This design comes from an exercise in tuning for small area and a short achievable clock period on the open sky130 flow, not from production work.
In this exercise RTL edits were held to simulation tests only and were not proved equivalent to the original.
The series may have gaps, and a smaller design here may also do less where the tests do not look.
Power figures rest on the tool's default switching activity, not on a simulated workload.

Fig. 1: run 1, signal wires on met3
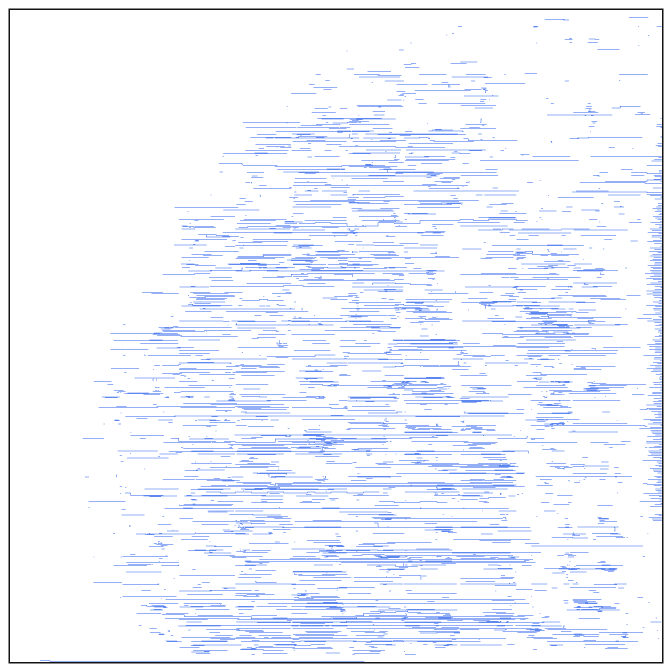
Fig. 2: run 1, the whole layout, all layers
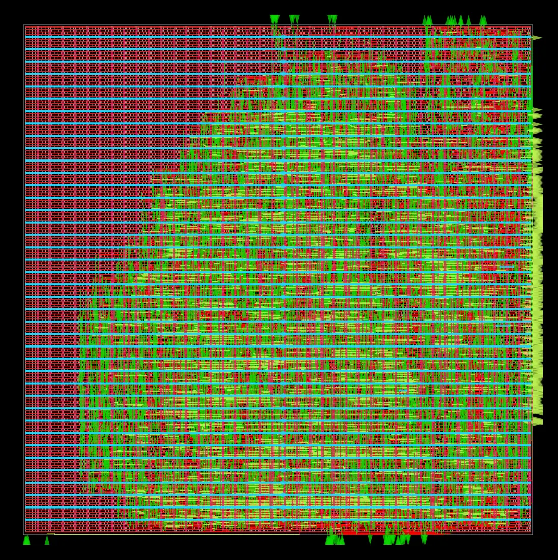
Fig. 3: run 1, met2 routing
Bar = 200 um. Cells faint in the background.
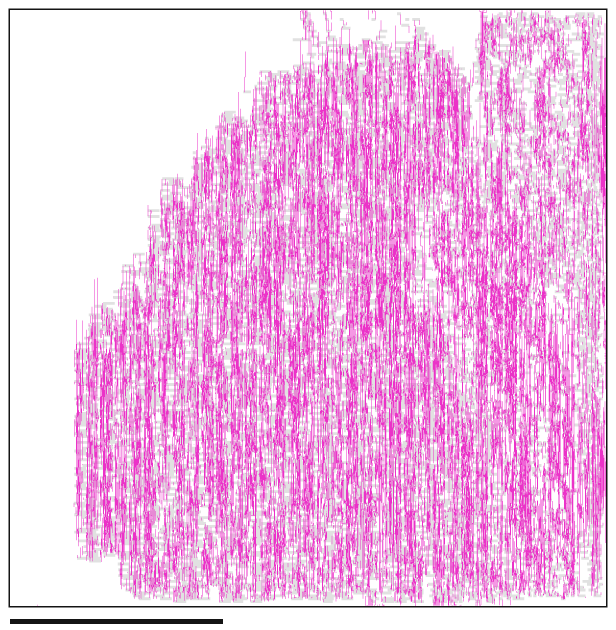
### config.mk
export PLATFORM = sky130hd
export DESIGN_NAME = pipelined_processor
export DESIGN_NICKNAME = pipelined_processor
export VERILOG_FILES = /design/flow/design.v
export SDC_FILE = /design/flow/constraint.sdc
export NUM_CORES = 4
export LEC_CHECK = 0
export CAP_MARGIN = 20
export CORE_MARGIN = 2
export CORE_UTILIZATION = 40
export PLACE_DENSITY = 0.6
export SLEW_MARGIN = 20
### constraint.sdc
create_clock -name core_clock -period 9.0 [get_ports {clk}]
set_input_delay 1.8000 -clock core_clock [delete_from_list [all_inputs] [get_ports {clk}]]
set_output_delay 1.8000 -clock core_clock [all_outputs]
set_load 0.01 [all_outputs]
### design.v
module Adder(
	input [63:0] a,b, 
	output wire [63:0] out
);
	assign out = a + b;
endmodule
module alu_64(
	input [63:0] a,b,
	input [3:0] ALUOp,
	output reg [63:0] Result,
	output reg CarryOut 
);
always @ (*)
begin
	case(ALUOp)
	4'b0000:
		Result = a & b;
	4'b0010:
		Result = a + b;
	4'b0001:
		Result = a | b;
	4'b0110:
		Result = a - b;
	4'b1100:
		Result = ~a & ~b;
	default:
		Result = 64'd0;
	endcase
	if (Result == 0)
		CarryOut = 1;
	else
		CarryOut = 0;
end
endmodule
module ALU_Control(
	input [1:0] ALUOp,
	input [3:0] Funct,
	output reg [3:0] Operation
);
always @ (*)
begin
	case (ALUOp)
		2'b00:
			Operation = 4'b0010;
		2'b01:
			Operation = 4'b0110;
		2'b10:
			case (Funct)
				4'b0000:
					Operation = 4'b0010;
				4'b1000:
					Operation = 4'b0110;
				4'b0111:
					Operation = 4'b0000;
				4'b0110:
					Operation = 4'b0001;
				default:
					Operation = 4'b0010;
			endcase
		default:
			Operation = 4'b0010;
	endcase
end
endmodule
module Control_Unit(
	input [6:0] opcode,
	output reg Branch, MemRead, MemToReg, MemWrite, ALUSrc, RegWrite,
	output reg [1:0] ALUOp
);
always @ (*)
begin
	case (opcode[6:4])
		3'b011:
			{ALUSrc, MemToReg, RegWrite, MemRead, MemWrite, Branch, ALUOp} = 8'b00100010;
		3'b000:
			{ALUSrc, MemToReg, RegWrite, MemRead, MemWrite, Branch, ALUOp} = 8'b11110000;
		3'b010:
			{ALUSrc, MemToReg, RegWrite, MemRead, MemWrite, Branch, ALUOp} = 8'b10001000;
		3'b110:
			{ALUSrc, MemToReg, RegWrite, MemRead, MemWrite, Branch, ALUOp} = 8'b00000101;
		3'b001:
			{ALUSrc, MemToReg, RegWrite, MemRead, MemWrite, Branch, ALUOp} = 8'b10100010;
		default:
			{ALUSrc, MemToReg, RegWrite, MemRead, MemWrite, Branch, ALUOp} = 8'b00000000;
	endcase
end
endmodule
module EX_MEM(
  input clk,
  input reset,
  input [1:0] WB,
  output reg [1:0] WB_Out,
  input [2:0] M,
  output reg Branch, MemWrite, MemRead,
  input [63:0] Adder_Result,
  output reg [63:0] Adder_Result_Out,
  input ALU_Zero,
  output reg ALU_Zero_Out,
  input [63:0] ALU_Result,
  output reg [63:0] ALU_Result_Out,
  input [63:0] Forward_B_Mux_Result,
  output reg [63:0] Forward_B_Mux_Result_Out,
  input [4:0] rd,
  output reg [4:0] rd_out
);
always @ (posedge clk)
begin
  if (reset)
  begin
    WB_Out <= 2'b00;
    {Branch, MemWrite, MemRead} <= 3'b000;
  end
  else
  begin
    WB_Out <= WB;
    {Branch, MemWrite, MemRead} <= M;
  end
  Adder_Result_Out <= Adder_Result;
  ALU_Zero_Out <= ALU_Zero;
  ALU_Result_Out <= ALU_Result;
  Forward_B_Mux_Result_Out <= Forward_B_Mux_Result;
  rd_out <= rd;
end
endmodule
module forward_A_mux (
	input [1:0] ForwardA,
	input[63:0] id_ex_input,
	input[63:0] mem_wb_input,
	input[63:0] ex_mem_input,
	output reg [63:0] a
);
	always @ (*)
	begin
		case (ForwardA)
			2'b00 : a = id_ex_input;
			2'b01 : a = mem_wb_input;
			2'b10 : a = ex_mem_input;
			default : a = id_ex_input;
		endcase
	end
endmodule
module forward_B_mux (
	input [1:0] ForwardB,
	input[63:0] id_ex_input,
	input[63:0] mem_wb_input,
	input[63:0] ex_mem_input,
	output reg [63:0] b
);
	always @ (*)
	begin
		case (ForwardB)
			2'b00 : b = id_ex_input;
			2'b01 : b = mem_wb_input;
			2'b10 : b = ex_mem_input;
			default : b = id_ex_input;
		endcase
	end
endmodule
module forwarding_unit 
(
	input [4:0] id_ex_rs1,
	input [4:0] id_ex_rs2,
	input ex_mem_RegWrite, 
	input [4:0] ex_mem_rd,
	input mem_wb_RegWrite,
	input [4:0] mem_wb_rd,
	output reg [1:0] ForwardA,
	output reg [1:0] ForwardB
);
	always @ (*)
	begin
		ForwardA = 2'b00;
		ForwardB = 2'b00;
		if(ex_mem_RegWrite == 1'b1) begin
			if(ex_mem_rd != 5'b0) begin
				if(ex_mem_rd == id_ex_rs1) begin
					ForwardA = 2'b10;
				end
			end
		end
		if(mem_wb_RegWrite == 1'b1) 
		begin
			if(mem_wb_rd != 5'b0) 
			begin
				if(mem_wb_rd == id_ex_rs1) 
				begin
					if(ex_mem_RegWrite != 1'b1)
						ForwardA = 2'b01;
					if(ex_mem_rd == 5'b0)
						ForwardA = 2'b01;
					if(ex_mem_rd != id_ex_rs1)
						ForwardA = 2'b01;					
				end
			end
		end
		if(ex_mem_RegWrite == 1'b1) begin
			if(ex_mem_rd != 5'b0) begin
				if(ex_mem_rd == id_ex_rs2) begin
					ForwardB = 2'b10;
				end
			end
		end
		if(mem_wb_RegWrite == 1'b1) begin
			if(mem_wb_rd != 5'b0) begin
				if(mem_wb_rd == id_ex_rs2) begin
					if(ex_mem_RegWrite != 1'b1)
						ForwardB = 2'b01;
					if(ex_mem_rd == 5'b0)
						ForwardB = 2'b01;
					if(ex_mem_rd != id_ex_rs2)
						ForwardB = 2'b01;					
				end
			end
		end
	end
endmodule
module ID_EX(
  input clk,
  input reset,
  input [63:0] Inst_Addr,
  output reg [63:0] Inst_Addr_Out,
  input [4:0] rs1,
  output reg [4:0] rs1_Out,
  input [4:0] rs2,
  output reg [4:0] rs2_Out,
  input [4:0] rd,
  output reg [4:0] rd_Out,
  input [63:0] ReadData1, 
  output reg [63:0] ReadData1_Out,
  input [63:0] ReadData2,
  output reg [63:0] ReadData2_Out,
  input [63:0] ImmediateData,
  output reg [63:0] ImmediateData_Out,
  input [3:0] Funct_Instruction,  
  output reg [3:0] Funct_Out,  
  input [1:0] WB,
  output reg [1:0] WB_Out,
  input [2:0] M,
  output reg [2:0] M_Out,
  input [2:0] EX,
  output reg [1:0] ALUOp,
  output reg ALUSrc
);
always @ (posedge clk)
begin
  Inst_Addr_Out <= Inst_Addr;
  rs1_Out <= rs1;
  rs2_Out <= rs2;
  rd_Out <= rd;
  ReadData1_Out <= ReadData1;
  ReadData2_Out <= ReadData2;
  ImmediateData_Out <= ImmediateData;
  Funct_Out <= Funct_Instruction;
  if (reset)
  begin
    WB_Out <= 2'b00;
    M_Out <= 3'b000;
  end
  else
  begin
    WB_Out <= WB;
    M_Out <= M;
  end
  ALUOp <= EX[1:0];
  ALUSrc <= EX[2];
end
endmodule
module IF_ID(
  input clk,
  input reset,
  input [31:0] Instruction,
  input [63:0] Inst_Addr,
  output reg [31:0] Instruction_Out,
  output reg [63:0] Inst_Addr_Out
);
always @ (posedge clk)
begin
  if (reset)
    Instruction_Out <= 32'h00000013;  
  else
    Instruction_Out <= Instruction;
  Inst_Addr_Out <= Inst_Addr;
end
endmodule
module ImmDataExtractor(
  input [31:0] instruction,
  output reg [63:0] imm_data
  );
always @ (*)
	begin
	case(instruction[6]) 
		1'b0:  
			case(instruction[5]) 
				1'b0:  
					imm_data = {{52{instruction[31]}}, instruction[31:20]};
				1'b1:  
					imm_data = {{52{instruction[31]}}, instruction[31:25], instruction[11:7]};
			endcase
		1'b1:  
			imm_data = {{52{instruction[31]}}, instruction[31], instruction[7], instruction[30:25], instruction[11:8]};
	endcase
end
endmodule
module InstructionParser (
  input [31:0] instruction,
  output reg [6:0] opcode,
  output reg [4:0] rd,
  output reg [2:0] funct3,
  output reg [4:0] rs1,
  output reg [4:0] rs2,
  output reg [6:0] funct7
);
  always @ (*)
  begin 
    opcode = instruction[6:0];
    rd = instruction[11:7];
    funct3 = instruction[14:12];
    rs1 = instruction[19:15];
    rs2 = instruction[24:20];
    funct7 = instruction[31:25];
  end
endmodule
module MEM_WB
(
    input clk,
    input reset,
    input [1:0] WB,
    output reg Mem_to_Reg, Reg_Write,
    input [63:0] Read_Data,
    output reg [63:0] Read_Data_out,
    input [4:0] rd,
    output reg [4:0] rd_out,
    input [63:0] Mem_Address,
    output reg [63:0] Mem_Address_out
);
    always@(posedge clk)
    begin
      if (reset)
      begin
        Mem_to_Reg <= 1'b0;
        Reg_Write <= 1'b0;
      end
      else
      begin
        Mem_to_Reg <= WB[0];
        Reg_Write <= WB[1];
      end
      Read_Data_out <= Read_Data;
      rd_out <= rd;
      Mem_Address_out <= Mem_Address;
    end
endmodule
module mux(
  input sel,
  input [63:0] a,  
  input [63:0] b,
  output reg [63:0] data_out
);
always @ (*)
begin
  if (sel) 
    data_out = a;
  else
    data_out = b;
end
endmodule
module Program_Counter
(
	input clk, reset,
	input [63:0] PC_In,
	output reg [63:0] PC_Out
);
always @ (posedge clk)
begin
	if (reset == 0)
		PC_Out <= PC_In;
	else
		PC_Out <= 0;
end
endmodule
module registerFile(
	input [63:0] WriteData,
	input [4:0] rs1,
	input [4:0] rs2,
	input [4:0] rd,
	output reg [63:0] readData1,
	output reg [63:0] readData2,
	input clk, reset, RegWrite
);
reg [63:0] Registers [31:1];
always @ (posedge clk)
begin
	if (RegWrite && rd != 5'd0) 
		Registers[rd] <= WriteData;
end
always @ (*)
begin
	if (reset) 
		begin
			readData1 = 0;
			readData2 = 0;
		end
	else
		begin
			readData1 = (rs1 == 5'd0) ? 64'd0 : Registers[rs1];
			readData2 = (rs2 == 5'd0) ? 64'd0 : Registers[rs2];
		end
end
endmodule
module pipelined_processor (
	input clk,     
	input reset,   
	output [63:0] imem_addr,
	input  [31:0] imem_data,
	output [63:0] dmem_addr,
	output [63:0] dmem_wdata,
	output        dmem_we,
	output        dmem_re,
	input  [63:0] dmem_rdata
);
	wire pc_select;  
	wire [63:0] pc_default_out;  
	wire [63:0] mem_branch_out;  
	wire [63:0] pc_mux_out;  
	wire [63:0] PC_Out;
	wire [31:0] instruction;
	wire [31:0] id_Instruction_Out;
	wire [63:0] if_id_Inst_Addr_Out;
	wire [6:0] opcode;
	wire [4:0] id_rs1;
	wire [4:0] id_rs2;
	wire [4:0] id_rd;
	wire [2:0] funct3; 
	wire [6:0] funct7; 
	wire [3:0] Funct;
	wire [63:0] readData1;
	wire [63:0] readData2;
	wire [63:0] imm_data;
	wire Branch, RegWrite, MemRead, MemToReg, MemWrite, ALUSrc;
	wire [1:0] ALUOp;
	wire [63:0] id_ex_Inst_Addr_Out;
	wire [4:0] ex_rs1;
	wire [4:0] ex_rs2;
	wire [4:0] ex_rd;
	wire [63:0] ex_readData1;
	wire [63:0] ex_readData2;
	wire [63:0] ex_imm_data;
	wire [3:0] ex_Funct;
	wire [1:0] ex_WB_out;
	wire [2:0] ex_M_out;
	wire ex_ALUSrc;
	wire [1:0] ex_ALUOp;
	wire [63:0] forward_mux_a_out;
	wire [63:0] forward_mux_b_out;
	wire [63:0] register_file_mux_out;
	wire [1:0] ForwardA;
	wire [1:0] ForwardB;
	wire [63:0] branch_adder_out;
	wire [3:0] alu_c_aluop;
	wire [63:0] alu_result;
	wire Zero;
	wire [1:0] mem_WB_out;
	wire mem_Branch, mem_MemWrite, mem_MemRead, mem_Zero;
	wire [63:0] mem_alu_result, mem_WriteData;
	wire [4:0] mem_rd;
	wire [63:0] data_memory_readData, wb_readData;
	wire wb_MemToReg, wb_RegWrite;
	wire [4:0] wb_rd;
	wire [63:0] wb_alu_result, WriteData;
	assign Funct = {id_Instruction_Out[30], id_Instruction_Out[14:12]};
	mux pc_mux(
		.sel(pc_select), 
		.a(mem_branch_out), 
		.b(pc_default_out),
		.data_out(pc_mux_out)
	);
	Program_Counter pc0(
		.PC_In(pc_mux_out),
		.PC_Out(PC_Out),
		.clk(clk),
		.reset(reset)
	);
	Adder pc_default_adder(
		.a(PC_Out),
		.b(64'd4),
		.out(pc_default_out)
	);
	assign imem_addr = PC_Out;
	assign instruction = imem_data;
	IF_ID if_id
	(
		.clk(clk),
		.reset(reset),
		.Instruction(instruction),
		.Inst_Addr(PC_Out),
		.Instruction_Out(id_Instruction_Out),
		.Inst_Addr_Out(if_id_Inst_Addr_Out)
	);
	InstructionParser ip0 (
		.opcode(opcode),
		.instruction(id_Instruction_Out),
		.rs1(id_rs1),
		.rs2(id_rs2),
		.rd(id_rd),
		.funct3(funct3),
		.funct7(funct7)
	);
	registerFile rf(
		.WriteData(WriteData), 
		.rs1(id_rs1),
		.rs2(id_rs2),
		.rd(wb_rd),
		.readData1(readData1),
		.readData2(readData2),
		.RegWrite(wb_RegWrite),
		.clk(clk),
		.reset(reset)
	);
	ImmDataExtractor ide0(
		.instruction(id_Instruction_Out),
		.imm_data(imm_data)
	);
	Control_Unit cu(
		.opcode(opcode),
		.Branch(Branch),
		.ALUOp(ALUOp),
		.RegWrite(RegWrite),
		.MemRead(MemRead),
		.MemToReg(MemToReg),
		.MemWrite(MemWrite),
		.ALUSrc(ALUSrc)
	);
	ID_EX id_ex
	(
		.clk(clk),
		.reset(reset),
		.Inst_Addr(if_id_Inst_Addr_Out),
		.Inst_Addr_Out(id_ex_Inst_Addr_Out),
		.rs1(id_rs1),
		.rs1_Out(ex_rs1),
		.rs2(id_rs2),
		.rs2_Out(ex_rs2),
		.rd(id_rd),
		.rd_Out(ex_rd),
		.ReadData1(readData1),
		.ReadData1_Out(ex_readData1),
		.ReadData2(readData2),
		.ReadData2_Out(ex_readData2),
		.ImmediateData(imm_data),
		.ImmediateData_Out(ex_imm_data),
		.Funct_Instruction(Funct),
		.Funct_Out(ex_Funct),
		.WB({RegWrite, MemToReg}),
		.WB_Out(ex_WB_out),
		.M({Branch, MemWrite, MemRead}),
		.M_Out(ex_M_out),
		.EX({ALUSrc, ALUOp}),
		.ALUOp(ex_ALUOp),
		.ALUSrc(ex_ALUSrc)
	);
	forward_A_mux fam0(
		.ForwardA(ForwardA),
		.id_ex_input(ex_readData1),
		.mem_wb_input(WriteData),
		.ex_mem_input(mem_alu_result),
		.a(forward_mux_a_out)
	);
	forward_B_mux fbm0(
		.ForwardB(ForwardB),
		.id_ex_input(ex_readData2),
		.mem_wb_input(WriteData),
		.ex_mem_input(mem_alu_result),
		.b(forward_mux_b_out)
	);
	Adder pc_branch_adder(
		.a(id_ex_Inst_Addr_Out),
		.b(ex_imm_data << 1),  
		.out(branch_adder_out) 
	);
	mux register_file_mux(
		.sel(ex_ALUSrc),
		.a(ex_imm_data),
		.b(forward_mux_b_out),
		.data_out(register_file_mux_out)
	);
	ALU_Control alu_c(
		.ALUOp(ex_ALUOp),
		.Funct(ex_Funct),
		.Operation(alu_c_aluop)
	);
	alu_64 a(
		.a(forward_mux_a_out),
		.b(register_file_mux_out),
		.ALUOp(alu_c_aluop),
		.Result(alu_result),
		.CarryOut(Zero)
	);
	forwarding_unit fu0(
		.id_ex_rs1(ex_rs1),
		.id_ex_rs2(ex_rs2),
		.ex_mem_RegWrite(mem_WB_out[1]),
		.ex_mem_rd(mem_rd),
		.mem_wb_RegWrite(wb_RegWrite),
		.mem_wb_rd(wb_rd),
		.ForwardA(ForwardA),
		.ForwardB(ForwardB)
	);
	EX_MEM ex_mem
	(
		.clk(clk),
		.reset(reset),
		.WB(ex_WB_out),
		.WB_Out(mem_WB_out),
		.M(ex_M_out),
		.Branch(mem_Branch),
		.MemWrite(mem_MemWrite),
		.MemRead(mem_MemRead),
		.Adder_Result(branch_adder_out),
		.Adder_Result_Out(mem_branch_out),
		.ALU_Zero(Zero),
		.ALU_Zero_Out(mem_Zero),
		.ALU_Result(alu_result),
		.ALU_Result_Out(mem_alu_result),
		.Forward_B_Mux_Result(forward_mux_b_out),
		.Forward_B_Mux_Result_Out(mem_WriteData),
		.rd(ex_rd),
		.rd_out(mem_rd)
	);
	assign pc_select = mem_Branch & mem_Zero;
	assign dmem_addr = mem_alu_result;
	assign dmem_wdata = mem_WriteData;
	assign dmem_we = mem_MemWrite;
	assign dmem_re = mem_MemRead;
	assign data_memory_readData = dmem_rdata;
	MEM_WB MEM_WB
	(
		.clk(clk),
		.reset(reset),
		.WB(mem_WB_out),
		.Mem_to_Reg(wb_MemToReg),
		.Reg_Write(wb_RegWrite),
		.Read_Data(data_memory_readData),
		.Read_Data_out(wb_readData),
		.rd(mem_rd),
		.rd_out(wb_rd),
		.Mem_Address(mem_alu_result),
		.Mem_Address_out(wb_alu_result)
	);
	mux data_memory_mux(
		.sel(wb_MemToReg),
		.a(wb_readData),
		.b(wb_alu_result),
		.data_out(WriteData)
	);
endmodule
### run.sh
#!/bin/bash
# synth_recipe.tcl (not shown) runs the flow's synth.tcl, then flattens the netlist and writes it again
# the make line also repeats each setting of config.mk as NAME=value (left out here)
make -C /OpenROAD-flow-scripts/flow DESIGN_CONFIG=/design/flow/config.mk WORK_HOME=/design/flow/orfs CLKGATE_MAP_FILE= SYNTH_SCRIPT=/design/flow/synth_recipe.tcl finish
==> impl_metrics.tcl, run 1 <==
set metrics [dict create \
    route.detailed.drc 0 \
    start_util 0.401 \
    hold_depth 0 \
    fin_setup_tns_ns 0 \
    syn_avg_cell_area_um2 14.8 \
    syn_nets 8586 \
    holdPathEnd "id_ex.Inst_Addr_Out[58]" \
    post-route-period-util 0.951 \
    wl_per_cell_um 32.4 \
    pwr-share-comb 0.137 \
    r2r-start "ex_mem.rd_out[2]" \
    slowest_stage "or4_1" \
    syn2layout_area_growth_pct 14.8 \
    endpoint_kind "flop" \
    synth_fa_ha_area_frac 0.0190 \
    path_class "flop to flop" \
    required_ns 9.81 \
    fin_cells 13000 \
    power_switching_mw 8.45 \
    arrival_ns 9.37 \
    postRouteAntennaNets 0 \
    report.final.hold_viol_count 0 \
    hold_class "flop to flop" \
    grt_pass1_vias 80200 \
    netlist_area_um2 124000 \
    first_iter_violations 10300 \
    gr-total-overflow 0 \
    cts-root-buf "clkbuf_16" \
    synth_ff_type "edfxtp_1" \
    synth_compound_area_frac 0.0897 \
    fillers 26700 \
    clk_pin_slew_ns 0.06 \
    grt_setup_unrepaired "no" \
    max_cap_violations 0 \
    synth_warnings 15 \
    status "complete, no violations" \
    ys_types 96 \
    vias_per_cell 6.31 \
    clockPowerShare 0.387 \
    numClockSinks 2707 \
    slew_headroom 0.108 \
    cts_tree "yes" \
    startpoint_type "flop" \
    synth_top_cell_area_share 0.482 \
    path_delay_family "simple AND/OR/NAND/NOR gates" \
    ff2ff_path_depth 34 \
    hold_ws_ns 0.324 \
    ys_async_sr_fraction 0 \
    globalplace.congestion 0.930 \
    grtUsageTotal 0.261 \
    rrSetupSlack_ns 0.45 \
    ir_drop_mv 0.141 \
    powerDensity_nw_per_um2 221 \
    ios 292 \
    critPathBufInv 7 \
    insertion_delay_ns 0.90 \
    place_hpwl_um 261000 \
    synth_seq_cells 2707 \
    drtPass1Iterations 8 \
    cts.htree.levels 5 \
    ys_top_cells_by_area "edfxtp_1 (48%), mux4_2 (15%), dfxtp_1 (12%), mux2i_1 (4.2%), a21oi_1 (2.3%)" \
    grt_start_max_net_pins 128 \
    numCtsBuffers 294 \
    drive_above_1_share 0.203 \
    place_inst 12400 \
    yosysMostFrequentCell "edfxtp_1" \
    critPathMostFrequentCell "buf_4" \
    coreArea_um2 308000 \
    drv_slew 0 \
    critical_path.max_fanout 13 \
    seq_power_share 0.475 \
    rows 204 \
    antenna_found_initial 24 \
    synth_xor_area_frac 0.0169 \
    synth_edf_count 1984 \
    tightestPinTransition_ns 1.34 \
    power.share.switching 0.269 \
    synthCells 8342 \
    grt_pass1_wl_um 594000 \
    yosys.area.top_type "edfxtp_1" \
    max_stage_delay_ns 0.57 \
    fin_skew_ns 0.0958 \
    synth_mux_area_frac 0.206 \
    layout.nets 8872 \
    synth_top_family_by_area "multiplexers" \
    synthSimpleGateAreaFrac 0.0490 \
    p_leak_nw 46.9 \
    setup_violations 0 \
    dieArea_um2 313000 \
    ys_top_cells_by_count "edfxtp_1 (1,984), mux4_2 (832), dfxtp_1 (723)" \
    fmaxAchievable_ghz 0.117 \
]
Back to the opening pictures, Fig. 1:
The wires run mostly horizontal. The layer carries 44.7 mm of wire. 1,179 nets have wire on it. The layer holds 11% of the routed length. The longest straight run is 309 um.
drt total wl: 421,000 um
global-route track usage on met3: 0.0567

Back to the opening pictures, Fig. 2:
DIE WIDTH: 560 um
final core occ: 0.460
Die H: 560 um
Design Area, Final: 142,000 um^2

Back to the opening pictures, Fig. 3:
7,672 nets have wire on it. The longest straight run is 170 um. The wires run mostly vertical.
vias after detailed routing: 81,900
M2 GR Usage: 0.402

-- run 1: layout make-up --
type | instances | area [um^2] | share of cell area
Sequential cell | 2707 | 74100 | 0.523
Timing Repair Buffer | 562 | 5190 | 0.0366
Multi-Input combinational cell | 4993 | 47500 | 0.335
Inverter | 70 | 270 | 0.00191
Clock buffer | 383 | 8120 | 0.0573
Tap cell | 4120 | 5150 | 0.0364
Antenna cell | 10 | 25.0 | 0.000177
Clock inverter | 144 | 1420 | 0.0100
-- run 1: registers in the layout, indices dropped and copies added, names as in the netlist, 64 cells and up --
name	flops
pc0.PC_Out	64
ex_mem.ALU_Result_Out	64
MEM_WB.Read_Data_out	64
id_ex.ReadData2_Out	64
if_id.Inst_Addr_Out	64
id_ex.Inst_Addr_Out	64
ex_mem.Forward_B_Mux_Result_Out	64
ex_mem.Adder_Result_Out	64
id_ex.ReadData1_Out	64
rf.Registers	1984
MEM_WB.Mem_Address_out	64
-- run 1: per-stage QoR --
step	total power, mW	util	area, um^2	setup WS, ns
2_1_floorplan	17.3	-	124000	1.32
3_3_place_gp	19.3	0.429	132000	0.161
3_5_place_dp	19.4	0.429	132000	0.233
4_1_cts	31.4	0.460	142000	0.228
5_1_grt	32.3	0.460	142000	0.0100
6_report	31.4	0.460	142000	0.445
-- run 1: per-layer routing --
metal | GRT usage | routed length, um
met1 | 0.368 | 171000
met2 | 0.402 | 191000
met3 | 0.0567 | 44700
met4 | 0.0827 | 14100
met5 | 0 | 34
-- run 1: power groups by stage --
stage / combinational [mW] / clock (mW) / sequential, mW
after floorplan: 2.33 / 0 / 14.9
after global placement: 4.14 / 0 / 15.2
after detailed placement: 4.22 / 0 / 15.2
after CTS: 4.23 / 12.3 / 14.9
after global routing: 4.55 / 12.8 / 14.9
final: 4.30 / 12.2 / 14.9
-- run 1: cell families after synthesis --
logic type,Yosys count
DFF,2707
AOI/OAI and AO/OA,1766
muxes,1486
and+or+nand+nor,1307
buffers and inverters,642
xor gates and xnor gates,238
adders and majority gates,196
-- run 1: worst max path at each step --
stage,start,endpoint,slack [ns],cells after the start
floorplan,ex_mem.rd_out[1],ex_mem.ALU_Zero_Out,1.32,34
global placement,ex_mem.rd_out[2],ex_mem.ALU_Zero_Out,0.16,34
detailed placement,ex_mem.rd_out[2],ex_mem.ALU_Zero_Out,0.23,34
CTS,ex_mem.rd_out[2],ex_mem.ALU_Zero_Out,0.23,34
global route,ex_mem.rd_out[2],ex_mem.ALU_Zero_Out,0.01,33
finish,ex_mem.rd_out[2],ex_mem.ALU_Zero_Out,0.45,34
-- run 1: layout by cell type, fill, tap and decap left out, types with 130 or more instances in the layout --
cell type,count
nand2_1,376
o21ai_0,367
clkdlybuf4s50_1,286
mux2_2,131
clkbuf_16,304
buf_4,257
ha_1,140
nor2_1,427
dfxtp_1,711
mux4_2,832
o22ai_1,148
a21oi_1,572
o221ai_1,130
edfxtp_1,1984
mux2i_1,509
-- run 1: what timing repair did --
item / in CTS / in global routing
hold buffers: 0 / 0
buffers inserted: 0 / 2
endpoints found under the setup margin: 0 / 1
gates resized for setup: 0 / 7
Fig. 4: run 1, sequential cells grouped by signal name
Bar = 200 um.
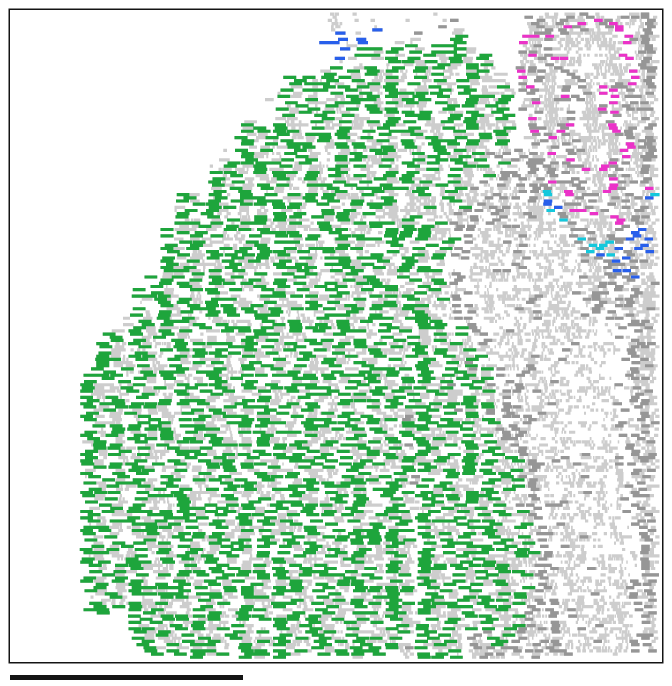

==> inputs of run 2 (changes only) <==
==> design.v (replaced) <==
module pipelined_processor (
	input clk,     
	input reset,   
	output [63:0] imem_addr,
	input  [31:0] imem_data,
	output [63:0] dmem_addr,
	output [63:0] dmem_wdata,
	output        dmem_we,
	output        dmem_re,
	input  [63:0] dmem_rdata
);
	integer i;
	reg [63:0] pc;
	reg [31:0] d_ins;           
	reg [63:0] d_pc;
	reg [63:0] e_pc;            
	reg [63:0] e_a, e_b;        
	reg [11:0] e_imm;
	reg [4:0]  e_rd;            
	reg        e_br, e_st, e_ld;
	reg        e_sub, e_and, e_or;
	reg        e_fa_m, e_fa_w, e_fa_n;    
	reg        e_fb_m, e_fb_w, e_fb_n;    
	reg        e_ob_m, e_ob_w, e_ob_n, e_ob_i;   
	reg [63:0] m_res, m_wdata, m_tgt;   
	reg        m_take, m_st, m_ld;
	reg [4:0]  m_rd;
	reg [63:0] w_val;           
	reg [4:0]  w_rd;
	reg [63:0] rf [1:31];
	assign imem_addr = pc;
	always @(posedge clk) begin
		if (reset)
			pc <= 64'd0;
		else if (m_take)
			pc <= m_tgt;
		else
			pc <= pc + 64'd4;
		d_ins <= reset ? 32'h00000013 : imem_data;
		d_pc  <= pc;
	end
	wire [2:0] op = d_ins[6:4];
	wire [4:0] rs1 = d_ins[19:15];
	wire [4:0] rs2 = d_ins[24:20];
	wire [4:0] rd  = d_ins[11:7];
	wire [3:0] funct = {d_ins[30], d_ins[14:12]};
	wire is_r  = (op == 3'b011);
	wire is_i  = (op == 3'b001);
	wire is_ld = (op == 3'b000);
	wire is_st = (op == 3'b010);
	wire is_br = (op == 3'b110);
	wire alu_f = is_r | is_i;
	wire src_imm = is_i | is_ld | is_st;
	wire wr = is_r | is_i | is_ld;
	wire [11:0] imm = d_ins[6] ? {d_ins[31], d_ins[7], d_ins[30:25], d_ins[11:8]} :
	                  d_ins[5] ? {d_ins[31:25], d_ins[11:7]} :
	                             d_ins[31:20];
	reg [63:0] rd1, rd2;
	always @(*) begin
		rd1 = 64'd0;
		rd2 = 64'd0;
		for (i = 1; i < 32; i = i + 1) begin
			rd1 = rd1 | ({64{!reset && rs1 == i}} & rf[i]);
			rd2 = rd2 | ({64{!reset && rs2 == i}} & rf[i]);
		end
	end
	wire fa_m = (e_rd != 5'd0) && (e_rd == rs1);
	wire fa_w = !fa_m && (m_rd != 5'd0) && (m_rd == rs1);
	wire fb_m = (e_rd != 5'd0) && (e_rd == rs2);
	wire fb_w = !fb_m && (m_rd != 5'd0) && (m_rd == rs2);
	always @(posedge clk) begin
		e_pc  <= d_pc;
		e_a   <= rd1;
		e_b   <= rd2;
		e_imm <= imm;
		e_rd  <= (reset || !wr) ? 5'd0 : rd;
		e_br  <= !reset && is_br;
		e_st  <= !reset && is_st;
		e_ld  <= !reset && is_ld;
		e_sub <= is_br || (alu_f && funct == 4'b1000);
		e_and <= alu_f && funct == 4'b0111;
		e_or  <= alu_f && funct == 4'b0110;
		e_fa_m <= fa_m;
		e_fa_w <= fa_w;
		e_fa_n <= !fa_m && !fa_w;
		e_fb_m <= fb_m;
		e_fb_w <= fb_w;
		e_fb_n <= !fb_m && !fb_w;
		e_ob_m <= !src_imm && fb_m;
		e_ob_w <= !src_imm && fb_w;
		e_ob_n <= !src_imm && !fb_m && !fb_w;
		e_ob_i <= src_imm;
	end
	wire [63:0] ximm = {{52{e_imm[11]}}, e_imm};
	wire [63:0] a  = ({64{e_fa_m}} & m_res) | ({64{e_fa_w}} & w_val) | ({64{e_fa_n}} & e_a);
	wire [63:0] b  = ({64{e_fb_m}} & m_res) | ({64{e_fb_w}} & w_val) | ({64{e_fb_n}} & e_b);
	wire [63:0] ob = ({64{e_ob_m}} & m_res) | ({64{e_ob_w}} & w_val) | ({64{e_ob_n}} & e_b) |
	                 ({64{e_ob_i}} & ximm);
	wire [63:0] sum = a + (ob ^ {64{e_sub}}) + {63'd0, e_sub};
	wire [63:0] res = e_and ? (a & ob) : e_or ? (a | ob) : sum;
	wire [63:0] tgt = e_pc + {ximm[62:0], 1'b0};
	always @(posedge clk) begin
		m_res   <= res;
		m_wdata <= b;
		m_tgt   <= tgt;
		m_take  <= !reset && e_br && (a == b);
		m_st    <= !reset && e_st;
		m_ld    <= !reset && e_ld;
		m_rd    <= reset ? 5'd0 : e_rd;
	end
	assign dmem_addr  = m_res;
	assign dmem_wdata = m_wdata;
	assign dmem_we    = m_st;
	assign dmem_re    = m_ld;
	always @(posedge clk) begin
		w_val <= m_ld ? dmem_rdata : m_res;
		w_rd  <= reset ? 5'd0 : m_rd;
	end
	always @(posedge clk) begin
		if (w_rd != 5'd0)
			rf[w_rd] <= w_val;
	end
endmodule
Fig. 5: run 2, sequential cells grouped by signal name
Bar = 200 um.
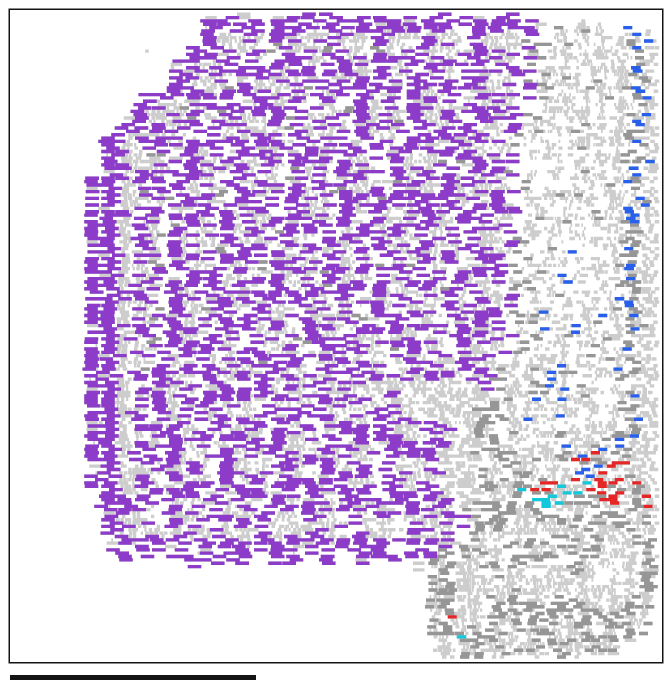
Red marks `d_ins`, sequential cells 28, where lower right. Cyan marks `e_imm`, sequential cells 12, where lower right. Purple marks `rf`, sequential cells 1,984. Blue marks `w_val`, sequential cells 64.
Another 546 sequential cells are not colored.
final core occ: 0.465
sequential cell area: 72,600 um^2
sequential cell area share: 0.567

Fig. 6: run 2, the whole layout, all layers
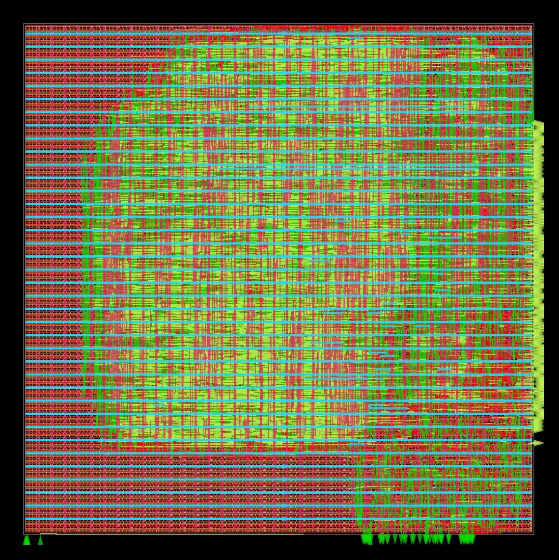
DIE WIDTH: 530 um
Design Area, Final: 128,000 um^2
I/O pin total: 292
Finished Layout Cells: 12,500
drt total wl: 553,000 um

==> impl_metrics.tcl, run 2 <==
set metrics [dict create \
    p_leak_nw 44.1 \
    critPathBufInv 5 \
    largest_register_ffs 1984 \
    grtUsageMet2 0.521 \
    grtUsageTotal 0.378 \
    syn2layout_area_growth_pct 15.9 \
    route.detailed.drc 0 \
    internal_power_mw 22.6 \
    place_inst 12000 \
    first_iter_violations 24700 \
    dieArea_um2 281000 \
    rrSetupSlack_ns 2.88 \
    cts_resized 0 \
    layout_common_cells "edfxtp_1 (1,984), a22oi_1 (1,230), dfxtp_1 (616)" \
    port_buffers 287 \
    seq_power_share 0.504 \
    tightestPinTransition_ns 1.39 \
    use_met1 0.465 \
    numCtsBuffers 279 \
    grt_start_max_net_pins 93 \
    r2r-start "e_fa_m" \
    netlist_area_um2 111000 \
    clockPowerShare 0.362 \
    setup_violations 0 \
    status "complete, no violations" \
    yosysMostFrequentCell "edfxtp_1" \
    hold_ws_ns 0.309 \
    power.share.switching 0.289 \
    ys_top_cells_by_area "edfxtp_1 (54%), dfxtp_1 (12%), a22oi_1 (8.4%), a221oi_1 (2.9%), a22o_1 (2.7%)" \
    max_stage_delay_ns 0.69 \
    worstHoldStart "d_pc[33]" \
    clockBufferDepth 4 \
    crit_cells 17 \
    required_ns 9.76 \
    globalplace.congestion 0.981 \
    numClockSinks 2634 \
    pwr-share-comb 0.133 \
    final_common_cell "edfxtp_1" \
    hold_buffers 0 \
    rows 193 \
    place_hpwl_um 299000 \
    path_cells "buf_4 > buf_4 > a222oi_1 > buf_4 > inv_1 > ha_1 > a21oi_1 > o21ai_1 > o311ai_1 > buf_4 > a31oi_1 > a211oi_2 > o41ai_2 > a221oi_2 > o22ai_2 > and4_1 > nor3_1" \
    synth_edf_count 1984 \
    cts_tree "yes" \
    grt_pass1_vias 86700 \
    yosys.area.top_type "edfxtp_1" \
    grt.busiest_layer "met2" \
    cts-root-buf "clkbuf_16" \
    vias 94100 \
    synth_top_cell_area_share 0.539 \
    slowest_stage "a211oi_2" \
    path_class "flop to flop" \
    synthCells 8323 \
    syn_avg_cell_area_um2 13.3 \
    synth_warnings 1 \
    clk_pin_slew_ns 0.06 \
    slew_headroom 0.0702 \
    fillers 24200 \
    wl_per_cell_um 44.1 \
    hold_class "flop to flop" \
    power_mw 31.7 \
    hold_depth 0 \
    ys_types 85 \
    postCtsSetupRepairBufs 0 \
    grt_setup_unrepaired "no" \
    antenna_found_initial 46 \
    vias_per_cell 7.50 \
    path_delay_family "compound AO/OA/AOI/OAI gates" \
    synth_ff_type "edfxtp_1" \
    grt_pass1_wl_um 731000 \
    gr-total-overflow 0 \
    arrival_ns 6.89 \
    ys_top_cells_by_count "edfxtp_1 (1,984), a22oi_1 (1,230), dfxtp_1 (650)" \
    fin_setup_tns_ns 0 \
    synth_seq_cells 2634 \
    cts.htree.levels 5 \
    seq_area_frac_synth 0.657 \
    power_switching_mw 9.19 \
    fin_skew_ns 0.0732 \
    insertion_delay_ns 0.90 \
    post-route-period-util 0.680 \
    drtPass1Iterations 13 \
    max_cap_violations 0 \
    drv_slew 0 \
    layout.nets 8830 \
    drive_above_1_share 0.103 \
    syn_nets 8548 \
    grtUsageMet3 0.199 \
    min_period_ns 6.12 \
    report.final.hold_viol_count 0 \
    fmaxAchievable_ghz 0.163 \
    ys_async_sr_fraction 0 \
    crit_path_start "e_fa_m" \
    powerDensity_nw_per_um2 248 \
    postRouteAntennaNets 0 \
    endpoint_kind "flop" \
    start_util 0.401 \
    critPathMostFrequentCell "buf_4" \
    coreArea_um2 276000 \
    startpoint_type "flop" \
    critical_path.max_fanout 30 \
    top_register "rf" \
    ir_drop_mv 0.161 \
    ff2ff_path_depth 17 \
]
[run 2: changes by cell type after synthesis, sizes merged, moves of 113 or more]
| cell | delta |
|---|---|
| a22oi | +1103 |
| mux4 | -832 |
| mux2i | -494 |
| nand3 | +432 |
| a221oi | +360 |
| a21oi | -358 |
| a22o | +317 |
| o21ai | -265 |
| a222oi | +218 |
| nor2 | -149 |
| o22ai | -139 |
| o221ai | -127 |
| or4 | +113 |
[run 2: cell families (layout without fill, tap and decap cells)]
logic type | count (synthesis) | after routing | share of synthesized area
xor+xnor | 287 | 287 | 0.0227
mux | 100 | 100 | 0.00991
simple gates | 1702 | 1702 | 0.0779
other cells | 0 | 30 | 0
buf+inv | 697 | 1180 | 0.0238
compound gates | 2776 | 2776 | 0.195
flops | 2634 | 2634 | 0.657
fa+ha+maj | 127 | 127 | 0.0145
[run 2: worst reg2reg max path, cell delays in order (launching register included)]
cell      delay [ns]
dfxtp_2         0.63
buf_4           0.43
buf_4           0.46
a222oi_1        0.19
buf_4           0.22
inv_1           0.06
ha_1            0.29
a21oi_1         0.36
o21ai_1         0.24
o311ai_1        0.33
buf_4           0.23
a31oi_1         0.14
a211oi_2        0.70
o41ai_2         0.30
a221oi_2        0.68
o22ai_2         0.34
and4_1          0.29
nor3_1          0.17
[run 2: metrics by stage]
step | area (um^2) | setup slack (ns)
6_report | 128000 | 2.88
5_1_grt | 128000 | 2.93
4_1_cts | 128000 | 3.13
3_5_place_dp | 119000 | 3.15
3_3_place_gp | 119000 | 3.17
2_1_floorplan | 111000 | 4.03
[run 2: routing by layer]
layer	routed length, um	part of all wire	vias up
met3	109000	0.20	2703
met1	183000	0.33	45600
met5	919	0.0017	-
met4	41700	0.075	52
li1	-	-	34700
met2	217000	0.39	11000
[run 2: power by group through the flow]
stage / clock, mW / combinational, mW / sequential, mW
2_1_floorplan: 0 / 1.39 / 16.0
3_3_place_gp: 0 / 3.93 / 16.1
3_5_place_dp: 0 / 3.97 / 16.1
4_1_cts: 11.4 / 3.98 / 15.9
5_1_grt: 11.9 / 4.30 / 16.0
6_report: 11.5 / 4.24 / 16.0
[run 2: final cells by class]
class                      count  area (um^2)  share of cell area
clock buffer                 366         7750              0.0604
multi-input combinational   4992        36100               0.281
clock inverter               116         1060             0.00825
antenna                       30         75.1            0.000586
sequential                  2634        72600               0.567
tap                         3705         4640              0.0362
inverter                     140          526             0.00410
timing repair buffer         558         5410              0.0422
[run 2: final timing paths]
kind                             endpoint
worst min register to register   e_pc[33]
worst min-delay path             e_pc[33]
worst max-delay path            m_res[58]
worst max register to register  m_res[58]
Fig. 7: run 2, signal wires on met3
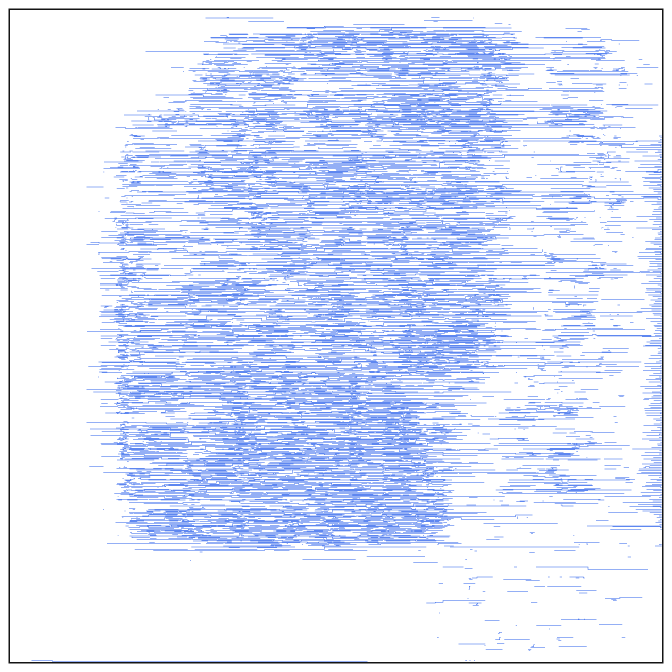

==> run 3: a larger rewrite; changed files in full <==
removed: run.sh
==> design.v <==
module pipelined_processor (
	input clk,     
	input reset,   
	output [63:0] imem_addr,
	input  [31:0] imem_data,
	output [63:0] dmem_addr,
	output [63:0] dmem_wdata,
	output        dmem_we,
	output        dmem_re,
	input  [63:0] dmem_rdata
);
	integer i;
	reg [63:0] pc;
	reg [31:0] d_ins;           
	reg [31:1] d_s1, d_s2;      
	reg [31:1] d_t1, d_t2;      
	reg        d_sub, d_and, d_or, d_srcimm;   
	reg [63:0] d_pc;
	reg [63:0] e_x;             
	reg [63:0] e_p, e_g;        
	reg [4:0]  e_rd;            
	reg        e_br, e_st, e_ld;
	reg        e_sub, e_and, e_or, e_arith;
	reg [3:0]  e_fb;            
	reg [63:0] m_res, m_wdata;  
	reg        m_take, m_st, m_ld;
	reg [4:0]  m_rd;
	reg [63:0] w_val;           
	reg [31:1] w_we;            
	reg [63:0] rf [1:31];
	assign imem_addr = pc;
	wire [2:0] if_op = imem_data[6:4];
	wire [3:0] if_funct = {imem_data[30], imem_data[14:12]};
	wire if_alu_f = if_op == 3'b011 || if_op == 3'b001;
	always @(posedge clk) begin
		if (reset)
			pc <= 64'd0;
		else if (m_take)
			pc <= m_res;
		else
			pc <= pc + 64'd4;
		d_ins <= reset ? 32'h00000013 : imem_data;
		for (i = 1; i < 32; i = i + 1) begin
			d_s1[i] <= !reset && imem_data[19:15] == i;
			d_s2[i] <= !reset && imem_data[24:20] == i;
			d_t1[i] <= !(reset || imem_data[19:15] != i);
			d_t2[i] <= !(reset || imem_data[24:20] != i);
		end
		d_sub    <= !reset && if_alu_f && if_funct == 4'b1000;
		d_and    <= !reset && if_alu_f && if_funct == 4'b0111;
		d_or     <= !reset && if_alu_f && if_funct == 4'b0110;
		d_srcimm <= reset || if_op == 3'b001 || if_op == 3'b000 || if_op == 3'b010;
		d_pc  <= pc;
	end
	wire [2:0] op = d_ins[6:4];
	wire [4:0] rs1 = d_ins[19:15];
	wire [4:0] rs2 = d_ins[24:20];
	wire [4:0] rd  = d_ins[11:7];
	wire [3:0] funct = {d_ins[30], d_ins[14:12]};
	wire is_r  = (op == 3'b011);
	wire is_i  = (op == 3'b001);
	wire is_ld = (op == 3'b000);
	wire is_st = (op == 3'b010);
	wire is_br = (op == 3'b110);
	wire alu_f = is_r | is_i;
	wire src_imm = d_srcimm;
	wire wr = is_r | is_i | is_ld;
	wire sub = d_sub;
	wire f_and = d_and;
	wire f_or  = d_or;
	wire [11:0] imm = d_ins[5] ? {d_ins[31:25], d_ins[11:7]} : d_ins[31:20];
	wire [11:0] boff = {d_ins[31], d_ins[7], d_ins[30:25], d_ins[11:8]};
	reg [63:0] rd1, rd2;
	always @(*) begin
		rd1 = 64'd0;
		rd2 = 64'd0;
		for (i = 1; i < 32; i = i + 1) begin
			rd1 = rd1 | ({{32{d_t1[i]}}, {32{d_s1[i]}}} & rf[i]);
			rd2 = rd2 | ({{32{d_t2[i]}}, {32{d_s2[i]}}} & rf[i]);
		end
	end
	wire fa_m = (e_rd != 5'd0) && (e_rd == rs1);
	wire fa_w = (m_rd != 5'd0) && (m_rd == rs1);
	wire fb_m = (e_rd != 5'd0) && (e_rd == rs2);
	wire fb_w = (m_rd != 5'd0) && (m_rd == rs2);
	wire [3:0] fb_mc = {(rs2 != 5'd0) && (e_rd == rs2), (e_rd == rs2) && |(e_rd | rs2),
	                    (e_rd == rs2) && |(e_rd & rs2), fb_m};
	wire [63:0] wb_next = m_ld ? dmem_rdata : m_res;
	wire [63:0] a_pre = fa_m ? 64'd0 : fa_w ? wb_next : rd1;
	wire [63:0] b_pre = fb_m ? 64'd0 : fb_w ? wb_next : rd2;
	wire [63:0] ob_pre = src_imm ? {{52{imm[11]}}, imm} : b_pre;
	wire [13:0] tlo = {1'b0, d_pc[12:0]} + {1'b0, boff, 1'b0};
	wire [50:0] thi_inc = d_pc[63:13] + 51'd1;
	wire [50:0] thi_dec = d_pc[63:13] - 51'd1;
	wire [50:0] thi = (tlo[13] && !boff[11]) ? thi_inc :
	                  (!tlo[13] && boff[11]) ? thi_dec : d_pc[63:13];
	wire [63:0] tgt = {thi, tlo[12:0]};
	always @(posedge clk) begin
		e_x   <= is_br ? tgt : b_pre;
		e_rd  <= (reset || !wr) ? 5'd0 : rd;
		e_br  <= !reset && is_br;
		e_st  <= !reset && is_st;
		e_ld  <= !reset && is_ld;
		e_sub <= sub;
		e_and <= f_and;
		e_or  <= f_or;
		e_arith <= !f_and && !f_or;
		e_fb  <= fb_mc;
	end
	wire fo  = fb_m && !src_imm;           
	wire inv = sub;                        
	wire [63:0] a0 = fa_w ? wb_next : rd1;
	wire [63:0] b0 = src_imm ? {{52{imm[11] ^ sub}}, imm ^ {12{sub}}} :
	                 (fb_w ? wb_next : rd2) ^ {64{sub}};
	reg [63:0] b;
	always @(*) begin
		for (i = 0; i < 64; i = i + 1)
			b[i]  = (e_fb[i/16] & m_res[i]) | e_x[i];
	end
	reg [63:0] gg, pp, ng, np;
	integer k, j;
	always @(*) begin
		gg = e_g;
		pp = e_p;
		gg[0] = e_g[0] | (e_p[0] & e_sub);
		for (k = 0; k < 6; k = k + 1) begin
			ng = gg; np = pp;
			for (j = 0; j < 64; j = j + 1)
				if (j >= (1 << k)) begin
					ng[j] = gg[j] | (pp[j] & gg[j - (1 << k)]);
					np[j] = pp[j] & pp[j - (1 << k)];
				end
			gg = ng; pp = np;
		end
	end
	wire [63:0] c = {gg[62:0], e_sub};
	wire [63:0] logic_res = e_and ? e_g : (e_p | e_g);
	wire [63:0] res_c0 = e_br ? e_x : e_arith ? e_p : logic_res;
	wire [63:0] res_c1 = e_br ? e_x : e_arith ? ~e_p : logic_res;
	wire [63:0] res = (c & res_c1) | (~c & res_c0);
	wire [63:0] a_next = fa_m ? res : a0;
	wire [63:0] b_next = fo ? res ^ {64{inv}} : b0;
	always @(posedge clk) begin
		e_p <= a_next ^ b_next;
		e_g <= a_next & b_next;
	end
	always @(posedge clk) begin
		m_res   <= res;
		m_wdata <= b;
		m_take  <= !reset && e_br && (e_p == 64'd0);
		m_st    <= !reset && e_st;
		m_ld    <= !reset && e_ld;
		m_rd    <= reset ? 5'd0 : e_rd;
	end
	assign dmem_addr  = m_res;
	assign dmem_wdata = m_wdata;
	assign dmem_we    = m_st;
	assign dmem_re    = m_ld;
	always @(posedge clk) begin
		w_val <= wb_next;
		for (i = 1; i < 32; i = i + 1)
			w_we[i] <= !reset && m_rd == i;
	end
	always @(posedge clk) begin
		for (i = 1; i < 32; i = i + 1)
			if (w_we[i])
				rf[i] <= w_val;
	end
endmodule
==> flow/run.sh <==
#!/bin/bash
set -euo pipefail
cd "$(dirname "$0")/.."
bash standard.sh SETUP_SLACK_MARGIN=5.7 finish > make.log 2>&1
==> standard.sh <==
#!/bin/bash
# synth_recipe.tcl (not shown) runs the flow's synth.tcl, then flattens the netlist and writes it again
# the make line also repeats each setting of config.mk as NAME=value (left out here)
make -C /OpenROAD-flow-scripts/flow DESIGN_CONFIG=/design/flow/config.mk WORK_HOME=/design/flow/orfs CLKGATE_MAP_FILE= SYNTH_SCRIPT=/design/flow/synth_recipe.tcl "${@:-finish}"
==> config.mk <==
export PLATFORM = sky130hd
export DESIGN_NAME = pipelined_processor
export DESIGN_NICKNAME = pipelined_processor
export VERILOG_FILES = /design/flow/design.v
export SDC_FILE = /design/flow/constraint.sdc
export NUM_CORES = 4
export LEC_CHECK = 0
export CAP_MARGIN = 20
export CORE_MARGIN = 2
export CORE_UTILIZATION = 40
export CTS_CLUSTER_DIAMETER = 60
export CTS_CLUSTER_SIZE = 30
export PLACE_DENSITY = 0.6
export SETUP_SLACK_MARGIN = 5
export SLEW_MARGIN = 20
Fig. 8: run 3, signal wires on met3
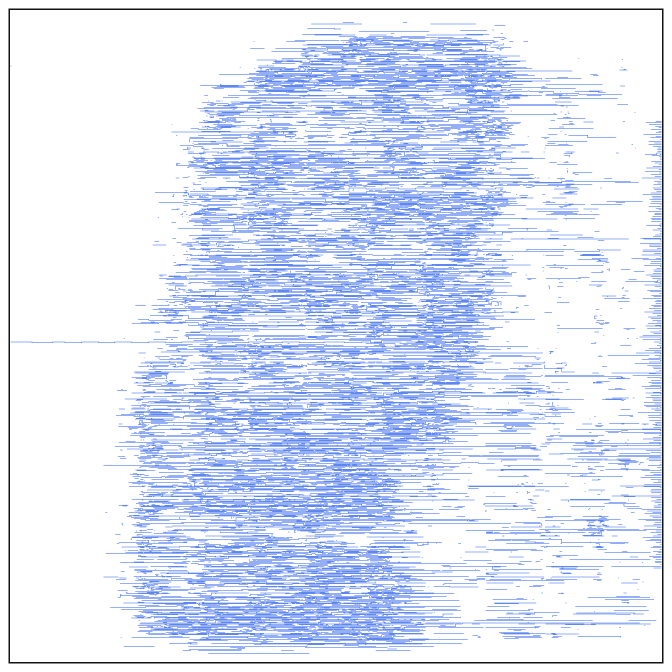
The wires run mostly horizontal. The longest straight run is 261 um. The layer carries 108 mm of wire. 1,973 nets have wire on it.
drt total wl: 590,000 um
vias after detailed routing: 96,900
global-route track usage on met3: 0.196

Fig. 9: run 3, sequential cells grouped by signal name
Bar = 200 um.
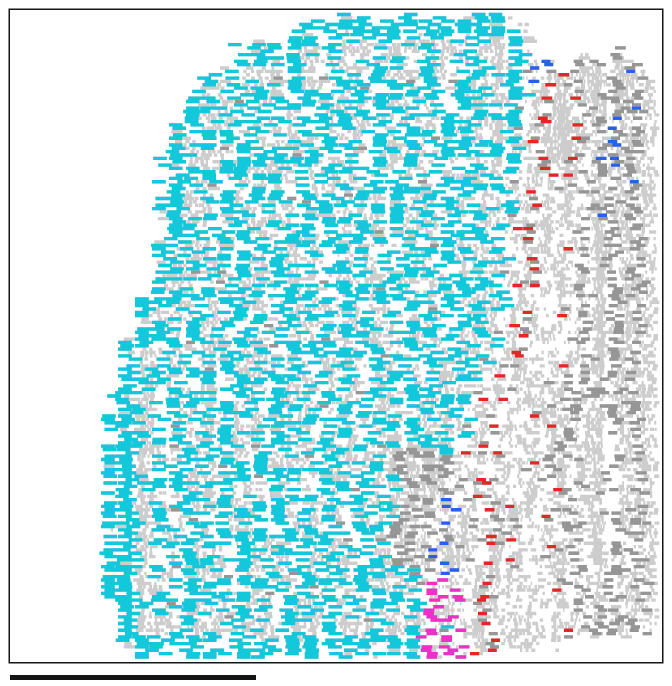
Blue marks `d_ins`, sequential cells 25. Magenta marks `w_we`, sequential cells 31. Red marks `e_p`, sequential cells 64, where a column on the right. Cyan marks `rf`, sequential cells 1,984.
Another 537 sequential cells are not colored.
sequential cell area: 73,600 um^2
sequential cell area share: 0.561
final core occ: 0.476

==> impl_metrics.tcl, run 3 <==
set metrics [dict create \
    place_hpwl_um 324000 \
    slowest_stage "dfxtp_4" \
    insertion_delay_ns 0.97 \
    rrSetupSlack_ns 5.39 \
    report.final.hold_viol_count 0 \
    grt_pass1_vias 88200 \
    globalplace.congestion 1.03 \
    dieArea_um2 281000 \
    ys_top_cells_by_count "edfxtp_1 (1,984), a221oi_1 (667), a22o_1 (659)" \
    hold_class "flop to flop" \
    fin_skew_ns 0.0745 \
    wl_met1_um 189000 \
    slew_headroom 0.161 \
    wl_per_cell_um 47.0 \
    hold_ws_ns 0.366 \
    ff2ff_path_depth 9 \
    required_ns 9.79 \
    tightestPinTransition_ns 1.26 \
    worstHoldStart "d_and" \
    clk_pin_slew_ns 0.10 \
    vias_per_cell 7.71 \
    r2r-start "d_s1[5]" \
    postRouteAntennaNets 0 \
    final_common_cell "edfxtp_1" \
    holdPathEnd "e_and" \
    max_cap_violations 0 \
    drtPass1Iterations 17 \
    die_h_um 530 \
    cts.htree.levels 4 \
    drv_slew 0 \
    path_class "flop to flop" \
    numCtsBuffers 163 \
    seq_area_frac_synth 0.657 \
    ys_top_cells_by_area "edfxtp_1 (54%), dfxtp_1 (12%), a221oi_1 (5.3%), a22o_1 (5.2%), a22oi_1 (3.3%)" \
    met3_length_um 108000 \
    first_iter_violations 23300 \
    die_w_um 530 \
    cts-root-buf "clkbuf_16" \
    numClockSinks 2641 \
    endpoint_kind "flop" \
    syn_avg_cell_area_um2 13.4 \
    largest_register_ffs 1984 \
    fmaxAchievable_ghz 0.277 \
    status "complete, no violations" \
    powerDensity_nw_per_um2 227 \
    grt_start_max_net_pins 66 \
    top_register "rf" \
    setup_violations 0 \
    layout.nets 8869 \
    p_leak_nw 44.0 \
    critical_path.max_fanout 27 \
    yosysMostFrequentCell "edfxtp_1" \
]
-- run 3: cell count changes in the layout (fill, tap and decap cells not counted), moves of 133 or more --
cell / delta
a22oi_1: -746
nand3_1: -353
a22o_1: +316
a221oi_1: +288
dfxtp_1: -247
buf_4: +226
dfxtp_4: +196
clkdlybuf4s50_1: -194
nand4_1: +133
-- run 3: through the flow --
| step | total power, mW | area [um^2] | worst slack, ns | cells |
|---|---|---|---|---|
| after CTS | 29.0 | 128000 | 5.50 | 12400 |
| final | 29.8 | 131000 | 5.39 | 12600 |
| after global routing | 30.2 | 131000 | 5.36 | 12500 |
| after detailed placement | 20.0 | 118000 | 4.16 | 11800 |
| after floorplan | 17.5 | 111000 | 5.72 | 8272 |
| after global placement | 19.9 | 118000 | 4.06 | 11800 |
-- run 3: area by class of cell --
cell class	instances	share of cell area
antenna	56	0.00107
clock buffer	171	0.0316
tap	3705	0.0353
inverter	110	0.00323
timing repair buffer	906	0.0645
sequential	2641	0.561
clock inverter	120	0.0129
multi-input combinational	4859	0.291
-- run 3: per-layer routing --
metal / vias to the layer above / track usage
met5: - / 0.00974
met3: 3418 / 0.196
met4: 66 / 0.273
met1: 47200 / 0.468
li1: 34900 / -
met2: 11300 / 0.568
-- run 3: worst max path at each step --
stage                              start       to  slack [ns]  depth (start not counted)
final                            d_s1[5]  e_p[47]        5.39                          9
after global routing            d_pc[29]  e_x[60]        5.36                         11
after CTS                         e_p[9]  e_p[38]        5.50                         12
after detailed placement        d_ins[8]  e_x[53]        4.16                         14
after global placement          d_ins[8]  e_x[53]        4.06                         14
after floorplan           dmem_rdata[63]  e_p[63]        5.72                          6
-- run 3: cells by family after synthesis --
| group | count (synthesis) | share of synthesized area |
|---|---|---|
| AOI/OAI and AO/OA | 2869 | 0.206 |
| DFF | 2641 | 0.657 |
| and+or+nand+nor | 1546 | 0.0698 |
| buffers and inverters | 772 | 0.0262 |
| xor gates and xnor gates | 201 | 0.0159 |
| muxes | 153 | 0.0148 |
| adders and majority gates | 90 | 0.0102 |
-- run 3: what timing repair did --
item | CTS | global route
pin swaps | 148 | 158
setup buffers | 232 | 140
gates resized for setup | 1454 | 340
endpoints found under the setup margin | 419 | 192
cloned | 6 | 4
-- run 3: power breakdown --
group          total [mW]  internal (mW)  switching [mW]
Clock                8.81           3.92            4.89
Sequential           16.6           14.9            1.75
Combinational        4.32           1.49            2.83
Total                29.8           20.3            9.46
Fig. 10: run 3, met2 routing
Bar = 200 um. Cells faint in the background.
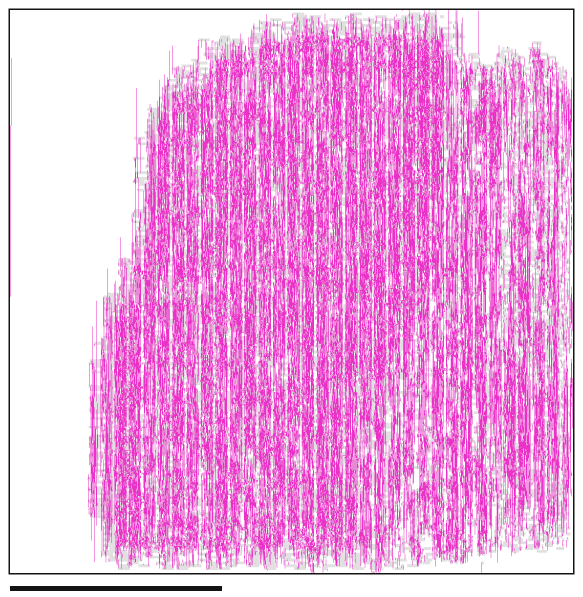

==> inputs of run 4 (changes only) <==
--- a/design.v
+++ b/design.v
@@ -21,4 +21,5 @@
 	reg [4:0]  e_rd;            
 	reg        e_br, e_st, e_ld;
+	reg        e_tinc, e_tdec;     
 	reg        e_sub, e_and, e_or, e_arith;
 	reg [3:0]  e_fb;            
@@ -91,11 +92,8 @@
 	wire [63:0] ob_pre = src_imm ? {{52{imm[11]}}, imm} : b_pre;
 	wire [13:0] tlo = {1'b0, d_pc[12:0]} + {1'b0, boff, 1'b0};
-	wire [50:0] thi_inc = d_pc[63:13] + 51'd1;
-	wire [50:0] thi_dec = d_pc[63:13] - 51'd1;
-	wire [50:0] thi = (tlo[13] && !boff[11]) ? thi_inc :
-	                  (!tlo[13] && boff[11]) ? thi_dec : d_pc[63:13];
-	wire [63:0] tgt = {thi, tlo[12:0]};
 	always @(posedge clk) begin
-		e_x   <= is_br ? tgt : b_pre;
+		e_x   <= is_br ? {d_pc[63:13], tlo[12:0]} : b_pre;
+		e_tinc <= tlo[13] && !boff[11];
+		e_tdec <= !tlo[13] && boff[11];
 		e_rd  <= (reset || !wr) ? 5'd0 : rd;
 		e_br  <= !reset && is_br;
@@ -136,6 +134,9 @@
 	wire [63:0] c = {gg[62:0], e_sub};
 	wire [63:0] logic_res = e_and ? e_g : (e_p | e_g);
-	wire [63:0] res_c0 = e_br ? e_x : e_arith ? e_p : logic_res;
-	wire [63:0] res_c1 = e_br ? e_x : e_arith ? ~e_p : logic_res;
+	wire [50:0] thi_inc = e_x[63:13] + 51'd1;
+	wire [50:0] thi_dec = e_x[63:13] - 51'd1;
+	wire [63:0] tgt = {e_tinc ? thi_inc : e_tdec ? thi_dec : e_x[63:13], e_x[12:0]};
+	wire [63:0] res_c0 = e_br ? tgt : e_arith ? e_p : logic_res;
+	wire [63:0] res_c1 = e_br ? tgt : e_arith ? ~e_p : logic_res;
 	wire [63:0] res = (c & res_c1) | (~c & res_c0);
 	wire [63:0] a_next = fa_m ? res : a0;
==> run.sh (new file) <==
#!/bin/bash
# synth_recipe.tcl (not shown) runs the flow's synth.tcl, then flattens the netlist and writes it again
# the make line also repeats each setting of config.mk as NAME=value (left out here)
make -C /OpenROAD-flow-scripts/flow DESIGN_CONFIG=/design/flow/config.mk WORK_HOME=/design/flow/orfs CLKGATE_MAP_FILE= SYNTH_SCRIPT=/design/flow/synth_recipe.tcl finish
removed: flow/run.sh
removed: standard.sh
Fig. 11: run 4, met2 routing
Bar = 200 um. Cells faint in the background.
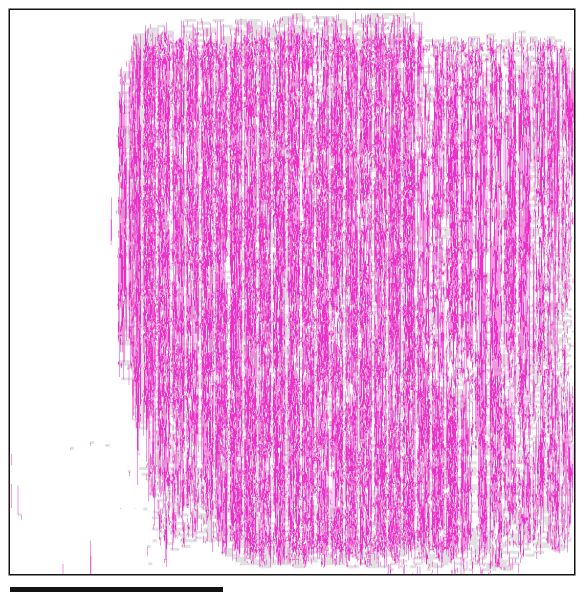
The wires run mostly vertical. The layer carries 230 mm of wire.
drt total wl: 575,000 um
M2 GR Usage: 0.555
vias after detailed routing: 94,300

==> impl_metrics.tcl, run 4 <==
set metrics [dict create \
    required_ns 9.74 \
    drv_slew 0 \
    antenna_found_initial 66 \
    grt_start_max_net_pins 111 \
    endpoint_kind "flop" \
    vias_per_cell 7.71 \
    path_class "flop to flop" \
    path_cells "buf_4 > a22o_1 > a221oi_1 > nand4_1 > o221ai_4 > a31oi_1 > mux2i_1 > a211o_1 > ha_1" \
    globalplace.congestion 0.995 \
    ir_drop_mv 0.161 \
    wl_per_cell_um 47.0 \
    yosys.area.top_type "edfxtp_1" \
    cts_tree "yes" \
    fmaxAchievable_ghz 0.242 \
    syn_avg_cell_area_um2 13.4 \
    port_buffers 287 \
    fin_cells 12200 \
    final_core_utilization 0.454 \
    numClockSinks 2643 \
    netlist_area_um2 111000 \
    final_common_cell "edfxtp_1" \
    power_mw 28.7 \
    fin_setup_tns_ns 0 \
    status "complete, no violations" \
    yosysMostFrequentCell "edfxtp_1" \
    tightestPinTransition_ns 1.37 \
    dieArea_um2 282000 \
    ff2ff_path_depth 9 \
    max_stage_delay_ns 1.09 \
    ys_top_cells_by_area "edfxtp_1 (54%), dfxtp_1 (12%), a221oi_1 (5.7%), a22o_1 (5.6%), a22oi_1 (2.6%)" \
    fin_skew_ns 0.0869 \
    ys_top_cells_by_count "edfxtp_1 (1,984), a221oi_1 (723), a22o_1 (713)" \
    gr-total-overflow 0 \
    place_hpwl_um 327000 \
    powerDensity_nw_per_um2 229 \
    synthCells 8291 \
    synth_top_cell_area_share 0.537 \
    post-route-period-util 0.459 \
    report.final.hold_viol_count 0 \
    crit_cells 9 \
    synth_seq_cells 2643 \
    ys_types 105 \
    path_delay_family "compound AO/OA/AOI/OAI gates" \
    clockBufferDepth 4 \
    postRouteAntennaNets 0 \
    first_iter_violations 22700 \
    grt_pass1_vias 86800 \
    min_period_ns 4.13 \
    hold_class "flop to flop" \
    top_register "rf" \
    rrSetupSlack_ns 4.87 \
    critical_path.max_fanout 36 \
    seq_area_frac_synth 0.656 \
    synth_ff_type "edfxtp_1" \
    startpoint_type "flop" \
    rr_endpoint "e_p[60]" \
    syn_nets 8479 \
    ys_async_sr_fraction 0 \
]
Fig. 12: run 4, signal wires on met3
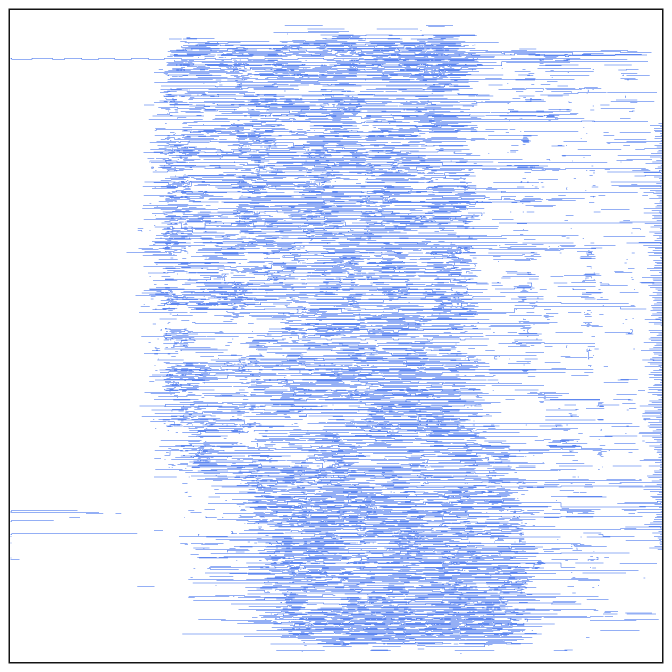
The longest straight run is 259 um. The layer holds 19% of the routed length. The wires run mostly horizontal.
global-route track usage on met3: 0.209

==> run 4: per-layer routing <==
metal	wire length (um)	vias up	track usage
met5	814	-	0.00598
met3	109000	3239	0.209
met4	51000	63	0.262
met1	184000	45700	0.458
li1	-	34400	-
met2	230000	10900	0.555
==> run 4: cells by family after synthesis <==
family | synth area share
xor+xnor | 0.0143
buf+inv | 0.0270
flops | 0.656
simple gates | 0.0739
mux | 0.0117
compound gates | 0.207
fa+ha+maj | 0.0102
==> run 4: where the power goes <==
group / internal [mW] / total, mW / switching (mW)
Sequential: 14.7 / 16.5 / 1.79
Combinational: 1.21 / 3.48 / 2.27
Clock: 3.88 / 8.73 / 4.84
Total: 19.8 / 28.7 / 8.89
==> run 4: area by class of cell <==
class,instances,area (um^2),share of cell area
diodes,61,153,0.00122
clock buffers,174,4200,0.0335
clock inverters,115,1590,0.0127
inverters,78,298,0.00238
multi-input cells,4888,36000,0.287
flip-flops and latches,2643,73200,0.584
well taps,3705,4640,0.0370
repair buffers,561,5240,0.0418
==> run 4: metrics by stage <==
step                      instance area (um^2)  setup WS [ns]
after global placement                  118000           4.07
after detailed placement                118000           4.09
after floorplan                         111000           5.66
after global routing                    125000           4.89
after CTS                               125000           4.95
final                                   125000           4.87
==> run 4: worst min path at each step <==
| stage | start | end | cells after the start |
|---|---|---|---|
| final | d_and | e_and | 0 |
| after global routing | d_and | e_and | 0 |
| after global placement | d_and | e_and | 0 |
| after CTS | d_and | e_and | 0 |
| after floorplan | d_sub | e_sub | 0 |
| after detailed placement | d_and | e_and | 0 |
==> run 4: timing repair <==
| action | 4_1_cts | 5_1_grt |
|---|---|---|
| pin swaps | 9 | 18 |
| resized for setup | 100 | 63 |
| setup buffers | 9 | 17 |
| cloned | 3 | 1 |
| setup endpoints to repair | 116 | 98 |

-- port drivers added, routing unchanged --
The results above use ideal ports. As a check the final layouts listed here were re-extracted and re-timed, cells and wires unchanged. Step 1 (the two cells are an assumption about what drives the block):
set clk [get_ports {clk}]
set_driving_cell -lib_cell sky130_fd_sc_hd__clkbuf_16 $clk
set_driving_cell -lib_cell sky130_fd_sc_hd__buf_2 [delete_from_list [all_inputs] $clk]
Step 2, shift: input delay + t, output delay - t, t = (earliest + latest rising clock arrival at the registers) / 2. This alone moves slack from input paths to output paths. a / b / c = ideal / step 1 / step 2; a / b = the first two.
run | t, ns | setup slack, ns | hold slack, ns | slew at the worst register clock pin (ns) | worst slew at a driven data input, ns
run 1 | 0.947 | 0.445 / 0.445 / 0.445 | 0.324 / 0.324 / 0.324 | 0.07 / 0.07 | 0.12
run 2 | 0.963 | 2.876 / 2.876 / 2.876 | 0.309 / 0.309 / 0.309 | 0.07 / 0.07 | 0.12
run 3 | 1.014 | 5.387 / 5.387 / 4.648 | 0.366 / 0.366 / 0.366 | 0.12 / 0.12 | 0.24
run 4 | 1.002 | 4.870 / 4.870 / 4.439 | 0.359 / 0.359 / 0.359 | 0.12 / 0.12 | 0.15
After both steps every run listed still meets setup and hold. The setup slack of run 3, which loses most, moves by 0.000 ns with the drivers and by -0.739 ns with both steps.
